Context: an optimization exercise on an open-source flow, tuned for small area. The choices shown serve that exercise and are no tape-out recipe.
At most, simulation tests tie the RTL to the original design; equivalence was not proved.
Not every run is shown, and edits may drop behaviour that the tests do not exercise.
Only the layout flow was run in runs 4, 5, 8 and 9; the RTL was not checked for function there.
Power figures rest on the tool's default switching activity, not on a simulated workload.

==> run_1/met3.png <==
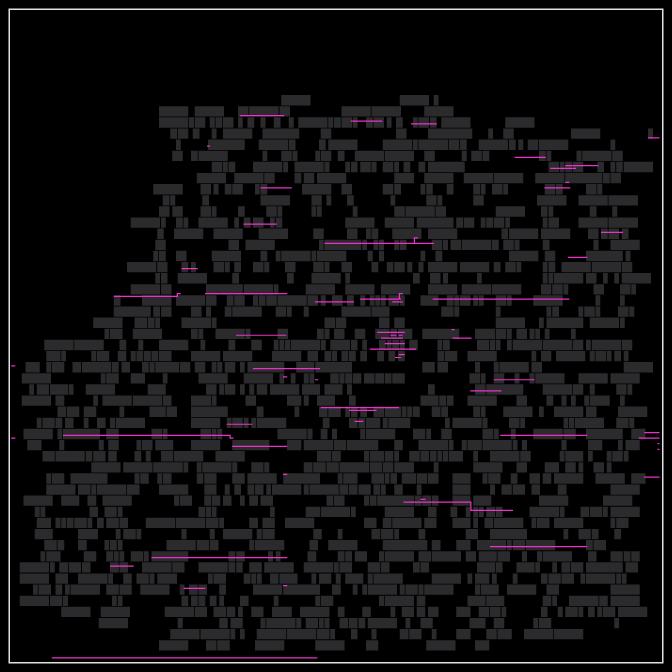
==> run_1/final_congestion.png <==
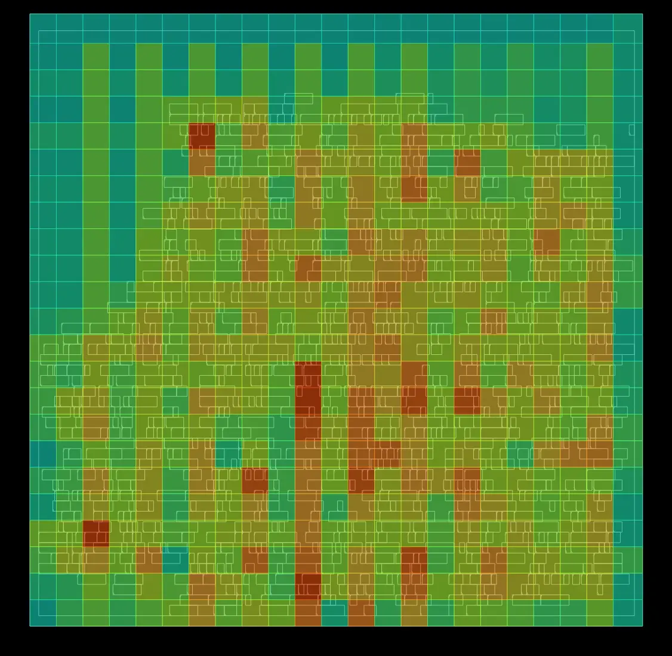
==> run_1/final_placement.png <==
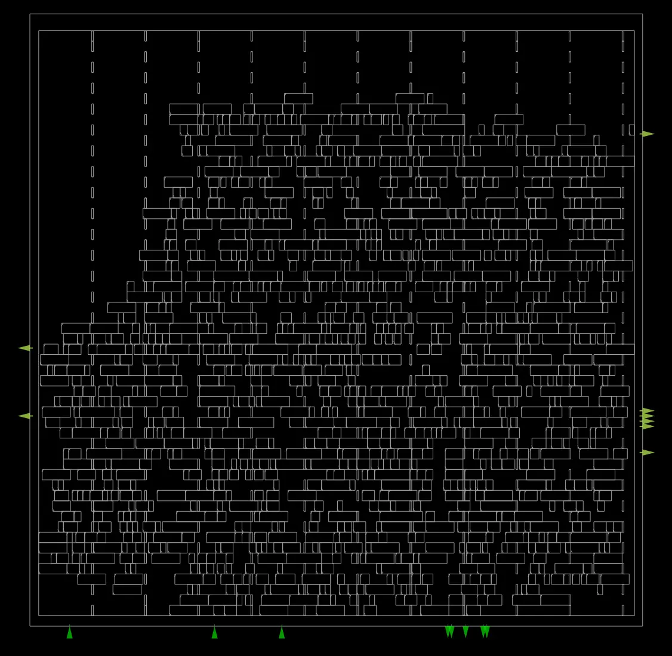
[flow/design.v]
module SimpleSend(dataOut,Ready2Go,Seg,Anode,Go,clk,reset);
  output dataOut, Ready2Go;
  output [0:6] Seg;
  output [3:0] Anode;
  input Go, clk, reset;
  parameter   [3:1]  NumLEDs = 3'b101;
  wire shipGRB, Done, allDone, Run, Flag;
  wire [1:0] qmode;
  wire LoadGRBPattern, ShiftPattern, StartCoding, ClrCounter, IncCounter, theBit, bdone, Cycle, Refresh;
  wire [7:0] Count;
  wire [119:0] GRBSeq, GRBout;
  wire [2:0] Lvl;
  SSStateMachine  sssm(shipGRB,Done,Cycle,clk,reset,allDone,Ready2Go);
  GRBStateMachine grbsm(qmode,Done,LoadGRBPattern,ShiftPattern,StartCoding,ClrCounter,
                        IncCounter,shipGRB,theBit,bdone,Count,NumLEDs,clk,reset,allDone);
  ShiftRegister   shftr(theBit,GRBSeq,LoadGRBPattern,ShiftPattern,clk,reset);
  BitCounter      btcnt(Count,ClrCounter,IncCounter,clk,reset);
  NZRbitGEN       nzrgn(dataOut,bdone,qmode,StartCoding,clk,reset);
  GameEngine1     game1(GRBout,Refresh,Flag,Go,clk,reset,Run,Lvl);
  GameEngine2     game2(GRBSeq,Cycle,Run,Lvl,Go,clk,reset,GRBout,Refresh,Flag);
  Display         dsply(Seg,Anode,clk,reset,Lvl);
endmodule
module SSStateMachine(shipGRB,Done,Cycle,clk,reset,allDone,Ready2Go);
  output shipGRB, Ready2Go;
  input allDone, Done, Cycle;
  input clk, reset;
  reg [1:0] S, nS;
  parameter SWAIT=2'b00, SSHIP=2'b01, SRET=2'b10;
  always @(posedge clk)
    if(reset) S <= SWAIT;
    else S <= nS;
  always @(S, Cycle, Done, allDone)
    case(S)
      SWAIT  : nS = Cycle   ? SSHIP : SWAIT;
      SSHIP  : nS = Done    ? SRET  : SSHIP;
      SRET   : nS = allDone ? SWAIT : SRET;
      default: nS = SWAIT;
    endcase
  assign Ready2Go = (S==SWAIT);   
  assign shipGRB  = (S==SSHIP);   
endmodule
module GRBStateMachine(qmode,Done,LoadGRBPattern,ShiftPattern,StartCoding,
          ClrCounter,IncCounter,ShipGRB,theBit,bdone,Count,NumLEDs,clk,reset,allDone);
  output [1:0] qmode;
  output allDone, Done, LoadGRBPattern, ShiftPattern, StartCoding, ClrCounter, IncCounter;
  input ShipGRB, theBit, bdone;
  input [7:0] Count;
  input [3:1] NumLEDs;
  input clk, reset;
  reg S, nS;
  parameter SSHIPRET=1'b0, SSHIPGRB=1'b1;
  reg [7:0] COMPAREVAL;
  reg [14:0] rCount;   
  always @(posedge clk)
    if(reset) S <= SSHIPRET;
    else S <= nS;
  always @(S, ShipGRB, bdone, Count, COMPAREVAL)
    case(S)
      SSHIPRET: nS = ShipGRB ? SSHIPGRB : SSHIPRET;
      SSHIPGRB: nS = (bdone && (Count==COMPAREVAL)) ? SSHIPRET : SSHIPGRB;
      default : nS = SSHIPRET;
		endcase
  assign LoadGRBPattern = (S==SSHIPRET)&&ShipGRB;
  assign ClrCounter     = (S==SSHIPRET)&&ShipGRB;
  assign StartCoding    = (S==SSHIPRET)&&ShipGRB;
  assign ShiftPattern   = (S==SSHIPGRB)&&bdone;
  assign IncCounter     = (S==SSHIPGRB)&&bdone;
  assign qmode          = (S==SSHIPRET) ? 2'b10 : {1'b0,theBit};
  assign Done           = (S==SSHIPGRB)&&bdone&&(Count==COMPAREVAL);
  assign allDone        = (S==SSHIPRET)&&(rCount==15'd28100);  
  always @(NumLEDs)
    case(NumLEDs)   
      3'b001:  COMPAREVAL = 23;   
      3'b010:  COMPAREVAL = 47;   
      3'b011:  COMPAREVAL = 71;   
      3'b100:  COMPAREVAL = 95;   
      3'b101:  COMPAREVAL = 119;  
      default: COMPAREVAL = 23;   
    endcase
  always @(posedge clk)
    begin
      if(reset || Done)   
        rCount <= 0;
      else if (S==SSHIPRET)
        rCount <= rCount+1; 
      else rCount <= rCount;
    end
endmodule
module ShiftRegister(CurrentBit,GRBSeq,LoadRegister,RotateRegisterLeft,clk,reset);
  output CurrentBit;
  input  [119:0] GRBSeq;
  input  LoadRegister, RotateRegisterLeft;
  input  clk, reset;
  parameter DEFAULTREG=120'h000000_000000_000000_000000_000000;   
  reg [119:0]  TheReg, nTheReg;   
  always @(posedge clk)
    if(reset) TheReg <= DEFAULTREG;
    else  TheReg <= nTheReg;
  always @(TheReg, LoadRegister, RotateRegisterLeft, GRBSeq)
    if(LoadRegister)
      nTheReg = GRBSeq;
    else if(RotateRegisterLeft)
      nTheReg = {TheReg[118:0],TheReg[119]};
    else
      nTheReg = TheReg;
  assign  CurrentBit = TheReg[119];
endmodule
module BitCounter(Count,ClearCounter,IncCounter,clk,reset);
  output  [7:0] Count;
  input   ClearCounter, IncCounter;
  input   clk, reset;
  reg [7:0] Count, nCount;
  always @(posedge clk)
    if(reset) Count <= 0;
    else Count <= nCount;
  always @(reset, Count, ClearCounter, IncCounter)
    if(reset || ClearCounter)
      nCount = 0;
    else if(IncCounter)
      nCount = Count+1;
    else
      nCount = Count;
endmodule
module NZRbitGEN(bout, bdone, qmode, startcoding, clk, reset);
  output  bout, bdone;   
  input   [1:0] qmode;   
  input   startcoding;   
  input   clk, reset;    
  reg     bout;          
  reg     [6:0] bcount;  
  always @(posedge clk)
  begin
    if(reset || startcoding)
      bcount <= 0;
    else
      bcount <= bcount+1; 
   end
  always @(qmode or bcount)  
  begin
    case(qmode)         
      2'b00:  bout = (bcount < 36) ? 1 : 0 ;  
      2'b01:  bout = (bcount < 92) ? 1 : 0 ;  
      2'b10:  bout = 0;  
      2'b11:  bout = 1;  
      default: bout = 0;
    endcase
  end
  assign bdone = (bcount == 127);   
endmodule
module GameEngine1(GRBout,Cycle,Flag,Go,clk,reset,Run,Lvl);
  output reg [119:0] GRBout;
  output Cycle;
  output Flag;
  input [2:0] Lvl; 
  input Go, clk, reset, Run;
  reg [3:0] S, nS;
  reg [15:0] Count, nCount;
  reg [23:0] color;  
  reg [3:0] N;  
  parameter OFF = 24'h000000, RED = 24'h00FF00, ORANGE = 24'h44FF00, GREEN = 24'hFF0000;
  parameter CYAN = 24'hFF00FF, BLUE = 24'h0000FF, VIOLET = 24'h0088FF;
  always @(posedge clk)
    begin
      if(reset) begin
        Count <= 0;
        S <= 0; end
      else if (Go || (Count[15:12]==N)) begin
        S <= nS;
        Count <= nCount; end
      else begin
        S <= S;
        Count <= nCount; end
    end
  always @(*)
    begin
      if((Count[15:12]==N))
        nCount = 0;
      else if (Run)
        nCount = Count+1;
      else
        nCount = Count;
    end
  always @(*)
    case(S)
      4'b0000: begin GRBout = {RED,   color, OFF,   color, color}; nS = (Go ? S : S+1); end
      4'b0001: begin GRBout = {color, RED,   OFF,   color, color}; nS = (Go ? S : S+1); end
      4'b0010: begin GRBout = {color, color, RED,   color, color}; nS = (Go ? 4'b1000 : S+1); end
      4'b0011: begin GRBout = {color, color, OFF,   RED,   color}; nS = (Go ? S : S+1); end
      4'b0100: begin GRBout = {color, color, OFF,   color, RED  }; nS = (Go ? S : S+1); end
      4'b0101: begin GRBout = {color, color, OFF,   RED,   color}; nS = (Go ? S : S+1); end
      4'b0110: begin GRBout = {color, color, RED,   color, color}; nS = (Go ? 4'b1000 : S+1); end
      4'b0111: begin GRBout = {color, RED,   OFF,   color, color}; nS = (Go ? S : 4'b0000); end
      4'b1000: begin GRBout = {color, color, color, color, color}; nS = (Run ? 4'b0000 : 4'b1000); end 
      default: begin GRBout = {OFF,   OFF,   OFF,   OFF,   OFF  }; nS = 4'b0000; end
    endcase
  always @ (Lvl)
    case (Lvl)
      3'b000:  begin color = ORANGE; N = 4'b1110; end
      3'b001:  begin color = GREEN;  N = 4'b1000; end
      3'b010:  begin color = CYAN;   N = 4'b0110; end
      3'b011:  begin color = BLUE;   N = 4'b0100; end
      3'b100:  begin color = VIOLET; N = 4'b0011; end
      default: begin color = OFF;    N = 4'b1100; end
    endcase
  assign Flag = (S==4'b1000) ? 1'b1 : 1'b0;  
  assign Cycle = Count[12];  
endmodule
module GameEngine2(GRBSeq,Refresh,Run,Lvl,Go,clk,reset,GRBin,Cycle,Flag);
  output reg [119:0] GRBSeq;
  output Refresh, Run;
  output [2:0] Lvl;
  input Go, clk, reset, Cycle;
  input [119:0] GRBin;  
  input Flag;  
  reg [1:0] S, nS;
  reg [19:0] Count, nCount;
  reg [2:0] Lvl, nLvl;
  parameter PLAY = 2'b00, FLASH = 2'b01, WIN = 2'b10;
  parameter OFF = 24'h000000_000000_000000_000000_000000;
  always @(posedge clk)
    if (reset) begin
      Count <= 0;
      S <= 0; 
      Lvl <= 0; end
    else begin
      S <= nS;
      Count <= nCount; 
      Lvl <= nLvl; end
  always @(*)
    if (Count[19]) begin
      if (Flag) nLvl = Lvl+1;
      else nLvl = 0; end
    else
      nLvl = Lvl;
  always @(*)
    begin
      if(S!=FLASH || Count[19])
        nCount = 0;
      else if (S==FLASH)
        nCount = Count+1;
      else
        nCount = Count;
    end
  always @(*)
    case(S)
      PLAY   : begin if (Lvl==3'b101) 
                   nS = WIN;
                 else
                   nS = (Go ? FLASH : PLAY); end 
      FLASH  : nS = (Count[19] ? PLAY : FLASH);
      WIN    : nS = (reset ? PLAY : WIN);
      default: nS = PLAY;
    endcase
  always @(*)
    if (S==FLASH && Count[15]) GRBSeq = OFF;
    else GRBSeq = GRBin;	
  assign Refresh = (Cycle || Count[14]);  
  assign Run = (S==PLAY);  
endmodule
module Display(Seg,Anode,clk,reset,Lvl);
  input  clk, reset;
  input  [2:0] Lvl;
  output [0:6] Seg;
  output [3:0] Anode;
  wire [2:0] Dig;
  wire Ghost;
  SevenSegment d1 (Seg,Dig,Ghost);
  Mux4Machine	 m1 (Dig,Anode,Ghost,Lvl,clk,reset);
endmodule
module SevenSegment(Seg,Dig,Ghost);
  input [2:0] Dig;
  input Ghost;
  output reg [0:6] Seg;
  always @(*)
    case(Dig)
      3'b000:  Seg = (Ghost) ? 7'b111_1111 : 7'b000_0001;  
      3'b001:  Seg = (Ghost) ? 7'b111_1111 : 7'b100_1111;  
      3'b010:  Seg = (Ghost) ? 7'b111_1111 : 7'b001_0010;  
      3'b011:  Seg = (Ghost) ? 7'b111_1111 : 7'b000_0110;  
      3'b100:  Seg = (Ghost) ? 7'b111_1111 : 7'b100_1100;  
      3'b101:  Seg = (Ghost) ? 7'b111_1111 : 7'b010_0100;  
      default: Seg = 7'b111_1111;  
    endcase
endmodule
module Mux4Machine(Dig,Anode,Ghost,Lvl,clk,reset);
  output reg [2:0] Dig;  
  output reg [3:0] Anode;   
  output Ghost; 
  input  [2:0] Lvl;
  input  clk, reset;
  parameter NUMSVAR=7;
  reg [15:0] NS, S;  
  reg [1:0] NSel, Sel;  
  always @(posedge clk)
    if (reset) S <= 0;
    else S <= NS;
  always @(posedge clk)
    if (reset) Sel <= 0;
    else if (NS[NUMSVAR] && !S[NUMSVAR]) Sel <= NSel;
  always @(*)
    NS = S + 1;
  always @(*)
    NSel = Sel + 1;
  always @(*)
    case(Sel)
      2'b00:   begin Dig = 3'h0; Anode=4'b1111; end  
      2'b01:   begin Dig = Lvl;  Anode=(Lvl==3'b101 && S[15]) ? 4'b1111 : 4'b1011; end  
      2'b10:   begin Dig = 3'h0; Anode=(Lvl==3'b101 && S[15]) ? 4'b1111 : 4'b1101; end
      2'b11:   begin Dig=3'h0;   Anode=(Lvl==3'b101 && S[15]) ? 4'b1111 : 4'b1110; end
      default: begin Dig=3'h0;   Anode=4'b1111; end
    endcase
  assign Ghost = S[8];  
endmodule
[flow/run.sh]
#!/bin/bash
# synth_recipe.tcl (not shown) runs the flow's synth.tcl, then flattens the netlist and writes it again
# the make line also repeats each setting of config.mk as NAME=value (left out here)
make -C /OpenROAD-flow-scripts/flow DESIGN_CONFIG=/design/flow/config.mk WORK_HOME=/design/flow/orfs CLKGATE_MAP_FILE= SYNTH_SCRIPT=/design/flow/synth_recipe.tcl finish
[flow/config.mk]
export PLATFORM = sky130hd
export DESIGN_NAME = SimpleSend
export DESIGN_NICKNAME = SimpleSend
export VERILOG_FILES = /design/flow/design.v
export SDC_FILE = /design/flow/constraint.sdc
export NUM_CORES = 4
export LEC_CHECK = 0
export CAP_MARGIN = 20
export CORE_MARGIN = 2
export CORE_UTILIZATION = 40
export SLEW_MARGIN = 20
[flow/constraint.sdc]
create_clock -name core_clock -period 10.0 [get_ports {clk}]
set_input_delay 2.0000 -clock core_clock [delete_from_list [all_inputs] [get_ports {clk}]]
set_output_delay 2.0000 -clock core_clock [all_outputs]
set_load 0.01 [all_outputs]
==> results.sh, run 1 <==
export IMPL_slew_headroom_pct=40.1
export IMPL_start_util_pct=40.9
export IMPL_p_leak_uw=0.00367
export IMPL_syn_inst=1149
export IMPL_grt_pass1_vias=7308
export IMPL_antenna_found_initial=0
export IMPL_synth_largest_area_cell="dfxtp_1"
export IMPL_cts_root_buf="clkbuf_16"
export IMPL_critPathMaxFanout=8
export IMPL_rsz0062_at_grt="no"
export IMPL_layout_drive_gt1_share_pct=5.87
export IMPL_clk_pin_slew_ns=0.06
export IMPL_criticalPathCategory="flop to output port"
export IMPL_drt_iter0_markers=605
export IMPL_ys_types=64
export IMPL_postPlaceCellArea_sq_mm=0.00995
export IMPL_die_area_sq_mm=0.0254
export IMPL_io_buffers=14
export IMPL_overflow=0
export IMPL_worstSetupStartpointType="flop"
export IMPL_finalSetupTns_ns=0
export IMPL_ys_async_sr_fraction_pct=0
export IMPL_slowest_stage="dfxtp_1"
export IMPL_viasPerCell=5.32
export IMPL_worstMarginPinSlew_ns=0.899
export IMPL_path_cells="inv_1, ha_1, and3_1, a2111o_1, clkdlybuf4s50_1"
export IMPL_cpPeakStageDelay_ns=0.49
export IMPL_drc_errors=0
export IMPL_die_h_microns=159
export IMPL_finalNetCount=1148
export IMPL_slew_viol_final=0
export IMPL_syn_nets=1174
export IMPL_ant_nets=0
export IMPL_globalplace_congestion=0.768
export IMPL_synthTopCellsByCount="nor2_1 (225), dfxtp_1 (216), a211oi_1 (120), nand2_1 (94), a21oi_1 (72)"
export IMPL_ys_warn_count=9
export IMPL_ios=16
export IMPL_grt_max_degree=84
export IMPL_cp_arrival_ns=2.53
export IMPL_period_share_pct=45.3
export IMPL_area_growth_pct=11.6
export IMPL_post_cts_resized=0
export IMPL_ys_ff_latch=216
export IMPL_powerDensity_mw_per_mm2=169
export IMPL_fin_crit_ns=4.53
export IMPL_clk_latency_ns=0.51
export IMPL_hold_buffers=0
export IMPL_hpwl_mm=12.1
export IMPL_die_w_microns=159
export IMPL_numCtsBuffers=24
export IMPL_fmax_mhz=221
export IMPL_wl_per_cell_microns=13.6
export IMPL_cts_htree_levels=1
export IMPL_clockBufferDepth=3
export IMPL_yosysMostFrequentCell="nor2_1"
export IMPL_clock_skew_ns=0.0154
export IMPL_cts_setup_buffers=0
export IMPL_avgSynthCellArea_sq_um=8.41
export IMPL_cap_viol_max_count=0
export IMPL_first_pass_iters=5
export IMPL_hold_path_class="flop to flop"
export IMPL_netlist_area_leader_share_pct=44.7
export IMPL_synth_main_ff_cell="dfxtp_1"
export IMPL_required_ns=8.00
export IMPL_synth_edf_count=0
export IMPL_synth_area_sq_mm=0.00966
export IMPL_outcome="timing/DRC/antenna clean"
export IMPL_final_area_sq_mm=0.0108
export IMPL_ys_seq_area_share_pct=44.7
export IMPL_setup_viol=0
export IMPL_clock_sinks=216
export IMPL_netlist_top_cells_area="dfxtp_1 (45%), a211oi_1 (9.3%), nor2_1 (8.7%)"
export IMPL_hold_violations=0
export IMPL_n_antenna_cell=0
export IMPL_row_count=56
export IMPL_grt_pass1_wl_mm=35.2
export IMPL_tritoncts="done"
export IMPL_irDropWorstVdd_uv=102
export IMPL_end_kind="output port"
About met3.png:
nets with wire on the layer: 32
share of all routed wire: 2.9%
routing usage on met3: 2.21%
routed wire length: 19.9 mm
via count: 7,767

About final_congestion.png:
fin util: 45.7%
M2 GR Usage: 24.6%
total track usage: 15.7%

About final_placement.png:
number of fill cells: 2,315
fin cells: 1,460
total core area: 0.0236 sq mm
number of tapcells: 319

## run 1: metrics by stage
step	hold WS (ns)	std cells	total power [uW]	utilization [%]	worst slack, ns
6_report	0.450	1460	1820	45.7	5.47
3_3_place_gp	0.427	1416	933	42.1	5.62
3_5_place_dp	0.434	1416	934	42.1	5.62
4_1_cts	0.457	1460	1850	45.7	5.45
5_1_grt	0.470	1460	1890	45.7	5.30
2_1_floorplan	0.413	1149	924	-	6.59
## run 1: critical path: cells and delay by family (launching register included)
| family | cells | cell delay, ns |
|---|---|---|
| fa+ha+maj | 1 | 0.29 |
| compound gates | 1 | 0.41 |
| flops | 1 | 0.49 |
| simple gates | 1 | 0.24 |
| buf+inv | 2 | 0.61 |
## run 1: path summary, 6_finish.rpt
kind                          startpoint                            end  slack [ns]  depth (start not counted)
max            game2.Lvl[1]$_SDFFE_PP0P_                       Anode[2]        5.47                          5
min          game2.Count[0]$_SDFFE_PP0N_    game2.Count[0]$_SDFFE_PP0N_        0.45                          1
max reg2reg           grbsm.S$_SDFF_PP0_  shftr.TheReg[51]$_SDFFE_PP0P_        7.00                          7
min reg2reg  game2.Count[0]$_SDFFE_PP0N_    game2.Count[0]$_SDFFE_PP0N_        0.45                          1
## run 1: power breakdown
group	total, uW	internal (uW)	switching [uW]
registers	873	867	6.24
clock network	907	566	341
logic	41.1	12.4	28.8
## run 1: sequential cells by signal, indices dropped and copies added, names as in the netlist
name and cells:
game2.Lvl 3, shftr.TheReg 120, grbsm.S 1, btcnt.Count 8
nzrgn.bcount 7, dsply.m1.S 16, dsply.m1.Sel 2, game1.Count 16
grbsm.rCount 15, game2.Count 20, game1.S 4, game2.S 2
sssm.S 2
## run 1: final cells by class
type | count | area, sq um | area share (%)
Multi-Input combinational cell | 839 | 4960 | 46.0
Clock inverter | 8 | 92.6 | 0.858
Inverter | 22 | 82.6 | 0.766
Sequential cell | 216 | 4320 | 40.1
Clock buffer | 36 | 747 | 6.93
Tap cell | 319 | 399 | 3.70
Timing Repair Buffer | 20 | 183 | 1.69
## run 1: cells in the final DEF (no fill, tap or decap), types with 3 or more instances in the layout
cell | synthesis | final
nor2b_1 | 10 | 10
or2_2 | 3 | 3
inv_1 | 21 | 21
nand3b_1 | 4 | 4
clkbuf_1 | 46 | 3
and4_1 | 7 | 7
nor3_1 | 39 | 39
a311oi_1 | 6 | 6
ha_1 | 22 | 22
o21bai_1 | 3 | 3
nand2b_1 | 8 | 8
clkdlybuf4s50_1 | 0 | 13
xor2_1 | 48 | 48
xnor2_1 | 25 | 25
dfxtp_1 | 216 | 216
a21oi_1 | 72 | 72
and3_1 | 19 | 19
nand3_1 | 30 | 30
clkbuf_16 | 0 | 25
nor2_2 | 3 | 3
or3_1 | 6 | 6
clkinv_2 | 0 | 5
buf_4 | 6 | 7
clkbuf_8 | 0 | 8
a211oi_1 | 120 | 120
o21ai_0 | 14 | 14
nand4_1 | 16 | 16
o21a_1 | 6 | 6
nor3b_2 | 3 | 3
nor4_1 | 8 | 8
nor2_1 | 225 | 224
mux2i_1 | 11 | 11
nand2_1 | 94 | 94
## run 1: cells by family after synthesis
kind of cell             after synthesis  synth area share, %
flip-flops                           216                 44.7
multiplexers                          11                 1.14
AND/OR/NAND/NOR                      487                 23.2
XOR/XNOR                              73                 6.62
other                                  1               0.0388
AO/OA/AOI/OAI                        245                 17.3
buffers and inverters                 94                 4.16
adder cells (fa/ha/maj)               22                 2.85
## run 1: per-layer routing
metal	global-route usage (%)	routed length, microns	up-vias	share of wire, %
li1	-	-	3975	-
met2	24.6	8720	101	44
met1	23.0	10300	3664	52
met5	0	0	-	0
met3	2.21	571	27	2.9
met4	3.06	277	0	1.4
==> run_1/registers.png <==
Other sequential cells in the stronger grey, the rest of the logic in the fainter grey.
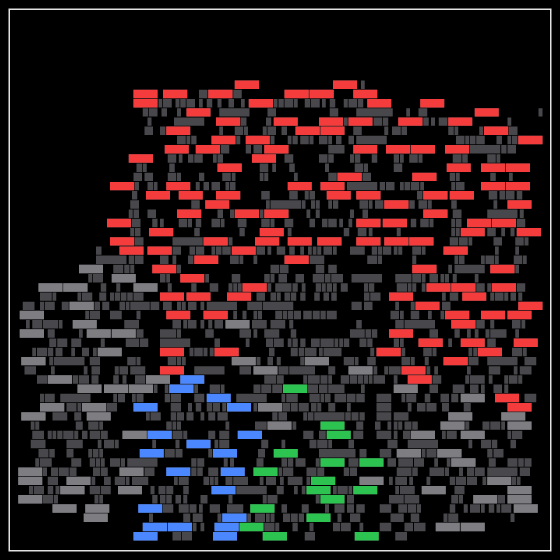

--- run 2 (diff from run 1) ---
==> flow/design.v (replaced) <==
module SimpleSend(dataOut,Ready2Go,Seg,Anode,Go,clk,reset);
  output dataOut, Ready2Go;
  output [0:6] Seg;
  output [3:0] Anode;
  input Go, clk, reset;
  reg        W;         
  reg [2:0]  P;         
  reg [15:0] C1;        
  reg        FL, WN;    
  reg [19:0] C2;        
  reg [2:0]  Lvl;
  reg [15:0] D;         
  reg        A, B;      
  reg [14:0] C;         
  reg [2:0]  rp;        
  reg [2:0]  col;       
  wire Run = !FL & !WN;
  reg [3:0] N;
  always @(*)
    case (Lvl)
      3'd0:    N = 4'd14;
      3'd1:    N = 4'd8;
      3'd2:    N = 4'd6;
      3'd3:    N = 4'd4;
      3'd4:    N = 4'd3;
      default: N = 4'd12;
    endcase
  wire top = (C1[15:12] == N);
  always @(posedge clk)
    if (reset) begin
      W <= 1'b0; P <= 3'd0;
    end else if (Go || top) begin
      if (W) begin
        if (Run) begin W <= 1'b0; P <= 3'd0; end
      end else if (Go) begin
        if (P[1:0] == 2'b10) W <= 1'b1;
      end else
        P <= P + 3'd1;
    end
  always @(posedge clk)
    if (reset || top) C1 <= 16'd0;
    else if (Run) C1 <= C1 + 16'd1;
  wire fend = C2[19];
  always @(posedge clk)
    if (reset || !FL || fend) C2 <= 20'd0;
    else C2 <= C2 + 20'd1;
  always @(posedge clk)
    if (reset) begin
      FL <= 1'b0; WN <= 1'b0; Lvl <= 3'd0;
    end else begin
      if (fend) Lvl <= W ? Lvl + 3'd1 : 3'd0;
      if (FL) begin
        if (fend) FL <= 1'b0;
      end else if (!WN) begin
        if (Lvl == 3'd5) WN <= 1'b1;
        else if (Go) FL <= 1'b1;
      end
    end
  wire off     = FL & C2[15];
  wire Refresh = C1[12] | C2[14];
  wire Done    = A &  B & (&C[13:11]) & (&C[9:0]);                  
  wire allDone = A & !B & C[14] & C[13] & C[11] & C[10] & C[8]
                       & C[7] & C[6] & C[2];                         
  always @(posedge clk)
    if (reset) begin
      A <= 1'b0; B <= 1'b0;
    end else begin
      A <= A ? !allDone | B : B;
      B <= A ? B & !Done : Refresh | B;
    end
  always @(posedge clk)
    if (!A || Done) C <= 15'd0;
    else C <= C + 15'd1;
  reg [2:0] pos;
  always @(*)
    case (P)
      3'd0: pos = 3'd0;
      3'd1: pos = 3'd1;
      3'd2: pos = 3'd2;
      3'd3: pos = 3'd3;
      3'd4: pos = 3'd4;
      3'd5: pos = 3'd3;
      3'd6: pos = 3'd2;
      default: pos = 3'd1;
    endcase
  always @(posedge clk)
    if (!A) begin
      rp  <= (off || W) ? 3'd5 : pos;
      col <= off ? 3'd5 : Lvl;
    end
  wire [6:0] bidx = C[13:7];
  wire [6:0] ph   = C[6:0];
  reg  [2:0] led;
  reg  [4:0] k;
  always @(*) begin
    if      (bidx < 7'd24) begin led = 3'd0; k = bidx[4:0]; end
    else if (bidx < 7'd48) begin led = 3'd1; k = bidx - 7'd24; end
    else if (bidx < 7'd72) begin led = 3'd2; k = bidx - 7'd48; end
    else if (bidx < 7'd96) begin led = 3'd3; k = bidx - 7'd72; end
    else                   begin led = 3'd4; k = bidx - 7'd96; end
  end
  wire redbit = (k[4:3] == 2'b01);
  reg  colbit;
  always @(*)
    case (col)
      3'd0: colbit = (k == 5'd1) || (k == 5'd5) || (k[4:3] == 2'b01);  
      3'd1: colbit = (k[4:3] == 2'b00);                               
      3'd2: colbit = (k[4:3] != 2'b01);                               
      3'd3: colbit = (k[4:3] == 2'b10);                               
      3'd4: colbit = (k == 5'd8) || (k == 5'd12) || (k[4:3] == 2'b10);  
      default: colbit = 1'b0;
    endcase
  wire theBit = (led == rp) ? redbit :
                ((led == 3'd2) && (rp != 3'd5)) ? 1'b0 : colbit;
  assign dataOut  = A & B & (theBit ? (ph < 7'd92) : (ph < 7'd36));
  assign Ready2Go = !A & !B;
  always @(posedge clk)
    if (reset) D <= 16'd0;
    else D <= D + 16'd1;
  wire [1:0] Sel = {D[9] ^ (D[8] & D[7]), D[8] ^ D[7]};
  wire blink = (Lvl == 3'd5) & D[15];
  wire [2:0] Dig = (Sel == 2'd1) ? Lvl : 3'd0;
  reg [3:0] an;
  always @(*)
    case (Sel)
      2'd0: an = 4'b1111;
      2'd1: an = 4'b1011;
      2'd2: an = 4'b1101;
      default: an = 4'b1110;
    endcase
  assign Anode = blink ? 4'b1111 : an;
  reg [0:6] sg;
  always @(*)
    case (Dig)
      3'd0: sg = 7'b000_0001;
      3'd1: sg = 7'b100_1111;
      3'd2: sg = 7'b001_0010;
      3'd3: sg = 7'b000_0110;
      3'd4: sg = 7'b100_1100;
      3'd5: sg = 7'b010_0100;
      default: sg = 7'b111_1111;
    endcase
  assign Seg = D[8] ? 7'b111_1111 : sg;
endmodule
==> run_2/registers.png <==
Other sequential cells in the stronger grey, the rest of the logic in the fainter grey.
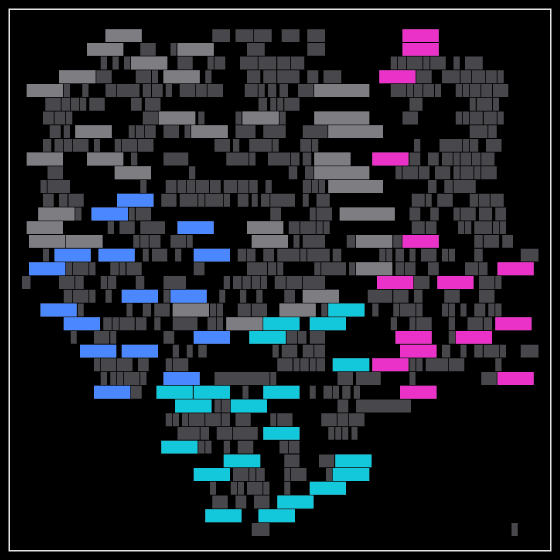
| netlist name | colour | flops |
|---|---|---|
| C | magenta | 15 |
| C1 | blue | 16 |
| C2 | cyan | 20 |
not coloured: 33
fin util: 45.2%
Seq/total area: 37.3%
total sequential power: 345 uW

==> run_2/final_congestion.png <==
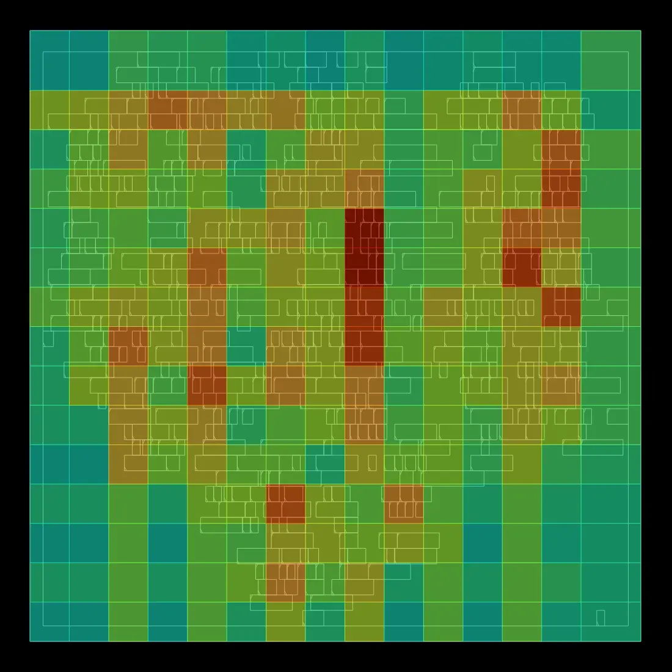
met1 global-route usage: 19.2%
total track usage: 14.6%

==> run 2 against run 1 <==
Net effect:
- register-to-register slack better by 0.38 ns
- routed wire length fell by 61%
- final area fell by 57%
- first-iteration DRC count shrank 66%
- count of clock-buffer cells in the layout is 24 lower
==> results.sh, run 2 <==
export IMPL_slowest_stage="dfxtp_1"
export IMPL_fmax_mhz=189
export IMPL_period_share_pct=52.9
export IMPL_final_area_sq_mm=0.00467
export IMPL_hold_path_class="flop to flop"
export IMPL_path_buf_inv=2
export IMPL_layout_common_cells="nor2_1 (100), dfxtp_1 (78), nand2_1 (40), xor2_1 (37), xnor2_1 (28)"
export IMPL_ys_ff_latch=84
export IMPL_ant_nets=0
export IMPL_synth_area_sq_mm=0.00425
export IMPL_ys_types=53
export IMPL_criticalPathCategory="flop to output port"
export IMPL_cpPeakStageDelay_ns=0.64
export IMPL_grt_pass1_wl_mm=13.7
export IMPL_grt_max_degree=31
export IMPL_critPathMaxFanout=16
export IMPL_powerDensity_mw_per_mm2=133
export IMPL_die_area_sq_mm=0.0115
export IMPL_netlist_area_leader_share_pct=36.7
export IMPL_layout_drive_gt1_share_pct=3.86
export IMPL_grt_pass1_vias=3042
export IMPL_wl_per_cell_microns=11.8
export IMPL_synth_main_ff_cell="dfxtp_1"
export IMPL_coreArea_sq_mm=0.0103
export IMPL_viasPerCell=5.02
export IMPL_clock_skew_ns=0.00784
export IMPL_setup_viol=0
export IMPL_multi_input_area_sq_mm=0.00234
export IMPL_cts_setup_buffers=0
export IMPL_die_w_microns=107
export IMPL_p_leak_uw=0.00157
export IMPL_cap_viol_max_count=0
export IMPL_reg_top3="C2: 20 flops, C1: 16 flops, D: 16 flops"
export IMPL_routed_wl_mm=7.74
export IMPL_hold_worst_slack_ns=0.450
export IMPL_outcome="timing/DRC/antenna clean"
export IMPL_netlist_top_cells_area="dfxtp_1 (37%), nor2_1 (8.8%), xor2_1 (7.6%)"
export IMPL_clockBufferDepth=2
export IMPL_synth_edf_count=6
export IMPL_synth_area_mux_share_pct=0.736
export IMPL_drt_iter0_markers=205
export IMPL_yosysMostFrequentCell="nor2_1"
export IMPL_first_pass_iters=7
export IMPL_hold_violations=0
export IMPL_synth_simple_area_share_pct=25.6
export IMPL_row_count=37
export IMPL_vias=3284
export IMPL_regArea_sq_mm=0.00174
export IMPL_slew_viol_final=0
export IMPL_final_fill_count=993
export IMPL_avgSynthCellArea_sq_um=8.32
export IMPL_cts_htree_levels=3
export IMPL_drc_errors=0
export IMPL_critPathTopFamily="compound AO/OA/AOI/OAI gates"
export IMPL_ys_seq_area_share_pct=41.0
export IMPL_syn_nets=530
export IMPL_ys_warn_count=1
export IMPL_synth_xor_area_share_pct=13.4
export IMPL_die_h_microns=107
export IMPL_worstMarginPinSlew_ns=1.04
export IMPL_synth_top_family_by_area="simple AND/OR/NAND/NOR gates"
export IMPL_n_antenna_cell=0
export IMPL_tritoncts="done"
export IMPL_io_buffers=14
export IMPL_cp_arrival_ns=3.29
export IMPL_irDropWorstVdd_uv=70.2
export IMPL_cts_root_buf="clkbuf_8"
export IMPL_area_growth_pct=9.83
export IMPL_ys_async_sr_fraction_pct=0
export IMPL_antenna_found_initial=0
export IMPL_required_ns=8.00
export IMPL_finalNetCount=532
export IMPL_regMostFlops="C2"
export IMPL_syn_inst=511
export IMPL_finalSetupTns_ns=0
export IMPL_clk_pin_slew_ns=0.08
export IMPL_slew_headroom_pct=30.4
export IMPL_post_cts_resized=0
export IMPL_end_kind="output port"
export IMPL_clock_sinks=84
export IMPL_overflow=0
export IMPL_numCtsBuffers=9
export IMPL_yosys_area_share_adder_pct=4.95
export IMPL_synth_compound_area_share_pct=10.4
export IMPL_globalplace_congestion=0.834
export IMPL_fin_crit_ns=5.29
export IMPL_synthTopCellsByCount="nor2_1 (100), dfxtp_1 (78), nand2_1 (40), xor2_1 (37), xnor2_1 (28)"
export IMPL_clk_latency_ns=0.35
export IMPL_final_common_cell="nor2_1"
export IMPL_path_cells="inv_1, ha_1, nor2_1, o21ai_0, a311oi_1, maj3_1, a31oi_1, a31oi_1, clkdlybuf4s50_1"
export IMPL_rsz0062_at_grt="no"
export IMPL_postPlaceCellArea_sq_mm=0.00446
export IMPL_synth_largest_area_cell="dfxtp_1"
export IMPL_worstSetupStartpointType="flop"
export IMPL_start_util_pct=41.2
export IMPL_largest_register_ffs=20
export IMPL_hpwl_mm=5.46
export IMPL_cp_common_cell="a31oi_1"
export IMPL_hold_buffers=0
export IMPL_ios=16
-- run 2: logic make-up after synthesis --
kind of cell,Yosys count
DFF,84
adders and majority gates,17
other,1
muxes,3
and+or+nand+nor,232
AOI/OAI and AO/OA,68
buffers and inverters,41
xor gates and xnor gates,65
-- run 2: report_power, final --
part	internal, uW	switching [uW]	total [uW]
sequential	341	3.94	345
clock	141	119	260
combinational	5.22	10.0	15.2
total	488	133	621
-- run 2: metal layers --
| metal | global-route usage [%] | vias up | share of wire (%) |
|---|---|---|---|
| met4 | 5.01 | 0 | 0.96 |
| met1 | 19.2 | 1505 | 49 |
| met3 | 3.10 | 8 | 2.4 |
| met5 | 0 | - | 0 |
| li1 | - | 1742 | - |
| met2 | 23.7 | 29 | 48 |
-- run 2: layout make-up --
| class | instances | area share (%) |
|---|---|---|
| repair buffers | 14 | 2.89 |
| flip-flops and latches | 84 | 37.3 |
| multi-input cells | 386 | 50.2 |
| clock buffers | 12 | 2.89 |
| clock inverters | 4 | 1.58 |
| inverters | 18 | 1.45 |
| well taps | 136 | 3.65 |
-- run 2: final timing paths --
| check | start | to | cells past startpoint | slack (ns) |
|---|---|---|---|---|
| setup reg to reg | Lvl[1]$_SDFFE_PP0P_ | P[2]$_SDFFE_PP0P_ | 8 | 7.38 |
| hold / removal | C[0]$_SDFF_PP0_ | C[0]$_SDFF_PP0_ | 1 | 0.45 |
| hold reg to reg | C[0]$_SDFF_PP0_ | C[0]$_SDFF_PP0_ | 1 | 0.45 |
| setup / recovery | C[11]$_SDFF_PP0_ | dataOut | 9 | 4.71 |
-- run 2: metrics by stage --
stage                     cells  worst slack (ns)  utilization, %  total power [uW]
after floorplan             511              5.77               -               364
after global placement      638              5.21            43.2               368
after detailed placement    638              5.10            43.2               368
after CTS                   654              4.70            45.3               629
after global routing        654              4.40            45.2               645
final                       654              4.71            45.2               621
-- run 2: worst register-to-register path, cell delays in order (launching register included) --
cell and delay, ns:
dfxtp_1 0.49, inv_1 0.13, ha_1 0.27, or3_1 0.35
o21ai_0 0.27, xnor2_1 0.10, a221o_1 0.33, or4_4 0.45
o22ai_1 0.17
==> run_2/final_placement.png <==
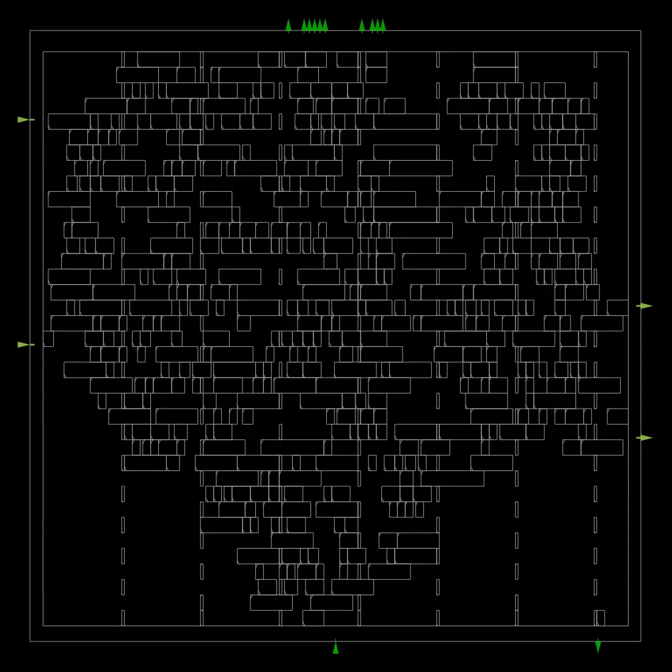

--- run 3 (changed files replaced; the others as in run 2) ---
==> flow/design.v <==
module SimpleSend(dataOut,Ready2Go,Seg,Anode,Go,clk,reset);
  output dataOut, Ready2Go;
  output [0:6] Seg;
  output [3:0] Anode;
  input Go, clk, reset;
  reg        W;         
  reg [2:0]  P;         
  reg [15:0] C1;        
  reg        FL, WN;    
  reg [19:0] C2;        
  reg [2:0]  Lvl;
  reg [15:0] D;         
  reg [1:0]  Q;
  reg [2:0]  j;
  reg [1:0]  y;
  reg        h;
  reg [1:0]  kb;
  reg [6:0]  ph;
  reg [2:0]  rp;        
  reg [2:0]  col;       
  wire Run = !FL & !WN;
  reg [3:0] N;
  always @(*)
    case (Lvl)
      3'd0:    N = 4'd14;
      3'd1:    N = 4'd8;
      3'd2:    N = 4'd6;
      3'd3:    N = 4'd4;
      3'd4:    N = 4'd3;
      default: N = 4'd12;
    endcase
  wire top = (C1[15:12] == N);
  always @(posedge clk)
    if (reset) begin
      W <= 1'b0; P <= 3'd0;
    end else if (Go || top) begin
      if (W) begin
        if (Run) begin W <= 1'b0; P <= 3'd0; end
      end else if (Go) begin
        if (P[1:0] == 2'b10) W <= 1'b1;
      end else
        P <= P + 3'd1;
    end
  wire [15:0] C1i, Di;
  wire [19:0] C2i;
  wire [6:0]  phi;
  wire        phc;
  Inc #(16) i_c1 (C1, Run,  C1i, );
  Inc #(20) i_c2 (C2, 1'b1, C2i, );
  Inc #(16) i_d  (D,  1'b1, Di,  );
  always @(posedge clk)
    if (reset || top) C1 <= 16'd0;
    else C1 <= C1i;
  wire fend = C2[19];
  always @(posedge clk)
    if (reset || !FL || fend) C2 <= 20'd0;
    else C2 <= C2i;
  always @(posedge clk)
    if (reset) begin
      FL <= 1'b0; WN <= 1'b0; Lvl <= 3'd0;
    end else begin
      if (fend) Lvl <= W ? Lvl + 3'd1 : 3'd0;
      if (FL) begin
        if (fend) FL <= 1'b0;
      end else if (!WN) begin
        if (Lvl == 3'd5) WN <= 1'b1;
        else if (Go) FL <= 1'b1;
      end
    end
  wire off     = FL & C2[15];
  wire Refresh = C1[12] | C2[14];
  wire idle  = (Q == 2'd0) & !ph[0];
  wire cin   = (Q != 2'd0) | ph[0] | Refresh;
  Inc #(7) i_ph (ph, cin, phi, phc);
  wire ckb   = phc & kb[1] & kb[0];
  wire ch    = ckb & h;
  wire cy    = ch & y[1];           
  wire cj    = cy & j[2];           
  wire allDone = (Q == 2'd3) & j[2] & kb[1] & kb[0] & ph[6] & ph[2];
  wire setIdle = reset | allDone;
  always @(posedge clk)
    if (setIdle) begin
      Q <= 2'd0; j <= 3'd4; y <= 2'd2; h <= 1'b1; kb <= 2'd3; ph <= 7'd126;
    end else begin
      Q  <= Q + cj;
      ph <= phi;
      if (phc) kb <= kb + 2'd1;
      if (ckb) h <= !h;
      if (ch)  y <= {y[0], !y[1] & !y[0]};
      if (cy)  j <= j[2] ? 3'd0 : j + 3'd1;
    end
  reg [2:0] pos;
  always @(*)
    case (P)
      3'd0: pos = 3'd0;
      3'd1: pos = 3'd1;
      3'd2: pos = 3'd2;
      3'd3: pos = 3'd3;
      3'd4: pos = 3'd4;
      3'd5: pos = 3'd3;
      3'd6: pos = 3'd2;
      default: pos = 3'd1;
    endcase
  reg [2:0] lcol;
  always @(*)
    case (Lvl)
      3'd0: lcol = 3'b100;    
      3'd1: lcol = 3'b010;    
      3'd2: lcol = 3'b011;    
      3'd3: lcol = 3'b001;    
      3'd4: lcol = 3'b101;    
      default: lcol = 3'b000;
    endcase
  always @(posedge clk)
    if (Q == 2'd0) begin
      rp  <= (off || W) ? 3'd7 : pos;
      col <= off ? 3'b000 : lcol;
    end
  wire cx = col[2], cg = col[1], cb = col[0];
  wire isRed = (j == rp);
  wire isOff = j[1] & !j[0] & !(rp[2] & rp[1]);      
  wire G = cg | (cx & !cb & !kb[1] & kb[0]);
  wire R = cx & (!cb | (!kb[1] & !kb[0]));
  wire theBit = isRed ? y[0] : !isOff & (y[1] ? cb : y[0] ? R : G);
  wire lt36 = !ph[6] & !(ph[5] & (ph[4] | ph[3] | ph[2]));
  wire lt92 = !(ph[6] & (ph[5] | (ph[4] & ph[3] & ph[2])));
  assign dataOut  = (Q == 2'd1) & (theBit ? lt92 : lt36);
  assign Ready2Go = idle;
  always @(posedge clk)
    if (reset) D <= 16'd0;
    else D <= Di;
  wire [1:0] Sel = {D[9] ^ (D[8] & D[7]), D[8] ^ D[7]};
  wire blink = (Lvl == 3'd5) & D[15];
  wire [2:0] Dig = (Sel == 2'd1) ? Lvl : 3'd0;
  reg [3:0] an;
  always @(*)
    case (Sel)
      2'd0: an = 4'b1111;
      2'd1: an = 4'b1011;
      2'd2: an = 4'b1101;
      default: an = 4'b1110;
    endcase
  assign Anode = blink ? 4'b1111 : an;
  reg [0:6] sg;
  always @(*)
    case (Dig)
      3'd0: sg = 7'b000_0001;
      3'd1: sg = 7'b100_1111;
      3'd2: sg = 7'b001_0010;
      3'd3: sg = 7'b000_0110;
      3'd4: sg = 7'b100_1100;
      3'd5: sg = 7'b010_0100;
      default: sg = 7'b111_1111;
    endcase
  assign Seg = D[8] ? 7'b111_1111 : sg;
endmodule
module Inc #(parameter W = 8) (input [W-1:0] q, input ci, output [W-1:0] n, output co);
  wire [W:0] c;
  assign c[0] = ci;
  genvar i;
  generate for (i = 0; i < W; i = i + 1) begin : g
    assign n[i]   = q[i] ^ c[i];
    assign c[i+1] = q[i] & c[i];
  end endgenerate
  assign co = c[W];
endmodule
==> run_3/final_placement.png <==
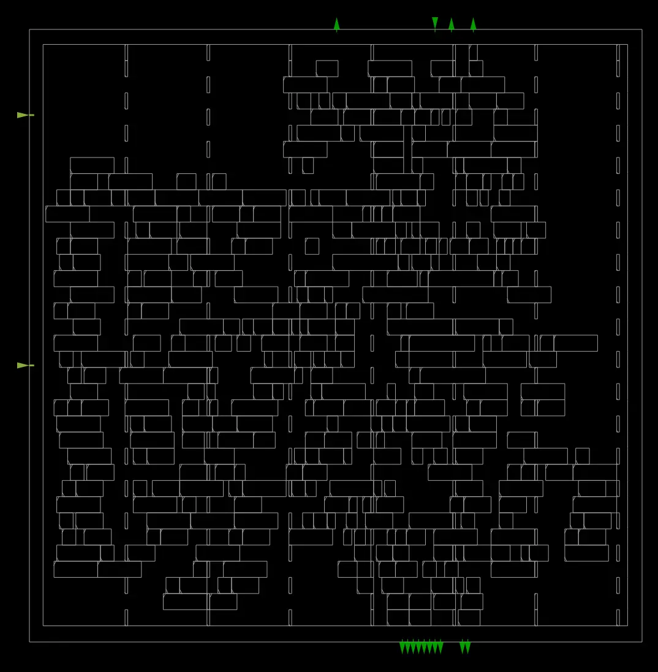
Core Rows: 36
fin cells: 520
number of fill cells: 929
total core area: 0.00964 sq mm
fin util: 45.4%

==> run_3/cell_classes.png <==
Bar = 20 microns.
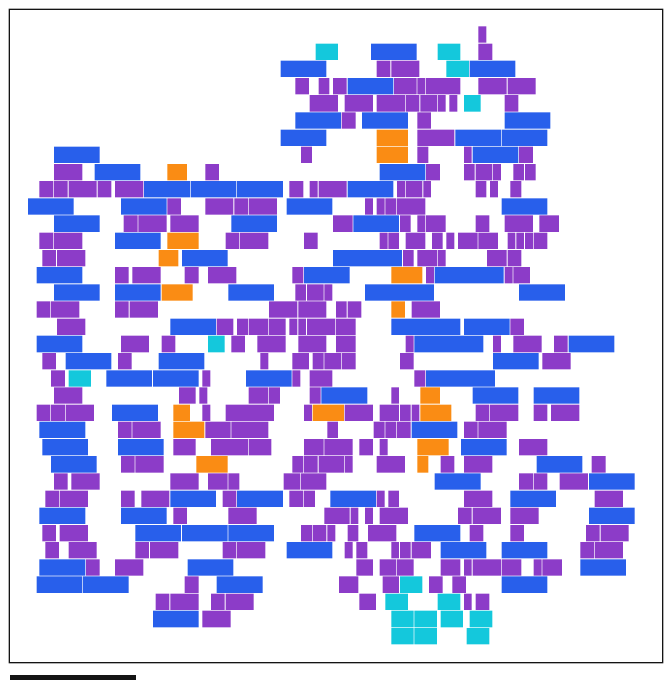
| class | colour | cells | share of their area |
|---|---|---|---|
| all other logic | purple | 271 | 51% |
| flops | blue | 84 | 41% |
| other buffers and delay cells | cyan | 16 | 3.7% |
| clock drivers and dummy loads | orange | 16 | 4.3% |
Seq/total area: 39.8%
final instance area: 0.00437 sq mm

==> run 3 against run 2 <==
Net effect:
- non-clock buffer count grew 2
- first-iteration DRC count shrank 80%
- maximum frequency grew 14%
- core utilization grew 0.13 points
- clock power shrank 15%
- sequential power is essentially flat
- power shrank 5.7%
- routed wire length shrank 28%
- die area shrank 7.2%
- final cell count shrank 20%
- highest routed layer unchanged
==> results.sh, run 3 <==
export IMPL_synth_main_ff_cell="dfxtp_1"
export IMPL_clk_latency_ns=0.34
export IMPL_hold_end="C2[0]$_SDFF_PP0_"
export IMPL_ys_types=50
export IMPL_clock_sinks=84
export IMPL_overflow=0
export IMPL_antenna_found_initial=0
export IMPL_ys_ff_latch=84
export IMPL_hold_violations=0
export IMPL_drc_errors=0
export IMPL_tritoncts="done"
export IMPL_hpwl_mm=3.99
export IMPL_cts_setup_buffers=0
export IMPL_critPathMaxFanout=3
export IMPL_worstSetupStartpointType="flop"
export IMPL_synth_largest_area_cell="dfxtp_1"
export IMPL_fmax_mhz=216
export IMPL_fin_crit_ns=4.62
export IMPL_globalplace_congestion=0.796
export IMPL_track_usage_pct=12.2
export IMPL_worstHoldStart="C2[0]$_SDFF_PP0_"
export IMPL_powerDensity_mw_per_mm2=134
export IMPL_ys_async_sr_fraction_pct=0
export IMPL_die_w_microns=103
export IMPL_grt_max_degree=30
export IMPL_synth_area_sq_mm=0.00393
export IMPL_outcome="timing/DRC/antenna clean"
export IMPL_rsz0062_at_grt="no"
export IMPL_layout_drive_gt1_share_pct=8.01
export IMPL_regMostFlops="C2"
export IMPL_power_uw=585
export IMPL_hold_path_depth=1
export IMPL_setup_ws_ns=5.38
export IMPL_start_util_pct=40.8
export IMPL_end_kind="output port"
export IMPL_worstRegToRegCells=19
export IMPL_yosysMostFrequentCell="dfxtp_1"
export IMPL_final_common_cell="dfxtp_1"
export IMPL_clockBufferDepth=2
export IMPL_cap_viol_max_count=0
export IMPL_syn_nets=439
export IMPL_synth_edf_count=6
export IMPL_period_share_pct=46.2
export IMPL_ios=16
export IMPL_netlist_area_leader_share_pct=39.7
export IMPL_dp_cells=504
export IMPL_n_antenna_cell=0
export IMPL_slew_viol_final=0
export IMPL_finalSetupTns_ns=0
export IMPL_worstMarginPinSlew_ns=0.629
export IMPL_ant_nets=0
export IMPL_drt_iter0_markers=42
export IMPL_rrSetupSlack_ns=6.11
export IMPL_netlist_top_cells_area="dfxtp_1 (40%), ha_1 (21%), and2_1 (5.9%)"
export IMPL_first_pass_iters=5
export IMPL_hold_buffers=0
export IMPL_cts_root_buf="clkbuf_8"
export IMPL_vias=2442
export IMPL_reg_top3="C2: 20 flops, C1: 16 flops, D: 16 flops"
export IMPL_r2r_start="C2[0]$_SDFF_PP0_"
export IMPL_numCtsBuffers=9
export IMPL_largest_register_ffs=20
export IMPL_grt_pass1_vias=2358
export IMPL_r2r_end="C2[18]$_SDFF_PP0_"
export IMPL_viasPerCell=4.70
export IMPL_irDropWorstVdd_uv=77.7
export IMPL_p_leak_uw=0.00201
export IMPL_die_area_sq_mm=0.0106
export IMPL_place_ws_ns=5.72
export IMPL_ys_warn_count=1
export IMPL_layout_common_cells="dfxtp_1 (78), ha_1 (67), and2_1 (37), nor2b_1 (19), nor2_1 (19)"
export IMPL_io_buffers=14
export IMPL_cts_htree_levels=3
export IMPL_ys_seq_area_share_pct=44.3
export IMPL_clk_pin_slew_ns=0.09
export IMPL_criticalPathCategory="flop to output port"
export IMPL_routed_wl_mm=5.60
export IMPL_synthTopCellsByCount="dfxtp_1 (78), ha_1 (67), and2_1 (37), nor2_1 (19), nor2b_1 (19)"
export IMPL_finalNetCount=452
export IMPL_slew_headroom_pct=58.1
export IMPL_required_ns=8.00
export IMPL_post_cts_resized=0
export IMPL_cp_arrival_ns=2.62
export IMPL_clock_skew_ns=0.0130
export IMPL_hold_path_class="flop to flop"
export IMPL_die_h_microns=103
export IMPL_syn_inst=369
export IMPL_setup_viol=0
export IMPL_area_growth_pct=11.1
export IMPL_grt_pass1_wl_mm=10.2
export IMPL_wl_per_cell_microns=10.8
export IMPL_avgSynthCellArea_sq_um=10.7
-- run 3: cell count changes in the layout (fill, tap and decap cells not counted), moves of 14 or more --
cell,previous run,this run
nor2_1,100,19
nand4_1,14,0
xnor2_1,28,10
nor2b_1,4,19
nand3_1,27,7
and2_1,3,37
nand2_1,40,13
ha_1,16,67
xor2_1,37,0
-- run 3: report_power, final --
part           internal (uW)  total, uW  switching (uW)
registers                343        346            2.67
logic                   7.81       18.9            11.1
clock network           98.9        221             122
total                    450        585             136
-- run 3: cell families after synthesis --
logic type	share of synthesized area, %
simple gates	17.8
flops	44.3
fa+ha+maj	21.3
compound gates	9.57
buf+inv	3.02
xor+xnor	3.05
mux	0.859
other cells	0.0953
-- run 3: stage by stage --
step                      hold slack (ns)  cell area, sq um
after detailed placement            0.418              4180
final                               0.426              4370
after floorplan                     0.398              3930
after global placement              0.407              4180
after global routing                0.451              4370
after CTS                           0.430              4360
-- run 3: worst max-delay path, stage by stage (launching register included) --
cell,delay [ns]
dfxtp_1,0.34
inv_1,0.08
ha_1,0.15
nor2b_1,0.04
o32ai_1,0.11
a221oi_1,0.11
o32ai_1,0.39
nand2_1,0.11
a2111oi_2,0.36
clkdlybuf4s50_1,0.59
-- run 3: layout make-up --
| class | count | area [sq um] |
|---|---|---|
| clock buffer | 10 | 138 |
| clock inverter | 6 | 45.0 |
| fill | 929 | 5270 |
| inverter | 12 | 45.0 |
| multi-input combinational | 259 | 2080 |
| sequential | 84 | 1740 |
| tap | 133 | 166 |
| timing repair buffer | 16 | 155 |
-- run 3: layer usage --
metal  vias up  GRT usage (%)  part of all wire [%]
met5         -              0                     0
met4         0           6.07                   2.1
met3         7           2.62                   1.8
met2        14           20.6                    47
met1      1128           14.8                    49
li1       1293              -                     -
-- run 3: worst max path at each step --
stage / startpoint / endpoint / slack, ns / cells past startpoint
after floorplan: C2[0]$_SDFF_PP0_ / C2[18]$_SDFF_PP0_ / 6.29 / 19
after global placement: kb[0]$_SDFFE_PP1P_ / dataOut / 5.74 / 9
after detailed placement: kb[0]$_SDFFE_PP1P_ / dataOut / 5.72 / 9
after CTS: kb[0]$_SDFFE_PP1P_ / dataOut / 5.32 / 9
after global routing: kb[0]$_SDFFE_PP1P_ / dataOut / 5.11 / 9
final: kb[0]$_SDFFE_PP1P_ / dataOut / 5.38 / 9
==> run_3/met3.png <==
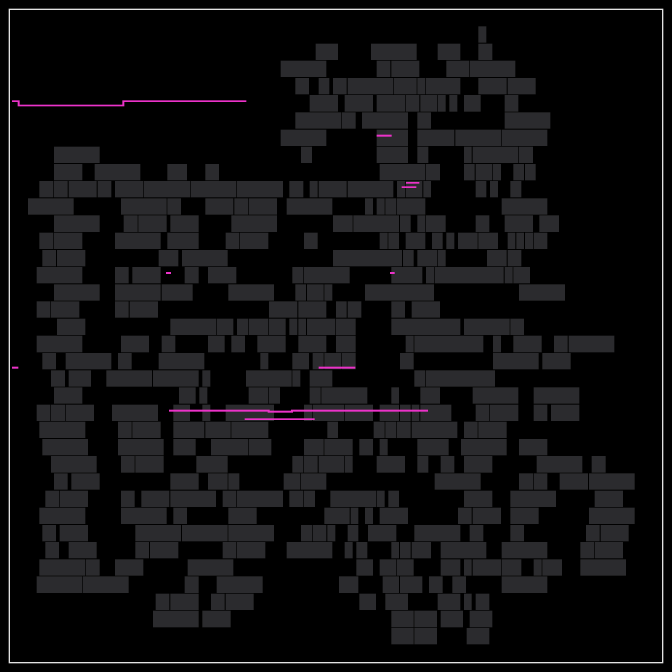

--- run 4 (changed files replaced; the others as in run 3) ---
==> flow/design.v <==
module SimpleSend(dataOut,Ready2Go,Seg,Anode,Go,clk,reset);
  output dataOut, Ready2Go;
  output [0:6] Seg;
  output [3:0] Anode;
  input Go, clk, reset;
  reg        W;         
  reg [2:0]  P;         
  reg [15:0] C1;        
  reg        FL;        
  reg [2:0]  Lvl;       
  reg [13:0] L2;        
  reg [5:0]  U2;        
  reg [6:0]  DL;        
  reg [15:7] D;         
  reg [1:0]  Q;
  reg [2:0]  j;
  reg [1:0]  y;
  reg        h;
  reg [1:0]  kb;
  reg [6:0]  ph;
  reg [2:0]  rp;        
  reg [2:0]  col;       
  wire isL5  = Lvl[2] & !Lvl[1] & Lvl[0];
  wire isWIN = Lvl[2] & Lvl[1];
  wire Run   = !FL & !isWIN;
  reg [3:0] N;
  always @(*)
    case (Lvl)
      3'd0:    N = 4'd14;
      3'd1:    N = 4'd8;
      3'd2:    N = 4'd6;
      3'd3:    N = 4'd4;
      3'd4:    N = 4'd3;
      default: N = 4'd12;
    endcase
  wire top = (C1[15:12] == N);
  wire upd = Go | top;
  wire [2:0] Pi;
  Inc #(3) i_p (P, top & !Go & !W, Pi, );
  always @(posedge clk) begin
    if (reset || (upd && W && Run)) P <= 3'd0;
    else P <= Pi;
    W <= !reset & (W ? !(upd & Run) : (Go & P[1] & !P[0]));
  end
  wire [15:0] C1i;
  Inc #(16) i_c1 (C1, Run, C1i, );
  always @(posedge clk)
    if (reset || top) C1 <= 16'd0;
    else C1 <= C1i;
  wire fend = U2[5];
  wire nz2  = ~|L2[12:0];
  wire T2   = L2[13] & nz2;               
  always @(posedge clk)
    if (reset) L2 <= 14'd0;
    else L2 <= {L2[12:0], L2[13] ^ L2[12] ^ L2[11] ^ L2[1] ^ (nz2 & FL & !fend)};
  wire [5:0] U2i;
  Inc #(6) i_u2 (U2, T2, U2i, );
  always @(posedge clk)
    if (reset || fend) U2 <= 6'd0;
    else U2 <= U2i;
  wire [2:0] Lvli;
  Inc #(3) i_l (Lvl, (fend & W) | isL5, Lvli, );
  always @(posedge clk) begin
    if (reset || (fend && !W)) Lvl <= 3'd0;
    else Lvl <= Lvli;
    FL <= !reset & (FL ? !fend : (Run & !isL5 & Go));
  end
  wire off     = U2[1];                   
  wire Refresh = C1[12] | U2[0];
  wire idle  = (Q == 2'd0) & !ph[0];
  wire cin   = (Q != 2'd0) | ph[0] | Refresh;
  wire [6:0] phi;
  wire phc;
  Inc #(7) i_ph (ph, cin, phi, phc);
  wire [1:0] kbi;
  wire ckb;
  Inc #(2) i_kb (kb, phc, kbi, ckb);
  wire ch    = ckb & h;
  wire cy    = ch & y[1];           
  wire cj    = cy & j[2];           
  wire allDone = Q[1] & Q[0] & j[2] & kb[1] & kb[0] & ph[6] & ph[2];
  wire [1:0] Qi;
  Inc #(2) i_q (Q, cj, Qi, );
  wire [2:0] ji;
  Inc #(3) i_j (j, cy, ji, );
  always @(posedge clk)
    if (reset || allDone) begin
      Q <= 2'd0; j <= 3'd4; y <= 2'd2; h <= 1'b1; kb <= 2'd3; ph <= 7'd126;
    end else begin
      Q  <= Qi;
      ph <= phi;
      kb <= kbi;
      h  <= h ^ ckb;
      y  <= ch ? {y[0], !y[1] & !y[0]} : y;
      j  <= cj ? 3'd0 : ji;
    end
  reg [2:0] pos;
  always @(*)
    case (P)
      3'd0: pos = 3'd0;
      3'd1: pos = 3'd1;
      3'd2: pos = 3'd2;
      3'd3: pos = 3'd3;
      3'd4: pos = 3'd4;
      3'd5: pos = 3'd3;
      3'd6: pos = 3'd2;
      default: pos = 3'd1;
    endcase
  reg [2:0] lcol;
  always @(*)
    case (Lvl)
      3'd0: lcol = 3'b100;    
      3'd1: lcol = 3'b010;    
      3'd2: lcol = 3'b011;    
      3'd3: lcol = 3'b001;    
      3'd4: lcol = 3'b101;    
      default: lcol = 3'b000;
    endcase
  always @(posedge clk)
    if (Q == 2'd0) begin
      rp  <= (off || W) ? 3'd7 : pos;
      col <= off ? 3'b000 : lcol;
    end
  wire cx = col[2], cg = col[1], cb = col[0];
  wire isRed = (j == rp);
  wire isOff = j[1] & !j[0] & !(rp[2] & rp[1]);      
  wire G = cg | (cx & !cb & !kb[1] & kb[0]);
  wire R = cx & (!cb | (!kb[1] & !kb[0]));
  wire theBit = isRed ? y[0] : !isOff & (y[1] ? cb : y[0] ? R : G);
  wire lt36 = !ph[6] & !(ph[5] & (ph[4] | ph[3] | ph[2]));
  wire lt92 = !(ph[6] & (ph[5] | (ph[4] & ph[3] & ph[2])));
  assign dataOut  = !Q[1] & Q[0] & (theBit ? lt92 : lt36);
  assign Ready2Go = idle;
  wire nz7 = ~|DL[5:0];
  always @(posedge clk)
    if (reset) DL <= 7'd0;
    else DL <= {DL[5:0], DL[6] ^ DL[5] ^ nz7};
  wire [15:7] Di;
  Inc #(9) i_d (D, DL[6] & nz7, Di, );
  always @(posedge clk)
    if (reset) D <= 9'd0;
    else D <= Di;
  wire [1:0] Sel = {D[9] ^ (D[8] & D[7]), D[8] ^ D[7]};
  wire blink = Lvl[2] & (Lvl[1] ^ Lvl[0]) & D[15];    
  wire [2:0] Dig = (Sel == 2'd1) ? Lvl : 3'd0;
  reg [3:0] an;
  always @(*)
    case (Sel)
      2'd0: an = 4'b1111;
      2'd1: an = 4'b1011;
      2'd2: an = 4'b1101;
      default: an = 4'b1110;
    endcase
  assign Anode = blink ? 4'b1111 : an;
  reg [0:6] sg;
  always @(*)
    case (Dig)
      3'd0: sg = 7'b000_0001;
      3'd1: sg = 7'b100_1111;
      3'd2: sg = 7'b001_0010;
      3'd3: sg = 7'b000_0110;
      3'd4: sg = 7'b100_1100;
      3'd5: sg = 7'b010_0100;
      3'd6: sg = 7'b010_0100;
      default: sg = 7'b111_1111;
    endcase
  assign Seg = D[8] ? 7'b111_1111 : sg;
endmodule
module Inc #(parameter W = 8) (input [W-1:0] q, input ci, output [W-1:0] n, output co);
  wire [W:0] c;
  assign c[0] = ci;
  genvar i;
  generate for (i = 0; i < W; i = i + 1) begin : g
    assign n[i]   = q[i] ^ c[i];
    assign c[i+1] = q[i] & c[i];
  end endgenerate
  assign co = c[W];
endmodule
==> flow/config.mk <==
export PLATFORM = sky130hd
export DESIGN_NAME = SimpleSend
export DESIGN_NICKNAME = SimpleSend
export VERILOG_FILES = /design/flow/design.v
export SDC_FILE = /design/flow/constraint.sdc
export NUM_CORES = 4
export LEC_CHECK = 0
export CAP_MARGIN = 20
export CORE_MARGIN = 2
export CORE_UTILIZATION = 60
export CTS_BUF_LIST = sky130_fd_sc_hd__clkbuf_8
export SLEW_MARGIN = 20
==> run_4/met3.png <==
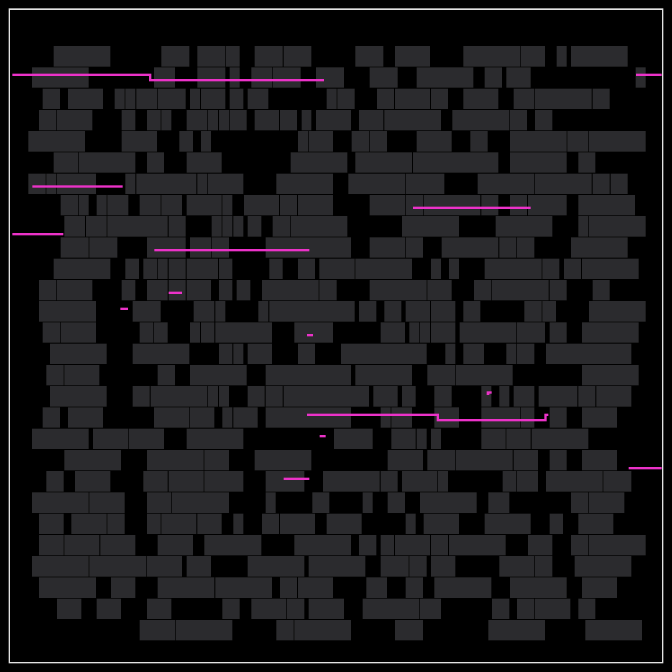
wire length on this layer: 137 microns
longest straight run: 22.1 microns
routing usage on met3: 5.84%
via count: 2,393
routed wire length: 5.93 mm

==> run 4 against run 3 <==
Net effect:
- via count shrank 2.0%
- clock power grew 17%
- maximum frequency grew 8.1%
- hold slack gained 0.035 ns
- power grew 5.1%
- first-iteration DRC count grew 140%
- clock skew shrank 0.0049 ns
- critical path depth shrank 4
==> results.sh, run 4 <==
export IMPL_synthTopCellsByCount="dfxtp_1 (77), ha_1 (50), nor2b_1 (33), nor2_1 (24), and2_1 (18)"
export IMPL_coreArea_sq_mm=0.00603
export IMPL_synth_main_ff_cell="dfxtp_1"
export IMPL_yosys_area_share_adder_pct=16.5
export IMPL_tritoncts="done"
export IMPL_io_buffers=14
export IMPL_worstMarginPinSlew_ns=0.703
export IMPL_largest_register_ffs=16
export IMPL_drc_errors=0
export IMPL_slew_headroom_pct=53.1
export IMPL_slew_viol_final=0
export IMPL_cp_arrival_ns=2.28
export IMPL_area_growth_pct=10.2
export IMPL_p_int_uw=485
export IMPL_switching_share_pct=21.1
export IMPL_overflow=0
export IMPL_path_cells="nand2_1, nor2_1, a21oi_1, o21bai_1, clkdlybuf4s50_1"
export IMPL_cap_viol_max_count=0
export IMPL_grt_pass1_wl_mm=10.4
export IMPL_post_cts_resized=0
export IMPL_ys_ff_latch=83
export IMPL_syn_nets=408
export IMPL_critPathMaxFanout=21
export IMPL_antenna_found_initial=0
export IMPL_power_switching_uw=130
export IMPL_ys_types=53
export IMPL_syn_inst=355
export IMPL_setup_viol=0
export IMPL_end_kind="output port"
export IMPL_outcome="timing/DRC/antenna clean"
export IMPL_hold_violations=0
export IMPL_hold_buffers=0
export IMPL_finalNetCount=423
export IMPL_cts_root_buf="clkbuf_8"
export IMPL_synth_area_sq_mm=0.00379
export IMPL_synth_top_family_by_area="simple AND/OR/NAND/NOR gates"
export IMPL_die_w_microns=83.5
export IMPL_fin_crit_ns=4.28
export IMPL_cts_setup_buffers=0
export IMPL_grt_pass1_vias=2335
export IMPL_cpPeakStageDelay_ns=0.78
export IMPL_ios=16
export IMPL_clk_pin_slew_ns=0.08
export IMPL_synth_xor_area_share_pct=3.47
export IMPL_grt_max_degree=40
export IMPL_row_count=28
export IMPL_avgSynthCellArea_sq_um=10.7
export IMPL_layout_common_cells="dfxtp_1 (77), ha_1 (50), nor2b_1 (33), nor2_1 (24), and2_1 (18)"
export IMPL_synth_edf_count=6
export IMPL_viasPerCell=5.32
export IMPL_die_h_microns=83.5
export IMPL_criticalPathCategory="flop to output port"
export IMPL_die_area_sq_mm=0.00696
export IMPL_yosysMostFrequentCell="dfxtp_1"
export IMPL_critPathTopFamily="flip-flops"
export IMPL_clock_sinks=83
export IMPL_ys_seq_area_share_pct=45.5
export IMPL_start_util_pct=62.9
export IMPL_numCtsBuffers=9
export IMPL_netlist_top_cells_area="dfxtp_1 (41%), ha_1 (17%), nor2b_1 (5.5%)"
export IMPL_globalplace_congestion=0.829
export IMPL_fmax_mhz=234
export IMPL_path_buf_inv=1
export IMPL_clk_latency_ns=0.34
export IMPL_final_common_cell="dfxtp_1"
export IMPL_hold_path_class="flop to flop"
export IMPL_seqPwrFrac_pct=55.2
export IMPL_layout_drive_gt1_share_pct=9.07
export IMPL_irDropWorstVdd_uv=128
export IMPL_period_share_pct=42.8
export IMPL_final_fill_count=483
export IMPL_drt_iter0_markers=100
export IMPL_reg_top3="C1: 16 flops, L2: 14 flops, D: 9 flops"
export IMPL_n_antenna_cell=0
export IMPL_synth_area_mux_share_pct=1.19
export IMPL_cts_htree_levels=3
export IMPL_synth_simple_area_share_pct=22.4
==> run_4/final_congestion.png <==
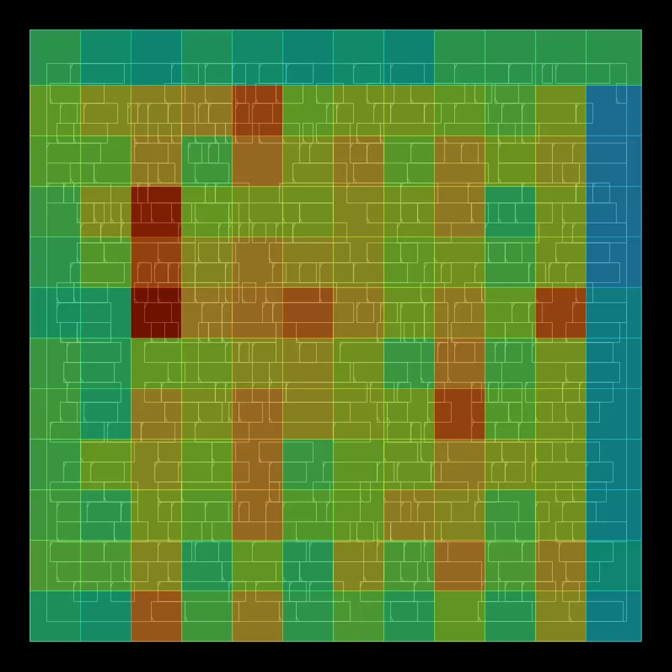
average wire per standard cell: 13.2 microns
met1 global-route usage: 23.2%
M2 GR Usage: 30.1%
GRT Max-Usage Layer: met2
total track usage: 18.3%

## run 4: power groups by stage
stage | Combinational [uW] | Clock, uW | Sequential, uW
2_1_floorplan | 13.9 | 0 | 347
3_3_place_gp | 17.2 | 0 | 347
3_5_place_dp | 17.4 | 0 | 347
4_1_cts | 17.5 | 266 | 339
5_1_grt | 20.1 | 280 | 340
6_report | 17.4 | 258 | 339
## run 4: per-stage QoR
stage	instance area, sq um	utilization [%]	total power, uW	setup slack, ns	std cells
floorplan	3790	-	361	6.45	355
global placement	3960	65.7	364	5.97	434
detailed placement	3960	65.7	365	5.88	434
CTS	4180	69.3	623	5.73	450
global route	4180	69.3	640	5.46	450
finish	4180	69.3	615	5.72	450
## run 4: worst register-to-register path: cells and delay by family (launching register included)
| kind | cells | cell delay [ns] |
|---|---|---|
| fa+ha+maj | 15 | 2.76 |
| compound gates | 1 | 0.20 |
| simple gates | 1 | 0.14 |
| xor+xnor | 1 | 0.15 |
| flops | 1 | 0.78 |
## run 4: cell type report
class	instances	area [sq um]	area share (%)
repair buffers	15	148	3.54
clock inverters	7	91.3	2.19
flip-flops and latches	83	1720	41.2
clock buffers	9	124	2.97
multi-input cells	253	1970	47.1
inverters	8	30.0	0.719
well taps	75	93.8	2.25
## run 4: logic make-up after synthesis
group | count (synthesis)
adder cells (fa/ha/maj) | 50
XOR/XNOR | 15
other | 1
multiplexers | 4
buffers and inverters | 19
AO/OA/AOI/OAI | 40
flip-flops | 83
AND/OR/NAND/NOR | 143
## run 4: routing by layer
layer / vias to the layer above / routed length [microns] / global-route usage, %
met5: - / 0 / 0
met2: 18 / 2800 / 30.1
li1: 1249 / - / -
met3: 10 / 136 / 5.84
met1: 1116 / 2900 / 23.2
met4: 0 / 93 / 5.43
## run 4: path summary, 6_finish.rpt
kind                      from           endpoint  slack [ns]  depth (start not counted)
min           DL[3]$_SDFF_PP0_   DL[4]$_SDFF_PP0_        0.46                          1
max reg2reg  Lvl[2]$_SDFF_PP0_  C1[15]$_SDFF_PP0_        5.90                         18
min reg2reg   DL[3]$_SDFF_PP0_   DL[4]$_SDFF_PP0_        0.46                          1
max          Lvl[2]$_SDFF_PP0_             Seg[3]        5.72                          5
==> run_4/registers.png <==
Other sequential cells in the stronger grey, the rest of the logic in the fainter grey.
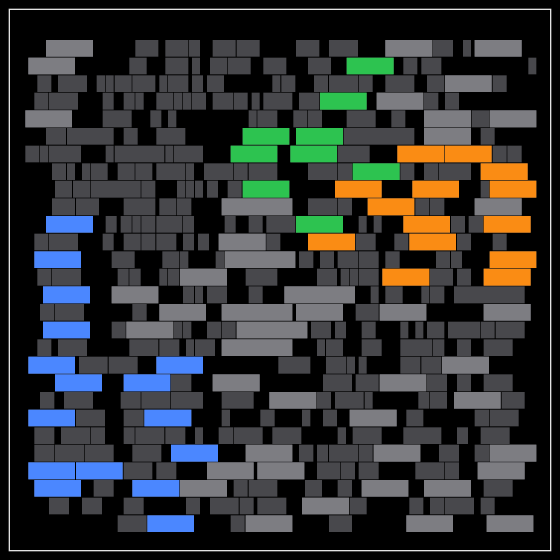

--- run 5 (diff from run 4) ---
--- a/flow/config.mk
+++ b/flow/config.mk
@@ -8,5 +8,7 @@
 export CAP_MARGIN = 20
 export CORE_MARGIN = 2
-export CORE_UTILIZATION = 60
-export CTS_BUF_LIST = sky130_fd_sc_hd__clkbuf_8
+export CORE_UTILIZATION = 70
+export CTS_BUF_LIST = sky130_fd_sc_hd__clkbuf_4
+export CTS_CLUSTER_DIAMETER = 30
+export CTS_CLUSTER_SIZE = 10
 export SLEW_MARGIN = 20
==> run_5/registers.png <==
Other sequential cells in the stronger grey, the rest of the logic in the fainter grey.
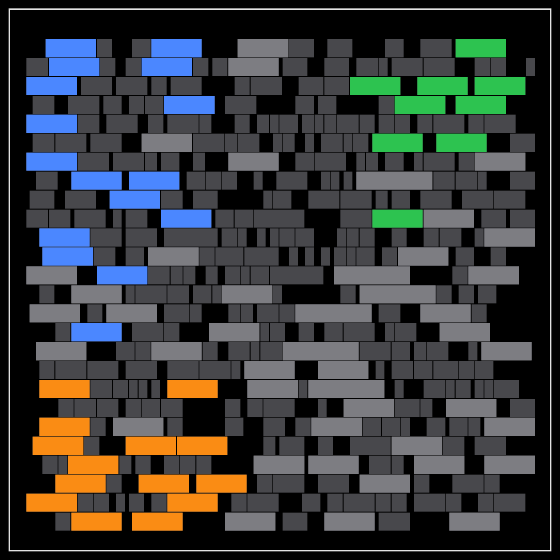
Seq/total area: 42.3%
fin util: 78.6%

==> run 5 against run 4 <==
Net effect:
- critical path depth stayed put
- via count is 1.2% higher
- sequential cell count stayed put
- maximum frequency is 2.7% lower
- combinational power is 3% higher
- synthesized area stayed put
- sequential power hardly changed
- power is 15% lower
- largest power group unchanged
==> results.sh, run 5 <==
export IMPL_largest_register_ffs=16
export IMPL_die_h_microns=77.6
export IMPL_ys_warn_count=1
export IMPL_final_common_cell="dfxtp_1"
export IMPL_cp_arrival_ns=2.40
export IMPL_final_fill_count=358
export IMPL_p_leak_uw=0.00183
export IMPL_ys_ff_latch=83
export IMPL_synth_largest_area_cell="dfxtp_1"
export IMPL_setup_viol=0
export IMPL_powerDensity_mw_per_mm2=129
export IMPL_viasPerCell=5.44
export IMPL_worstMarginPinSlew_ns=0.736
export IMPL_regMostFlops="C1"
export IMPL_fmax_mhz=227
export IMPL_ant_nets=0
export IMPL_hold_path_class="flop to flop"
export IMPL_ys_async_sr_fraction_pct=0
export IMPL_reg_top3="C1: 16 flops, L2: 14 flops, D: 9 flops"
export IMPL_die_w_microns=77.6
export IMPL_numCtsBuffers=9
export IMPL_clockBufferDepth=2
export IMPL_slew_headroom_pct=50.9
export IMPL_netlist_area_leader_share_pct=40.7
export IMPL_globalplace_congestion=0.795
export IMPL_post_cts_resized=0
export IMPL_clk_latency_ns=0.42
export IMPL_end_kind="output port"
export IMPL_n_antenna_cell=0
export IMPL_grt_pass1_wl_mm=10.8
export IMPL_required_ns=8.00
export IMPL_avgSynthCellArea_sq_um=10.7
export IMPL_layout_drive_gt1_share_pct=9.07
export IMPL_cts_setup_buffers=0
export IMPL_cts_htree_levels=3
export IMPL_vias=2422
export IMPL_hpwl_mm=4.31
export IMPL_syn_inst=355
export IMPL_rsz0062_at_grt="no"
export IMPL_antenna_found_initial=0
export IMPL_finalNetCount=423
export IMPL_ys_types=53
export IMPL_clock_sinks=83
export IMPL_worstSetupStartpointType="flop"
export IMPL_hold_violations=0
export IMPL_tritoncts="done"
export IMPL_routed_wl_mm=5.95
export IMPL_first_pass_iters=4
export IMPL_netlist_top_cells_area="dfxtp_1 (41%), ha_1 (17%), nor2b_1 (5.5%)"
export IMPL_drc_errors=0
export IMPL_critPathMaxFanout=21
export IMPL_clock_skew_ns=0.0123
export IMPL_wl_per_cell_microns=13.4
export IMPL_slew_viol_final=0
export IMPL_drt_iter0_markers=102
export IMPL_period_share_pct=44.0
export IMPL_clk_pin_slew_ns=0.12
export IMPL_yosysMostFrequentCell="dfxtp_1"
export IMPL_hold_buffers=0
export IMPL_irDropWorstVdd_uv=113
export IMPL_ys_seq_area_share_pct=45.5
export IMPL_ios=16
export IMPL_outcome="timing/DRC/antenna clean"
export IMPL_cap_viol_max_count=0
export IMPL_synthTopCellsByCount="dfxtp_1 (77), ha_1 (50), nor2b_1 (33), nor2_1 (24), and2_1 (18)"
export IMPL_io_buffers=14
export IMPL_grt_pass1_vias=2424
export IMPL_row_count=26
export IMPL_criticalPathCategory="flop to output port"
export IMPL_area_growth_pct=7.37
export IMPL_syn_nets=408
export IMPL_start_util_pct=73.2
export IMPL_fin_crit_ns=4.40
export IMPL_synth_area_sq_mm=0.00379
export IMPL_layout_common_cells="dfxtp_1 (77), ha_1 (50), nor2b_1 (33), nor2_1 (24), and2_1 (18)"
export IMPL_die_area_sq_mm=0.00601
export IMPL_cts_root_buf="clkbuf_4"
export IMPL_overflow=0
export IMPL_grt_max_degree=40
export IMPL_synth_main_ff_cell="dfxtp_1"
export IMPL_coreArea_sq_mm=0.00517
export IMPL_synth_edf_count=6
export IMPL_finalSetupTns_ns=0
==> run_5/final_congestion.png <==
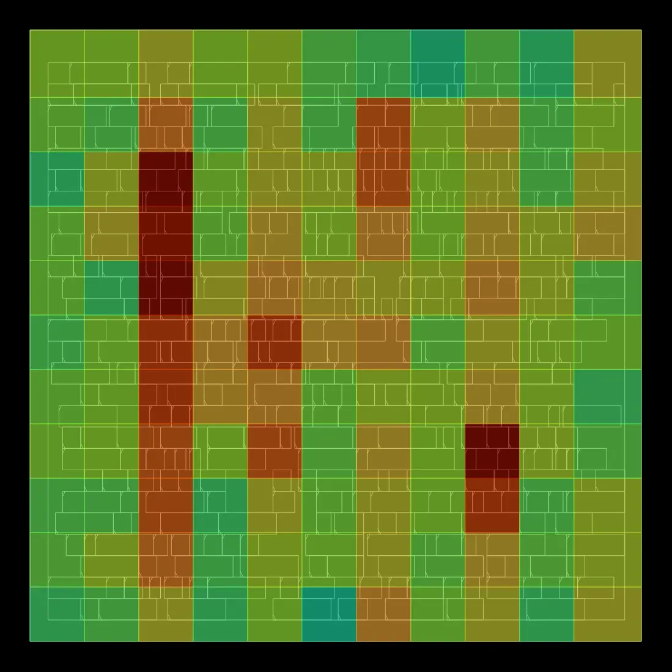
total track usage: 23.0%
M2 GR Usage: 39.4%
met1 global-route usage: 27.5%

## run 5: changes by cell type in the layout (fill, tap and decap cells not counted), sizes merged
cell	delta
clkinvlp	-1
bufinv	-2
clkbuf	+4
inv	-2
clkinv	+1
## run 5: per-stage QoR
step	total power, uW	hold slack, ns	cell area, sq um	std cells	worst slack, ns
final	525	0.463	4070	445	5.60
after global routing	546	0.473	4070	445	5.36
after CTS	531	0.458	4070	445	5.59
after detailed placement	365	0.454	3950	429	5.88
after global placement	364	0.441	3950	429	5.99
after floorplan	361	0.428	3790	355	6.45
## run 5: logic make-up (layout without fill, tap and decap cells)
kind of cell | Yosys count | in the layout | synth area share [%]
AOI/OAI and AO/OA | 40 | 40 | 8.26
xor gates and xnor gates | 15 | 15 | 3.47
adders and majority gates | 50 | 50 | 16.5
buffers and inverters | 19 | 39 | 2.61
DFF | 83 | 83 | 45.5
muxes | 4 | 4 | 1.19
other | 1 | 1 | 0.0990
and+or+nand+nor | 143 | 143 | 22.4
## run 5: layer usage
| metal | vias to the layer above | track usage [%] | routed length [microns] |
|---|---|---|---|
| met5 | - | 0 | 0 |
| met4 | 0 | 9.82 | 80 |
| met3 | 8 | 5.58 | 119 |
| met2 | 28 | 39.4 | 2990 |
| met1 | 1144 | 27.5 | 2760 |
| li1 | 1242 | - | - |
## run 5: final cells by class
type / count / area, sq um / area share [%]
repair buffers: 15 / 148 / 3.63
well taps: 70 / 87.6 / 2.15
inverters: 8 / 30.0 / 0.738
clock inverters: 3 / 15.0 / 0.369
multi-input cells: 253 / 1970 / 48.4
flip-flops and latches: 83 / 1720 / 42.3
clock buffers: 13 / 97.6 / 2.40
## run 5: critical path, stage by stage (launching register included)
cell,delay [ns]
dfxtp_1,0.79
nand2_1,0.22
nor2_1,0.14
a21oi_1,0.05
o21bai_1,0.21
clkdlybuf4s50_1,0.58
## run 5: path summary, 6_finish.rpt
kind	endpoint	slack, ns	from	cells past startpoint
max	Seg[3]	5.60	Lvl[2]$_SDFF_PP0_	5
min	DL[4]$_SDFF_PP0_	0.46	DL[3]$_SDFF_PP0_	1
max reg2reg	C1[15]$_SDFF_PP0_	5.83	Lvl[2]$_SDFF_PP0_	18
min reg2reg	DL[4]$_SDFF_PP0_	0.46	DL[3]$_SDFF_PP0_	1
## run 5: power breakdown
group	internal, uW	switching [uW]	total, uW	leakage (uW)
Combinational	7.47	10.4	17.9	0.00107
Sequential	338	1.88	340	0.000692
Clock	61.7	106	168	0.0000698
Total	407	118	525	0.00183
==> run_5/met3.png <==
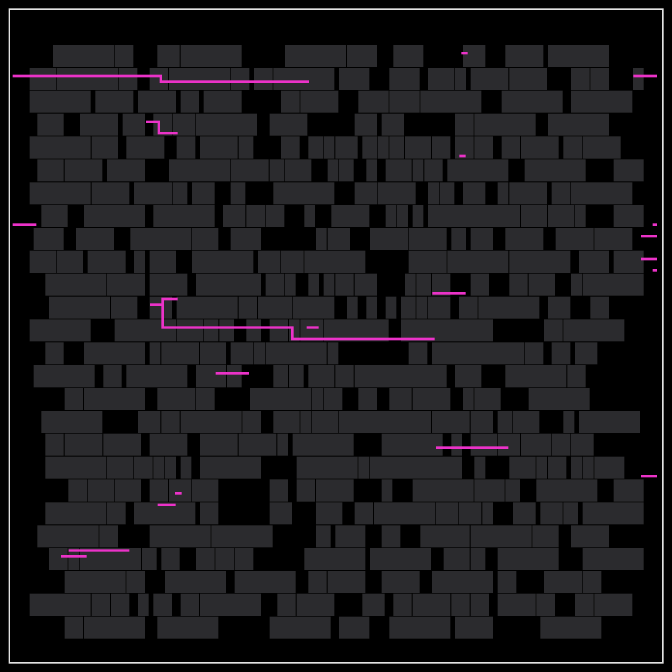

--- run 6 (diff from run 5) ---
--- a/flow/design.v
+++ b/flow/design.v
@@ -34,5 +34,10 @@
       default: N = 4'd12;
     endcase
-  wire top = (C1[15:12] == N);
+  wire [3:0] H = C1[15:12];
+  wire n1 = !Lvl[0] & !isWIN;                       
+  wire n0 = Lvl[2] & !Lvl[1] & !Lvl[0];             
+  wire n3 = (!Lvl[1] & (!Lvl[2] | Lvl[0])) | isWIN;  
+  wire n2 = Lvl[2] ? (Lvl[0] | Lvl[1]) : (Lvl[1] | !Lvl[0]);  
+  wire top = (H[3] ~^ n3) & (H[2] ~^ n2) & (H[1] ~^ n1) & (H[0] ~^ n0);
   wire upd = Go | top;
   wire [2:0] Pi;
==> run_6/met3.png <==
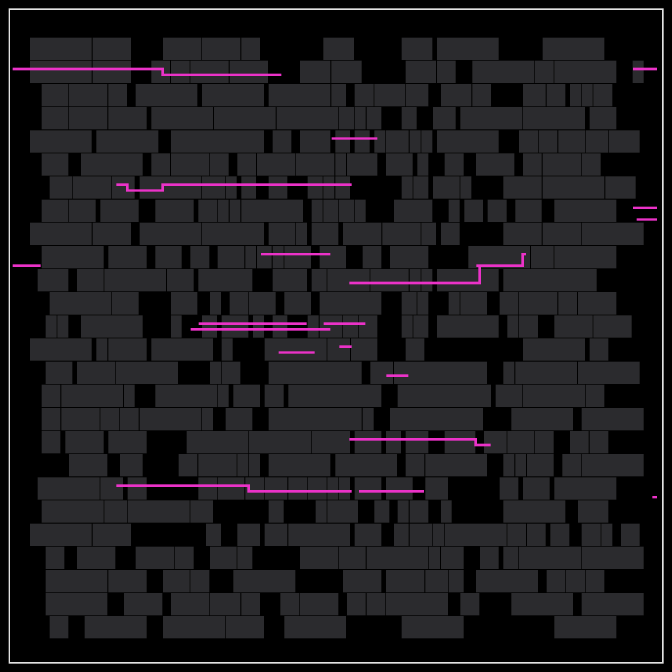
via count: 2,343
routed wire length: 5.65 mm
routing usage on met3: 7.82%

==> run 6 against run 5 <==
Net effect:
- sequential share of layout area is 0.43 points higher
- synthesized cell count is 0.85% lower
- clock power is 23% higher
- synthesized area is 2.5% lower
- first-iteration DRC count is 28% higher
- maximum frequency is 1.2% lower
- routed wire length is 5.1% lower
- register-to-register slack better by 0.04 ns
- non-clock buffer count is 1 higher
- largest cell class unchanged
- highest routed layer unchanged
==> results.sh, run 6 <==
export IMPL_yosys_area_share_adder_pct=16.9
export IMPL_first_pass_iters=4
export IMPL_rsz0062_at_grt="no"
export IMPL_cts_htree_levels=3
export IMPL_synth_largest_area_cell="dfxtp_1"
export IMPL_final_core_util_pct=78.8
export IMPL_final_common_cell="dfxtp_1"
export IMPL_hpwl_mm=4.15
export IMPL_setup_viol=0
export IMPL_period_share_pct=44.5
export IMPL_synth_main_ff_cell="dfxtp_1"
export IMPL_ios=16
export IMPL_slew_headroom_pct=56.1
export IMPL_clock_sinks=83
export IMPL_coreArea_sq_mm=0.00511
export IMPL_track_usage_pct=22.4
export IMPL_ys_ff_latch=83
export IMPL_fmax_mhz=225
export IMPL_worstSetupStartpointType="flop"
export IMPL_criticalPathCategory="flop to output port"
export IMPL_syn_nets=405
export IMPL_synthTopCellsByCount="dfxtp_1 (77), ha_1 (50), nor2b_1 (30), nor2_1 (23), and2_1 (20)"
export IMPL_layout_drive_gt1_share_pct=7.80
export IMPL_clk_latency_ns=0.41
export IMPL_slew_viol_final=0
export IMPL_grt_pass1_vias=2358
export IMPL_cp_arrival_ns=2.45
export IMPL_cts_root_buf="clkbuf_4"
export IMPL_finalSetupTns_ns=0
export IMPL_antenna_found_initial=0
export IMPL_grt_max_degree=38
export IMPL_ys_types=52
export IMPL_netlist_top_cells_area="dfxtp_1 (42%), ha_1 (17%), nor2b_1 (5.1%)"
export IMPL_avgSynthCellArea_sq_um=10.5
export IMPL_cap_viol_max_count=0
export IMPL_ys_seq_area_share_pct=46.6
export IMPL_p_leak_uw=0.00184
export IMPL_fin_crit_ns=4.45
export IMPL_cts_setup_buffers=0
export IMPL_synth_area_mux_share_pct=0.271
export IMPL_numCtsBuffers=9
export IMPL_outcome="timing/DRC/antenna clean"
export IMPL_layout_common_cells="dfxtp_1 (77), ha_1 (50), nor2b_1 (30), nor2_1 (23), and2_1 (20)"
export IMPL_post_cts_resized=0
export IMPL_hold_buffers=0
export IMPL_final_fill_count=341
export IMPL_synth_simple_area_share_pct=21.2
export IMPL_n_antenna_cell=0
export IMPL_slowest_stage="dfxtp_1"
export IMPL_irDropWorstVdd_uv=107
export IMPL_synth_top_family_by_area="simple AND/OR/NAND/NOR gates"
export IMPL_critPathMaxFanout=13
export IMPL_synth_compound_area_share_pct=7.42
export IMPL_drt_iter0_markers=131
export IMPL_synth_area_sq_mm=0.00369
export IMPL_reg_top3="C1: 16 flops, L2: 14 flops, D: 9 flops"
export IMPL_die_h_microns=76.6
export IMPL_end_kind="output port"
export IMPL_synth_xor_area_share_pct=4.03
export IMPL_path_cells="inv_1, ha_1, nand3_1, nor2b_1, nand2b_1, clkdlybuf4s50_1"
export IMPL_overflow=0
export IMPL_syn_inst=352
export IMPL_ant_nets=0
export IMPL_required_ns=8.00
export IMPL_hold_path_class="flop to flop"
export IMPL_powerDensity_mw_per_mm2=140
export IMPL_finalNetCount=421
export IMPL_synth_edf_count=6
export IMPL_netlist_area_leader_share_pct=41.7
export IMPL_row_count=26
export IMPL_grt_pass1_wl_mm=10.3
export IMPL_start_util_pct=72.3
export IMPL_cpPeakStageDelay_ns=0.63
export IMPL_globalplace_congestion=0.866
export IMPL_ys_async_sr_fraction_pct=0
export IMPL_yosysMostFrequentCell="dfxtp_1"
export IMPL_tritoncts="done"
export IMPL_area_growth_pct=8.98
export IMPL_clockBufferDepth=2
export IMPL_clk_pin_slew_ns=0.11
export IMPL_regMostFlops="C1"
export IMPL_ys_warn_count=1
export IMPL_clock_skew_ns=0.0129
export IMPL_drc_errors=0
export IMPL_wl_per_cell_microns=12.8
export IMPL_largest_register_ffs=16
export IMPL_die_w_microns=76.6
export IMPL_hold_violations=0
export IMPL_io_buffers=14
export IMPL_die_area_sq_mm=0.00587
export IMPL_viasPerCell=5.30
export IMPL_worstMarginPinSlew_ns=0.650
==> run_6/registers.png <==
Other sequential cells in the stronger grey, the rest of the logic in the fainter grey.
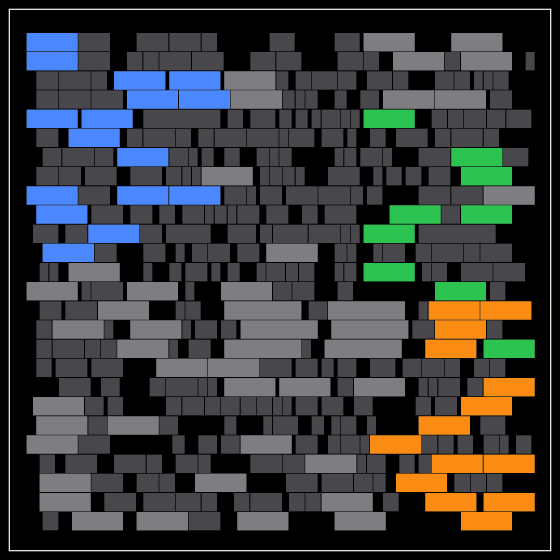
register area: 0.00172 sq mm
total sequential power: 340 uW

==> run 6: layout make-up <==
cell class                      instances  area, sq um  area share [%]
Inverter                               16         60.1            1.49
Sequential cell                        83         1720            42.8
Clock inverter                          5         78.8            1.96
Multi-Input combinational cell        242         1850            45.9
Clock buffer                           10         75.1            1.87
Timing Repair Buffer                   16          155            3.85
Tap cell                               70         87.6            2.18
==> run 6: path summary, 6_finish.rpt <==
check	from	end	slack, ns	depth (start not counted)
setup / recovery	Lvl[0]$_SDFF_PP0_	Anode[1]	5.55	6
setup reg to reg	Lvl[2]$_SDFF_PP0_	C1[15]$_SDFF_PP0_	5.87	18
hold reg to reg	DL[4]$_SDFF_PP0_	DL[5]$_SDFF_PP0_	0.46	1
hold / removal	DL[4]$_SDFF_PP0_	DL[5]$_SDFF_PP0_	0.46	1
==> run 6: cell families after synthesis <==
family,after synthesis
and+or+nand+nor,134
DFF,83
adders and majority gates,50
AOI/OAI and AO/OA,39
buffers and inverters,27
xor gates and xnor gates,17
other,1
muxes,1
==> run 6: per-layer routing <==
metal  part of all wire (%)  GRT usage, %
met5                      0             0
met4                    1.2          6.55
met3                    3.5          7.82
met2                     48          36.8
met1                     47          27.9
==> run 6: per-stage QoR <==
stage	setup WS [ns]	total power (uW)	std cells	hold WS, ns	instance area, sq um
global route	5.38	584	442	0.477	4030
CTS	5.56	569	442	0.464	4030
global placement	6.00	364	427	0.436	3870
detailed placement	5.89	364	427	0.446	3870
floorplan	6.41	360	352	0.428	3690
finish	5.55	563	442	0.461	4030
==> run 6: worst max-delay path: cells and delay by family, from the launching register on <==
| kind | cells | cell delay, ns |
|---|---|---|
| fa+ha+maj | 1 | 0.32 |
| buf+inv | 2 | 0.72 |
| simple gates | 3 | 0.37 |
| flops | 1 | 0.63 |
==> run 6: power breakdown <==
group	leakage (uW)	switching, uW	total, uW	internal, uW
Clock	0.0000862	103	206	103
Combinational	0.00106	9.90	17.3	7.43
Sequential	0.000692	1.82	340	338
Total	0.00184	115	563	448
==> run_6/cell_classes.png <==
Bar = 20 microns.
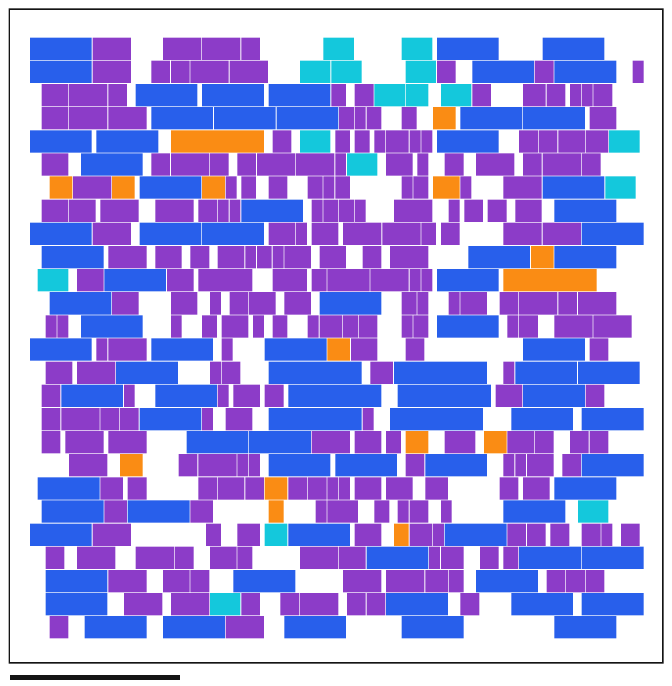

--- run 7 (diff from run 6) ---
==> flow/flow/run.sh (new file) <==
#!/bin/bash
# The standard layout, with two changes: the ports get the smallest
# buffer, and clock tree synthesis inserts no dummy loads.
set -o pipefail
bash standard.sh \
  BUFFER_PORTS_ARGS="-buffer_cell sky130_fd_sc_hd__buf_1" \
  CTS_ARGS="-sink_clustering_enable -repair_clock_nets -sink_clustering_size 10 -sink_clustering_max_diameter 30 -buf_list sky130_fd_sc_hd__clkbuf_4 -dont_use_dummy_load" \
  finish > standard.log 2>&1
==> flow/standard.sh (new file) <==
#!/bin/bash
# synth_recipe.tcl (not shown) runs the flow's synth.tcl, then flattens the netlist and writes it again
# the make line also repeats each setting of config.mk as NAME=value (left out here)
make -C /OpenROAD-flow-scripts/flow DESIGN_CONFIG=/design/flow/config.mk WORK_HOME=/design/flow/orfs CLKGATE_MAP_FILE= SYNTH_SCRIPT=/design/flow/synth_recipe.tcl "${@:-finish}"
removed: flow/run.sh
==> run_7/cell_classes.png <==
Bar = 20 microns.
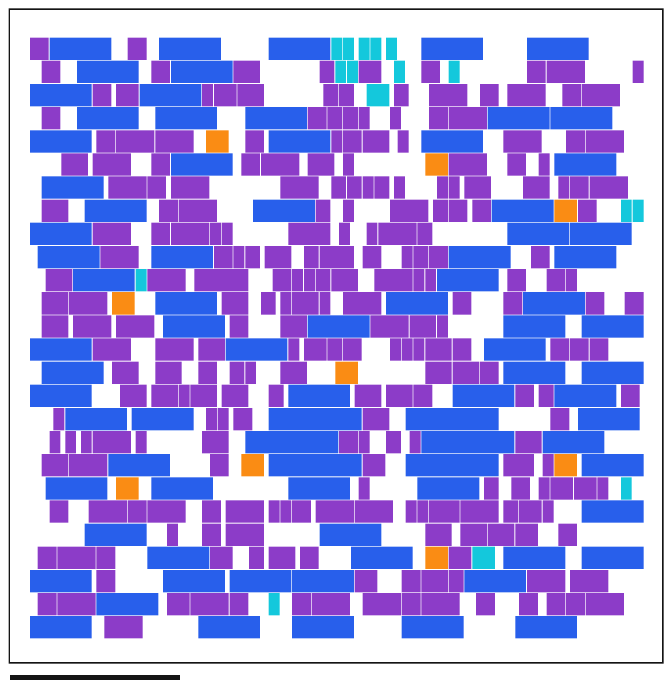
| class | colour | cells | share of their area |
|---|---|---|---|
| flops | blue | 83 | 46% |
| other buffers and delay cells | cyan | 16 | 1.8% |
| cells driving clock nets | orange | 9 | 1.8% |
| all other logic | purple | 258 | 51% |
final instance area: 0.00385 sq mm
total core area: 0.00511 sq mm
Seq/total area: 44.7%
Core Rows: 26

==> run 7 against run 6 <==
Net effect:
- setup slack improved by 0.40 ns
- power fell by 13%
- count of clock-buffer cells in the layout is 1 lower
- via count up 0.17%
- combinational power shrank 5%
- non-clock buffer count unchanged
- core utilization fell by 3.4 points
- die area did not move
- still clean on timing, DRC and antenna
==> results.sh, run 7 <==
export IMPL_powerDensity_mw_per_mm2=127
export IMPL_worstMarginPinSlew_ns=0.634
export IMPL_overflow=0
export IMPL_grt_pass1_vias=2322
export IMPL_vias=2347
export IMPL_dp_cells=427
export IMPL_period_share_pct=40.5
export IMPL_hold_violations=0
export IMPL_die_h_microns=76.6
export IMPL_ys_ff_latch=83
export IMPL_post_cts_resized=0
export IMPL_antenna_found_initial=0
export IMPL_fin_crit_ns=4.05
export IMPL_worstHoldStart="ph[0]$_SDFF_PP0_"
export IMPL_ios=16
export IMPL_crit_path_start="Lvl[0]$_SDFF_PP0_"
export IMPL_layout_common_cells="dfxtp_1 (77), ha_1 (50), nor2b_1 (30), nor2_1 (23), and2_1 (20)"
export IMPL_postPlaceCellArea_sq_mm=0.00378
export IMPL_slew_headroom_pct=57.2
export IMPL_largest_register_ffs=16
export IMPL_critPathMaxFanout=13
export IMPL_routed_wl_mm=5.54
export IMPL_syn_inst=352
export IMPL_synth_largest_area_cell="dfxtp_1"
export IMPL_ys_seq_area_share_pct=46.6
export IMPL_p_leak_uw=0.00176
export IMPL_synth_main_ff_cell="dfxtp_1"
export IMPL_layout_drive_gt1_share_pct=6.28
export IMPL_cts_root_buf="clkbuf_4"
export IMPL_tritoncts="done"
export IMPL_netlist_area_leader_share_pct=41.7
export IMPL_clockBufferDepth=2
export IMPL_hpwl_mm=4.05
export IMPL_cts_htree_levels=3
export IMPL_cts_setup_buffers=0
export IMPL_synth_compound_area_share_pct=7.42
export IMPL_hold_worst_slack_ns=0.462
export IMPL_synth_top_family_by_area="simple AND/OR/NAND/NOR gates"
export IMPL_die_w_microns=76.6
export IMPL_fmax_mhz=247
export IMPL_p_comb_share_pct=3.3
export IMPL_clkPwrFrac_pct=27.2
export IMPL_finalNetCount=421
export IMPL_irDropWorstVdd_uv=115
export IMPL_grt_max_degree=38
export IMPL_die_area_sq_mm=0.00587
export IMPL_viasPerCell=5.38
export IMPL_setup_viol=0
export IMPL_finalSetupTns_ns=0
export IMPL_yosysMostFrequentCell="dfxtp_1"
export IMPL_p_int_uw=386
export IMPL_drt_iter0_markers=131
export IMPL_final_fill_count=379
export IMPL_first_pass_iters=4
export IMPL_outcome="timing/DRC/antenna clean"
export IMPL_reg_top3="C1: 16 flops, L2: 14 flops, D: 9 flops"
export IMPL_area_growth_pct=4.27
export IMPL_avgSynthCellArea_sq_um=10.5
export IMPL_final_common_cell="dfxtp_1"
export IMPL_criticalPathCategory="flop to output port"
export IMPL_yosys_area_share_adder_pct=16.9
export IMPL_syn_nets=405
export IMPL_ys_async_sr_fraction_pct=0
export IMPL_switching_share_pct=21.0
export IMPL_clock_skew_ns=0.0224
export IMPL_n_antenna_cell=0
export IMPL_cap_viol_max_count=0
export IMPL_globalplace_congestion=0.795
export IMPL_regMostFlops="C1"
export IMPL_slew_viol_final=0
export IMPL_r2r_start="Lvl[2]$_SDFF_PP0_"
export IMPL_grt_pass1_wl_mm=9.96
export IMPL_synth_edf_count=6
export IMPL_worstSetupStartpointType="flop"
export IMPL_io_buffers=14
export IMPL_clock_sinks=83
export IMPL_netlist_top_cells_area="dfxtp_1 (42%), ha_1 (17%), nor2b_1 (5.1%)"
export IMPL_fin_cells=436
export IMPL_clk_pin_slew_ns=0.11
export IMPL_ys_types=52
export IMPL_ys_warn_count=1
export IMPL_synth_area_sq_mm=0.00369
export IMPL_numCtsBuffers=9
export IMPL_synth_area_mux_share_pct=0.271
export IMPL_rsz0062_at_grt="no"
export IMPL_track_usage_pct=21.8
export IMPL_synthTopCellsByCount="dfxtp_1 (77), ha_1 (50), nor2b_1 (30), nor2_1 (23), and2_1 (20)"
export IMPL_wl_per_cell_microns=12.7
export IMPL_end_kind="output port"
export IMPL_power_switching_uw=102
export IMPL_ant_nets=0
export IMPL_synth_simple_area_share_pct=21.2
export IMPL_hold_buffers=0
export IMPL_required_ns=8.00
export IMPL_clk_latency_ns=0.42
export IMPL_drc_errors=0
export IMPL_seqPwrFrac_pct=69.5
export IMPL_hold_path_class="flop to flop"
export IMPL_cp_arrival_ns=2.05
export IMPL_synth_xor_area_share_pct=4.03
==> run_7/density.png <==
Bar = 20 microns. The die is cut into 8 by 8 equal tiles; white is low, dark blue is high, 0 to 100% covered.
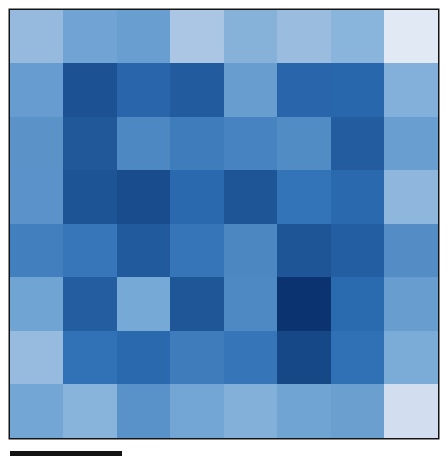
fullest tile: 99%
mean over tiles: 64%
tiles over 75% full: 33%
Initial Util: 72.3%
fin util: 75.4%

run 7: kinds of logic after synthesis:
| kind of cell | count (synthesis) |
|---|---|
| AOI/OAI and AO/OA | 39 |
| adders and majority gates | 50 |
| xor gates and xnor gates | 17 |
| buffers and inverters | 27 |
| other | 1 |
| and+or+nand+nor | 134 |
| DFF | 83 |
| muxes | 1 |
run 7: area by class of cell:
type                    instances  area (sq um)  area share, %
inverters                      16          60.1           1.56
well taps                      70          87.6           2.27
clock buffers                   9          67.6           1.75
multi-input cells             242          1850           48.0
repair buffers                 16          67.6           1.75
flip-flops and latches         83          1720           44.7
run 7: final timing paths:
| path | endpoint | slack [ns] | cells past startpoint |
|---|---|---|---|
| worst max register to register | C1[15]$_SDFF_PP0_ | 5.98 | 18 |
| worst max-delay path | Anode[0] | 5.95 | 6 |
| worst min-delay path | ph[0]$_SDFF_PP0_ | 0.46 | 1 |
| worst min register to register | ph[0]$_SDFF_PP0_ | 0.46 | 1 |
run 7: stage by stage:
step                      worst slack, ns  power [uW]  utilization (%)
after floorplan                      6.41         360                -
after global placement               6.01         363             74.1
after detailed placement             5.96         364             74.1
after CTS                            5.93         497             75.4
after global routing                 5.75         513             75.4
final                                5.95         489             75.4
run 7: metal layers:
layer	routed length, microns	share of wire, %	track usage (%)	up-vias
met1	2710	49	26.1	1075
li1	-	-	-	1230
met5	0	0	0	-
met3	212	3.8	8.77	13
met4	140	2.5	10.0	0
met2	2480	45	34.4	29
run 7: critical path, stage by stage, from the launching register on:
cell and delay (ns):
dfxtp_1 0.62, inv_1 0.20, ha_1 0.33, nand3_1 0.09
nor2b_1 0.20, nand2_1 0.08, buf_1 0.12
run 7: power by group through the flow:
stage               Clock, uW  Combinational (uW)  Sequential [uW]
floorplan                   0                13.6              347
global placement            0                16.3              347
detailed placement          0                16.5              347
CTS                       141                16.6              340
global route              154                18.6              340
finish                    133                16.4              340
==> run_7/final_placement.png <==
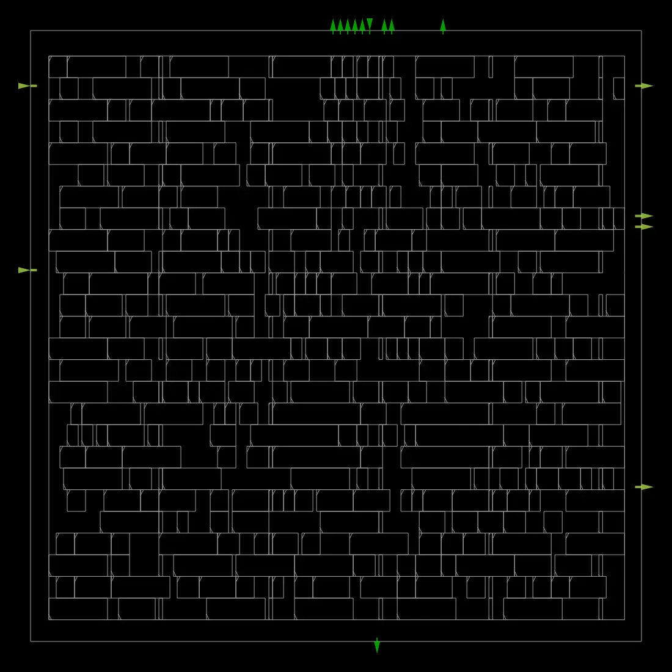

--- run 8 (diff from run 7) ---
--- a/flow/design.v
+++ b/flow/design.v
@@ -146,29 +146,19 @@
     if (reset) D <= 9'd0;
     else D <= Di;
-  wire [1:0] Sel = {D[9] ^ (D[8] & D[7]), D[8] ^ D[7]};
-  wire blink = Lvl[2] & (Lvl[1] ^ Lvl[0]) & D[15];    
-  wire [2:0] Dig = (Sel == 2'd1) ? Lvl : 3'd0;
-  reg [3:0] an;
-  always @(*)
-    case (Sel)
-      2'd0: an = 4'b1111;
-      2'd1: an = 4'b1011;
-      2'd2: an = 4'b1101;
-      default: an = 4'b1110;
-    endcase
-  assign Anode = blink ? 4'b1111 : an;
-  reg [0:6] sg;
-  always @(*)
-    case (Dig)
-      3'd0: sg = 7'b000_0001;
-      3'd1: sg = 7'b100_1111;
-      3'd2: sg = 7'b001_0010;
-      3'd3: sg = 7'b000_0110;
-      3'd4: sg = 7'b100_1100;
-      3'd5: sg = 7'b010_0100;
-      3'd6: sg = 7'b010_0100;
-      default: sg = 7'b111_1111;
-    endcase
-  assign Seg = D[8] ? 7'b111_1111 : sg;
+  wire s1 = !D[9] & (D[8] ^ D[7]);
+  wire s2 = (D[9] ^ D[8]) & (D[8] ~^ D[7]);
+  wire s3 = D[9] & (D[8] ^ D[7]);
+  wire l5 = Lvl[2] & (Lvl[1] | Lvl[0]);              
+  wire blink = l5 & D[15];
+  assign Anode = {1'b1, !s1 | blink, !s2 | blink, !s3 | blink};
+  wire a = !D[8] & !D[9] & D[7];
+  wire f14  = !Lvl[1] & (Lvl[2] ^ Lvl[0]);          
+  wire f2   = !Lvl[2] & Lvl[1] & !Lvl[0];           
+  wire f1x  = Lvl[2] | Lvl[0];                      
+  wire f123 = !Lvl[2] & (Lvl[1] | Lvl[0]);          
+  wire f01  = !Lvl[2] & !Lvl[1];                    
+  wire g = D[8];
+  assign Seg = {g | (a & f14), g | (a & l5), g | (a & f2), g | (a & f14), g | (a & f1x),
+                g | (a & f123), !a | f01};
 endmodule
 module Inc #(parameter W = 8) (input [W-1:0] q, input ci, output [W-1:0] n, output co);
==> flow/flow/run.sh (replaced) <==
#!/bin/bash
# The standard layout, with two changes: the ports get the smallest
# buffer, and clock tree synthesis inserts no dummy loads.
set -o pipefail
bash standard.sh \
  BUFFER_PORTS_ARGS="-buffer_cell sky130_fd_sc_hd__buf_1" \
  CTS_ARGS="-sink_clustering_enable -repair_clock_nets -sink_clustering_size 30 -sink_clustering_max_diameter 80 -buf_list sky130_fd_sc_hd__clkbuf_8 -dont_use_dummy_load" \
  finish > standard.log 2>&1
==> run_8/final_placement.png <==
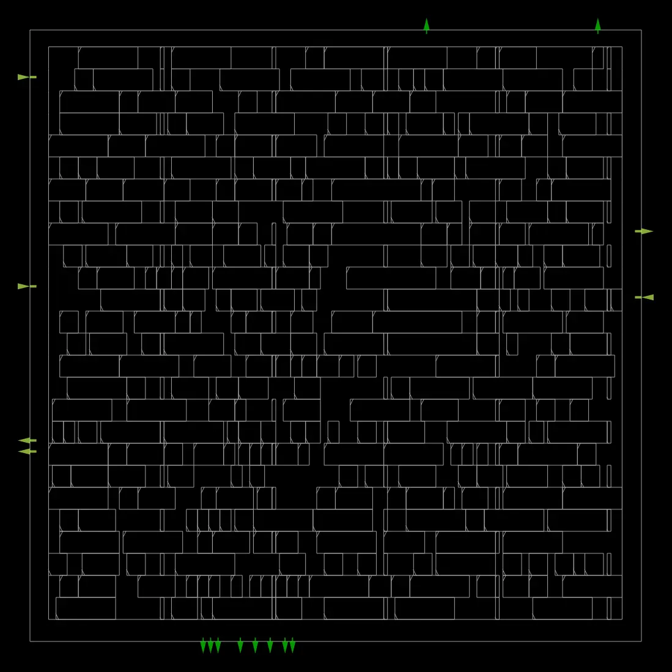
FF+latch count: 83
fin cells: 416
number of tapcells: 70
number of fill cells: 369
fin util: 75.6%

==> run 8 against run 7 <==
Net effect:
- synthesized area decreased by 3.0%
- clock skew rose by 0.0048 ns
- sequential share of layout area rose by 0.72 points
- critical path type is now flop to flop
- highest routed layer unchanged
==> results.sh, run 8 <==
export IMPL_end_kind="flop"
export IMPL_irDropWorstVdd_uv=105
export IMPL_outcome="timing/DRC/antenna clean"
export IMPL_finalNetCount=398
export IMPL_overflow=0
export IMPL_hold_worst_slack_ns=0.443
export IMPL_synth_area_sq_mm=0.00358
export IMPL_io_buffers=14
export IMPL_path_cells="a21oi_1, ha_1, ha_1, ha_1, ha_1, ha_1, ha_1, ha_1, ha_1, ha_1, ha_1, ha_1, ha_1, ha_1, ha_1, ha_1, and2_1"
export IMPL_avgSynthCellArea_sq_um=10.8
export IMPL_netlist_area_leader_share_pct=43.0
export IMPL_die_area_sq_mm=0.00570
export IMPL_routed_wl_mm=5.36
export IMPL_period_share_pct=39.6
export IMPL_synth_largest_area_cell="dfxtp_1"
export IMPL_rrSetupSlack_ns=6.04
export IMPL_powerDensity_mw_per_mm2=140
export IMPL_die_h_microns=75.5
export IMPL_numCtsBuffers=9
export IMPL_clk_latency_ns=0.34
export IMPL_hold_end="DL[3]$_SDFF_PP0_"
export IMPL_clockBufferDepth=2
export IMPL_worstSetupStartpointType="flop"
export IMPL_cap_viol_max_count=0
export IMPL_ys_types=50
export IMPL_setup_viol=0
export IMPL_hold_path_class="flop to flop"
export IMPL_die_w_microns=75.5
export IMPL_ys_async_sr_fraction_pct=0
export IMPL_ant_nets=0
export IMPL_critPathMaxFanout=16
export IMPL_globalplace_congestion=0.741
export IMPL_hpwl_mm=3.87
export IMPL_post_cts_resized=0
export IMPL_ys_ff_latch=83
export IMPL_syn_nets=383
export IMPL_rsz0062_at_grt="no"
export IMPL_layout_drive_gt1_share_pct=3.76
export IMPL_cp_arrival_ns=4.18
export IMPL_worstMarginPinSlew_ns=0.618
export IMPL_cts_setup_buffers=0
export IMPL_antenna_found_initial=0
export IMPL_clock_sinks=83
export IMPL_worstHoldStart="DL[2]$_SDFF_PP0_"
export IMPL_wl_per_cell_microns=12.9
export IMPL_finalSetupTns_ns=0
export IMPL_fin_crit_ns=3.96
export IMPL_cp_common_cell="ha_1"
export IMPL_synth_edf_count=6
export IMPL_r2r_end="C1[14]$_SDFF_PP0_"
export IMPL_reg_top3="C1: 16 flops, L2: 14 flops, D: 9 flops"
export IMPL_drt_iter0_markers=91
export IMPL_cts_root_buf="clkbuf_8"
export IMPL_slew_viol_final=0
export IMPL_yosysMostFrequentCell="dfxtp_1"
export IMPL_worstRegToRegCells=17
export IMPL_layout_common_cells="dfxtp_1 (77), ha_1 (47), and2_1 (27), nor2b_1 (27), nor2_1 (16)"
export IMPL_tritoncts="done"
export IMPL_n_antenna_cell=0
export IMPL_hold_path_depth=1
export IMPL_clock_skew_ns=0.0272
export IMPL_slew_headroom_pct=58.2
export IMPL_ios=16
export IMPL_viasPerCell=5.46
export IMPL_ys_warn_count=1
export IMPL_required_ns=10.22
export IMPL_slowest_stage="dfxtp_1"
export IMPL_clk_pin_slew_ns=0.08
export IMPL_vias=2271
export IMPL_largest_register_ffs=16
export IMPL_cts_htree_levels=3
export IMPL_hold_buffers=0
export IMPL_synth_main_ff_cell="dfxtp_1"
export IMPL_regMostFlops="C1"
export IMPL_first_pass_iters=4
export IMPL_cpPeakStageDelay_ns=0.65
export IMPL_synthTopCellsByCount="dfxtp_1 (77), ha_1 (47), and2_1 (27), nor2b_1 (27), nor2_1 (16)"
export IMPL_area_growth_pct=5.83
export IMPL_p_leak_uw=0.00172
export IMPL_ys_seq_area_share_pct=48.1
export IMPL_hold_violations=0
export IMPL_grt_pass1_vias=2142
export IMPL_grt_pass1_wl_mm=9.06
export IMPL_r2r_start="Lvl[2]$_SDFF_PP0_"
export IMPL_start_util_pct=71.5
export IMPL_syn_inst=333
export IMPL_final_common_cell="dfxtp_1"
export IMPL_fmax_mhz=253
export IMPL_coreArea_sq_mm=0.00501
export IMPL_grt_max_degree=41
export IMPL_row_count=26
export IMPL_drc_errors=0
export IMPL_criticalPathCategory="flop to flop"
export IMPL_netlist_top_cells_area="dfxtp_1 (43%), ha_1 (16%), edfxtp_1 (5.0%)"
==> run_8/final_congestion.png <==
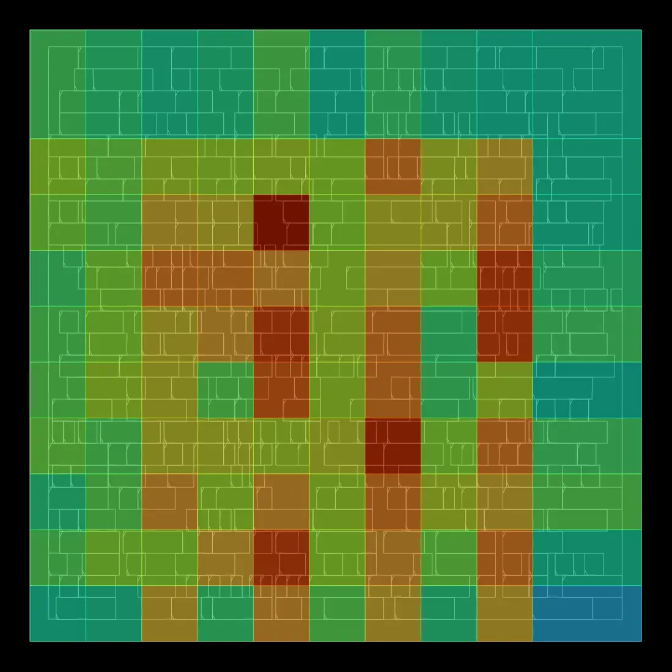
met1 global-route usage: 24.1%
total track usage: 21.3%

run 8: layer usage:
layer / vias up / wire length, microns / global-route usage, %
li1: 1169 / - / -
met1: 1069 / 2420 / 24.1
met2: 25 / 2690 / 37.0
met3: 8 / 177 / 7.14
met4: 0 / 70 / 8.77
met5: - / 0 / 0
run 8: worst max-delay path by stage:
stage | from | to | slack [ns] | cells past startpoint
CTS | Lvl[2]$_SDFF_PP0_ | C1[14]$_SDFF_PP0_ | 6.04 | 17
global route | Lvl[2]$_SDFF_PP0_ | C1[15]$_SDFF_PP0_ | 5.79 | 18
floorplan | Lvl[1]$_SDFF_PP0_ | C1[14]$_SDFF_PP0_ | 6.33 | 18
detailed placement | Lvl[2]$_SDFF_PP0_ | C1[15]$_SDFF_PP0_ | 6.06 | 18
global placement | Lvl[2]$_SDFF_PP0_ | C1[15]$_SDFF_PP0_ | 6.18 | 18
finish | Lvl[2]$_SDFF_PP0_ | C1[14]$_SDFF_PP0_ | 6.04 | 17
run 8: worst max-delay path: cells and delay by family, from the launching register on:
family | cells | cell delay [ns]
AO/OA/AOI/OAI | 1 | 0.22
adder cells (fa/ha/maj) | 15 | 2.83
AND/OR/NAND/NOR | 1 | 0.14
flip-flops | 1 | 0.65
run 8: metrics by stage:
stage | setup slack (ns) | area [sq um] | cells | total power, uW
after floorplan | 6.33 | 3580 | 333 | 359
after global placement | 6.18 | 3670 | 407 | 363
after detailed placement | 6.06 | 3670 | 407 | 363
after CTS | 6.04 | 3790 | 416 | 540
after global routing | 5.79 | 3790 | 416 | 554
final | 6.04 | 3790 | 416 | 532
run 8: area by class of cell:
type,count,area (sq um)
Inverter,11,41.3
Tap cell,70,87.6
Multi-Input combinational cell,227,1750
Timing Repair Buffer,16,67.6
Clock buffer,9,124
Sequential cell,83,1720
Fill cell,369,1220
run 8: kinds of logic after synthesis:
family | after synthesis | share of synthesized area [%]
AOI/OAI and AO/OA | 33 | 6.46
other | 1 | 0.105
and+or+nand+nor | 126 | 20.9
adders and majority gates | 47 | 16.4
DFF | 83 | 48.1
xor gates and xnor gates | 19 | 4.65
buffers and inverters | 23 | 3.11
muxes | 1 | 0.280
run 8: power breakdown:
group          total (uW)  internal (uW)  switching [uW]  leakage (uW)
Sequential            340            338            1.84      0.000692
Combinational        15.7           6.36            9.33      0.000967
Clock                 177           80.4            96.2     0.0000647
==> run_8/registers.png <==
Other sequential cells in the stronger grey, the rest of the logic in the fainter grey.
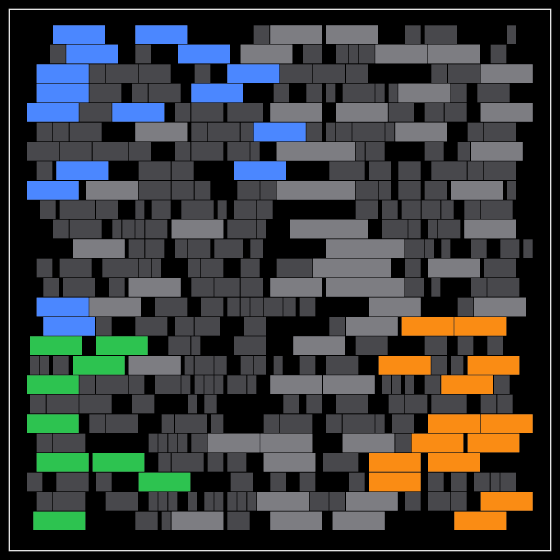

--- run 9 (diff from run 8) ---
==> flow/flow/run.sh (replaced) <==
#!/bin/bash
# The standard layout with three changes:
#  1. after the standard synthesis, the combinational logic (not the
#     flip-flops, which keep their instances, names and cells) is mapped again
#     with area-oriented ABC scripts, and the smallest result is kept;
#  2. the ports get the smallest buffer;
#  3. clock tree synthesis uses clkbuf_8 and inserts no dummy loads.
# Each tool's output goes to a log file of its own in this folder.
set -euo pipefail
here=$(pwd)
R=$here/orfs/results/$FLOW_PLATFORM/SimpleSend/base
LIB=$FLOW_HOME/platforms/$FLOW_PLATFORM/lib/sky130_fd_sc_hd__tt_025C_1v80.lib

bash standard.sh synth > 1_standard_synth.log 2>&1
cp "$R/1_2_yosys.v" "$here/standard_synth.v"

SEQ=$(grep -oE 'sky130_fd_sc_hd__[a-z0-9]*(df|dl)[a-z0-9_]*' standard_synth.v | sort -u | tr '\n' ' ')
DONTUSE=$(sed 's/^/-dont_use /' flow/dont_use.txt | tr '\n' ' ')
best=""; best_area=""
for s in a b c; do
  sed -e "s#@LIB@#$LIB#g" -e "s#@IN@#$here/standard_synth.v#" -e "s#@TOP@#$FLOW_TOP#g" \
      -e "s#@SEQ@#$SEQ#" -e "s#@SCRIPT@#$here/flow/map_$s.abc#" -e "s#@DONTUSE@#$DONTUSE#" \
      -e "s#@STAT@#$here/resyn_$s.stat#" -e "s#@OUT@#$here/resyn_$s.v#" flow/resyn.ys.in > resyn_$s.ys
  if yosys -s resyn_$s.ys > 2_resyn_$s.log 2>&1; then
    area=$(grep -oE 'Chip area for module .*: [0-9.]+' resyn_$s.stat | awk '{print $NF}')
    echo "script $s: area $area" >> 2_resyn_choice.log
    if [[ -z "$best" ]] || awk -v a="$area" -v b="$best_area" 'BEGIN{exit !(a<b)}'; then
      best=$s; best_area=$area
    fi
  fi
done
if [[ -n "$best" ]]; then
  echo "kept script $best ($best_area)" >> 2_resyn_choice.log
  cp "resyn_$best.v" "$R/1_2_yosys.v"
  touch "$R/1_2_yosys.v"
fi

bash standard.sh \
  BUFFER_PORTS_ARGS="-buffer_cell sky130_fd_sc_hd__buf_1" \
  CTS_ARGS="-sink_clustering_enable -repair_clock_nets -sink_clustering_size 30 -sink_clustering_max_diameter 80 -buf_list sky130_fd_sc_hd__clkbuf_8 -dont_use_dummy_load" \
  finish > 3_standard_layout.log 2>&1
==> flow/flow/dont_use.txt (new file) <==
sky130_fd_sc_hd__lpflow_bleeder_1
sky130_fd_sc_hd__lpflow_clkbufkapwr_1
sky130_fd_sc_hd__lpflow_clkbufkapwr_16
sky130_fd_sc_hd__lpflow_clkbufkapwr_2
sky130_fd_sc_hd__lpflow_clkbufkapwr_4
sky130_fd_sc_hd__lpflow_clkbufkapwr_8
sky130_fd_sc_hd__lpflow_clkinvkapwr_1
sky130_fd_sc_hd__lpflow_clkinvkapwr_16
sky130_fd_sc_hd__lpflow_clkinvkapwr_2
sky130_fd_sc_hd__lpflow_clkinvkapwr_4
sky130_fd_sc_hd__lpflow_clkinvkapwr_8
sky130_fd_sc_hd__lpflow_decapkapwr_12
sky130_fd_sc_hd__lpflow_decapkapwr_3
sky130_fd_sc_hd__lpflow_decapkapwr_4
sky130_fd_sc_hd__lpflow_decapkapwr_6
sky130_fd_sc_hd__lpflow_decapkapwr_8
sky130_fd_sc_hd__lpflow_inputiso0n_1
sky130_fd_sc_hd__lpflow_inputiso0p_1
sky130_fd_sc_hd__lpflow_inputiso1n_1
sky130_fd_sc_hd__lpflow_inputiso1p_1
sky130_fd_sc_hd__lpflow_inputisolatch_1
sky130_fd_sc_hd__lpflow_isobufsrc_1
sky130_fd_sc_hd__lpflow_isobufsrc_16
sky130_fd_sc_hd__lpflow_isobufsrc_2
sky130_fd_sc_hd__lpflow_isobufsrc_4
sky130_fd_sc_hd__lpflow_isobufsrc_8
sky130_fd_sc_hd__lpflow_isobufsrckapwr_16
sky130_fd_sc_hd__lpflow_lsbuf_lh_hl_isowell_tap_1
sky130_fd_sc_hd__lpflow_lsbuf_lh_hl_isowell_tap_2
sky130_fd_sc_hd__lpflow_lsbuf_lh_hl_isowell_tap_4
sky130_fd_sc_hd__lpflow_lsbuf_lh_isowell_4
sky130_fd_sc_hd__lpflow_lsbuf_lh_isowell_tap_1
sky130_fd_sc_hd__lpflow_lsbuf_lh_isowell_tap_2
sky130_fd_sc_hd__lpflow_lsbuf_lh_isowell_tap_4
sky130_fd_sc_hd__probe_p_8
sky130_fd_sc_hd__probec_p_8
==> flow/flow/map_a.abc (new file) <==
strash
dch -f
amap
topo
==> flow/flow/map_b.abc (new file) <==
strash
dch -f
map -a
mfs2
strash
dch -f
map -a
topo
==> flow/flow/map_c.abc (new file) <==
strash
&get -n
&st
&dch
&nf -a
&put
topo
==> flow/flow/resyn.ys.in (new file) <==
# Re-map the combinational logic of the standard synthesis for area.
# The flip-flops are kept as they are: same instances, names and cells.
read_liberty -ignore_miss_func @LIB@
read_verilog @IN@
hierarchy -top @TOP@
blackbox @SEQ@
flatten
delete t:$scopeinfo
hierarchy -top @TOP@
opt_clean -purge
abc -script @SCRIPT@ -liberty @LIB@ @DONTUSE@
opt_clean -purge
hilomap -singleton -hicell sky130_fd_sc_hd__conb_1 HI -locell sky130_fd_sc_hd__conb_1 LO
insbuf -buf sky130_fd_sc_hd__buf_1 A X
splitnets
opt_clean -purge
tee -o @STAT@ stat -liberty @LIB@
write_verilog -noattr -noexpr -nohex -nodec @OUT@
==> run_9/registers.png <==
Other sequential cells in the stronger grey, the rest of the logic in the fainter grey.
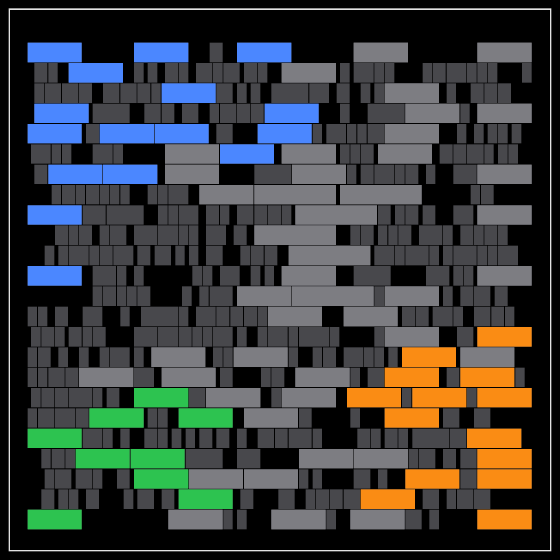
| netlist name | colour | flops |
|---|---|---|
| L2 | orange | 14 |
| D | green | 9 |
| C1 | blue | 16 |
not coloured: 44
total sequential power: 339 uW
Seq/total area: 49.0%
fin util: 79.7%

==> run_9/density.png <==
Bar = 20 microns. The die is cut into 7 by 7 equal tiles; white is low, dark blue is high, 0 to 100% covered.
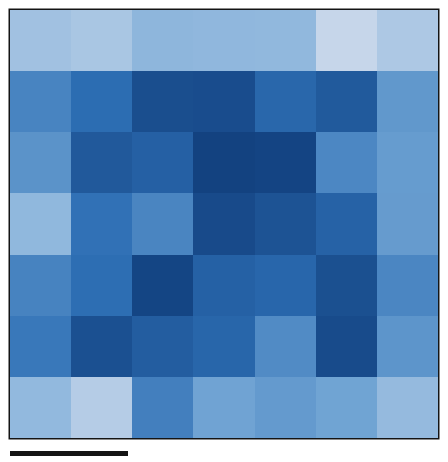
total core area: 0.00441 sq mm
Initial Util: 74.0%

==> run 9 against run 8 <==
Net effect:
- still clean
- routed wire length rose by 11%
- clock skew fell by 0.0017 ns
- non-clock buffer count did not move
- power rose by 1.2%
- synthesized area fell by 8.7%
- critical endpoint is now Anode[0]
==> results.sh, run 9 <==
export IMPL_vias=2686
export IMPL_worstMarginPinSlew_ns=0.861
export IMPL_track_usage_pct=25.2
export IMPL_cts_root_buf="clkbuf_8"
export IMPL_clk_pin_slew_ns=0.08
export IMPL_layout_common_cells="dfxtp_1 (77), nor2_1 (74), clkinv_1 (48), nor3_1 (35)"
export IMPL_hold_worst_slack_ns=0.423
export IMPL_slew_viol_final=0
export IMPL_rrSetupSlack_ns=7.04
export IMPL_period_share_pct=38.8
export IMPL_outcome="timing/DRC/antenna clean"
export IMPL_postPlaceCellArea_sq_mm=0.00339
export IMPL_criticalPathCategory="flop to output port"
export IMPL_antenna_found_initial=0
export IMPL_numCtsBuffers=9
export IMPL_r2r_end="C1[15]$_SDFF_PP0_"
export IMPL_drt_iter0_markers=102
export IMPL_required_ns=8.00
export IMPL_hold_violations=0
export IMPL_viasPerCell=5.71
export IMPL_clock_sinks=83
export IMPL_critPathMaxFanout=9
export IMPL_largest_register_ffs=16
export IMPL_clockBufferDepth=2
export IMPL_ios=16
export IMPL_worstRegToRegCells=14
export IMPL_hold_path_class="flop to flop"
export IMPL_syn_inst=395
export IMPL_synth_area_sq_mm=0.00327
export IMPL_globalplace_congestion=0.829
export IMPL_hpwl_mm=4.24
export IMPL_wl_per_cell_microns=12.7
export IMPL_dp_cells=461
export IMPL_grt_pass1_vias=2524
export IMPL_cap_viol_max_count=0
export IMPL_die_h_microns=72.3
export IMPL_p_int_uw=423
export IMPL_clk_latency_ns=0.36
export IMPL_end_kind="output port"
export IMPL_ant_nets=0
export IMPL_powerDensity_mw_per_mm2=153
export IMPL_p_comb_share_pct=3.1
export IMPL_cts_setup_buffers=0
export IMPL_area_growth_pct=7.62
export IMPL_cp_arrival_ns=1.88
export IMPL_crit_path_start="Lvl[2]$_SDFF_PP0_"
export IMPL_routed_wl_mm=5.98
export IMPL_cts_htree_levels=3
export IMPL_clock_skew_ns=0.0255
export IMPL_p_leak_uw=0.00128
export IMPL_io_buffers=14
export IMPL_grt_max_degree=34
export IMPL_finalSetupTns_ns=0
export IMPL_clkPwrFrac_pct=33.9
export IMPL_irDropWorstVdd_uv=110
export IMPL_avgSynthCellArea_sq_um=8.27
export IMPL_die_w_microns=72.3
export IMPL_die_area_sq_mm=0.00523
export IMPL_n_antenna_cell=0
export IMPL_seqPwrFrac_pct=63.1
export IMPL_first_pass_iters=5
export IMPL_overflow=0
export IMPL_crit_path_end="Anode[0]"
export IMPL_r2r_start="Lvl[1]$_SDFF_PP0_"
export IMPL_drc_errors=0
export IMPL_final_area_sq_mm=0.00352
export IMPL_ys_warn_count=1
export IMPL_final_common_cell="dfxtp_1"
export IMPL_post_cts_resized=0
export IMPL_tritoncts="done"
export IMPL_finalNetCount=423
export IMPL_layout_drive_gt1_share_pct=2.63
export IMPL_worstSetupStartpointType="flop"
export IMPL_syn_nets=398
export IMPL_grt_pass1_wl_mm=10.4
export IMPL_setup_viol=0
export IMPL_fmax_mhz=257
export IMPL_row_count=24
export IMPL_reg_top3="C1: 16 flops, L2: 14 flops, D: 9 flops"
-- run 9: changes by cell type in the layout (fill, tap and decap cells not counted), sizes merged, moves of 19 or more --
cell,previous run,this run
and2,27,3
ha,47,0
nor3,5,35
clkinv,0,48
nor2,17,74
o21ai,5,24
-- run 9: worst min-delay path by stage --
stage               slack, ns               end  depth (start not counted)              from
global placement         0.41  DL[2]$_SDFF_PP0_                          2  DL[1]$_SDFF_PP0_
CTS                      0.43  DL[2]$_SDFF_PP0_                          2  DL[1]$_SDFF_PP0_
finish                   0.42  DL[2]$_SDFF_PP0_                          2  DL[1]$_SDFF_PP0_
detailed placement       0.41  DL[2]$_SDFF_PP0_                          2  DL[1]$_SDFF_PP0_
floorplan                0.40  DL[5]$_SDFF_PP0_                          2  DL[4]$_SDFF_PP0_
global route             0.46  DL[2]$_SDFF_PP0_                          2  DL[1]$_SDFF_PP0_
-- run 9: critical path, cell delays in order (launching register included) --
cell      delay [ns]
dfxtp_1         0.41
clkinv_1        0.24
nor2_1          0.22
clkinv_1        0.18
o21ai_0         0.22
or2_0           0.13
buf_1           0.15
-- run 9: final cells by class --
type / count / area [sq um] / area share (%)
clock buffers: 9 / 124 / 3.52
well taps: 52 / 65.1 / 1.85
multi-input cells: 262 / 1360 / 38.6
repair buffers: 16 / 67.6 / 1.92
flip-flops and latches: 83 / 1720 / 49.0
inverters: 48 / 180 / 5.12
-- run 9: through the flow --
| stage | power (uW) | setup WS (ns) |
|---|---|---|
| after floorplan | 357 | 6.52 |
| after global placement | 362 | 6.54 |
| after detailed placement | 363 | 6.52 |
| after CTS | 541 | 6.13 |
| after global routing | 556 | 5.87 |
| final | 538 | 6.12 |
-- run 9: metal layers --
metal / track usage [%] / part of all wire [%] / vias to the layer above
met5: 0 / 0 / -
met4: 9.64 / 1.8 / 0
met3: 7.92 / 4.7 / 19
met2: 40.6 / 46 / 74
met1: 31.8 / 47 / 1190
li1: - / - / 1403
-- run 9: power groups by stage --
stage / sequential [uW] / clock [uW] / combinational, uW
after floorplan: 346 / 0 / 10.8
after global placement: 346 / 0 / 15.5
after detailed placement: 347 / 0 / 16.2
after CTS: 339 / 185 / 16.4
after global routing: 339 / 197 / 18.6
final: 339 / 182 / 16.5

separate check: timing with driven ports:
In the flow no input, the clock included, has a driving cell. The finished layouts below were timed again as built, in two steps.
Step 1, drivers: a clkbuf_16 drives clk and a buf_2 each remaining input, both assumed.
Step 2 adds t to the input delays and takes it off the output delays; t is the mean of the earliest and latest rising clock arrival at the registers after step 1. Input paths then give back, and output paths get back, about the clock's delay inside the block.
Slacks: no drivers / after step 1 / after step 2; pairs: no drivers / after step 1.
run | t, ns | setup WS [ns] | hold slack, ns
run 1 | 0.540 | 5.466 / 5.424 / 5.641 | 0.450 / 0.450 / 0.450
run 2 | 0.375 | 4.708 / 4.678 / 5.053 | 0.450 / 0.450 / 0.450
run 3 | 0.370 | 5.377 / 5.345 / 5.715 | 0.426 / 0.426 / 0.426
run 4 | 0.369 | 5.722 / 5.691 / 5.896 | 0.461 / 0.461 / 0.461
run 5 | 0.438 | 5.604 / 5.578 / 5.834 | 0.463 / 0.463 / 0.463
run 6 | 0.433 | 5.550 / 5.523 / 5.870 | 0.461 / 0.461 / 0.461
run 7 | 0.442 | 5.949 / 5.920 / 5.982 | 0.462 / 0.462 / 0.462
run 8 | 0.358 | 6.042 / 6.042 / 6.042 | 0.443 / 0.443 / 0.443
run 9 | 0.368 | 6.115 / 6.090 / 6.458 | 0.423 / 0.423 / 0.423
After both steps setup and hold are still met in every run listed.
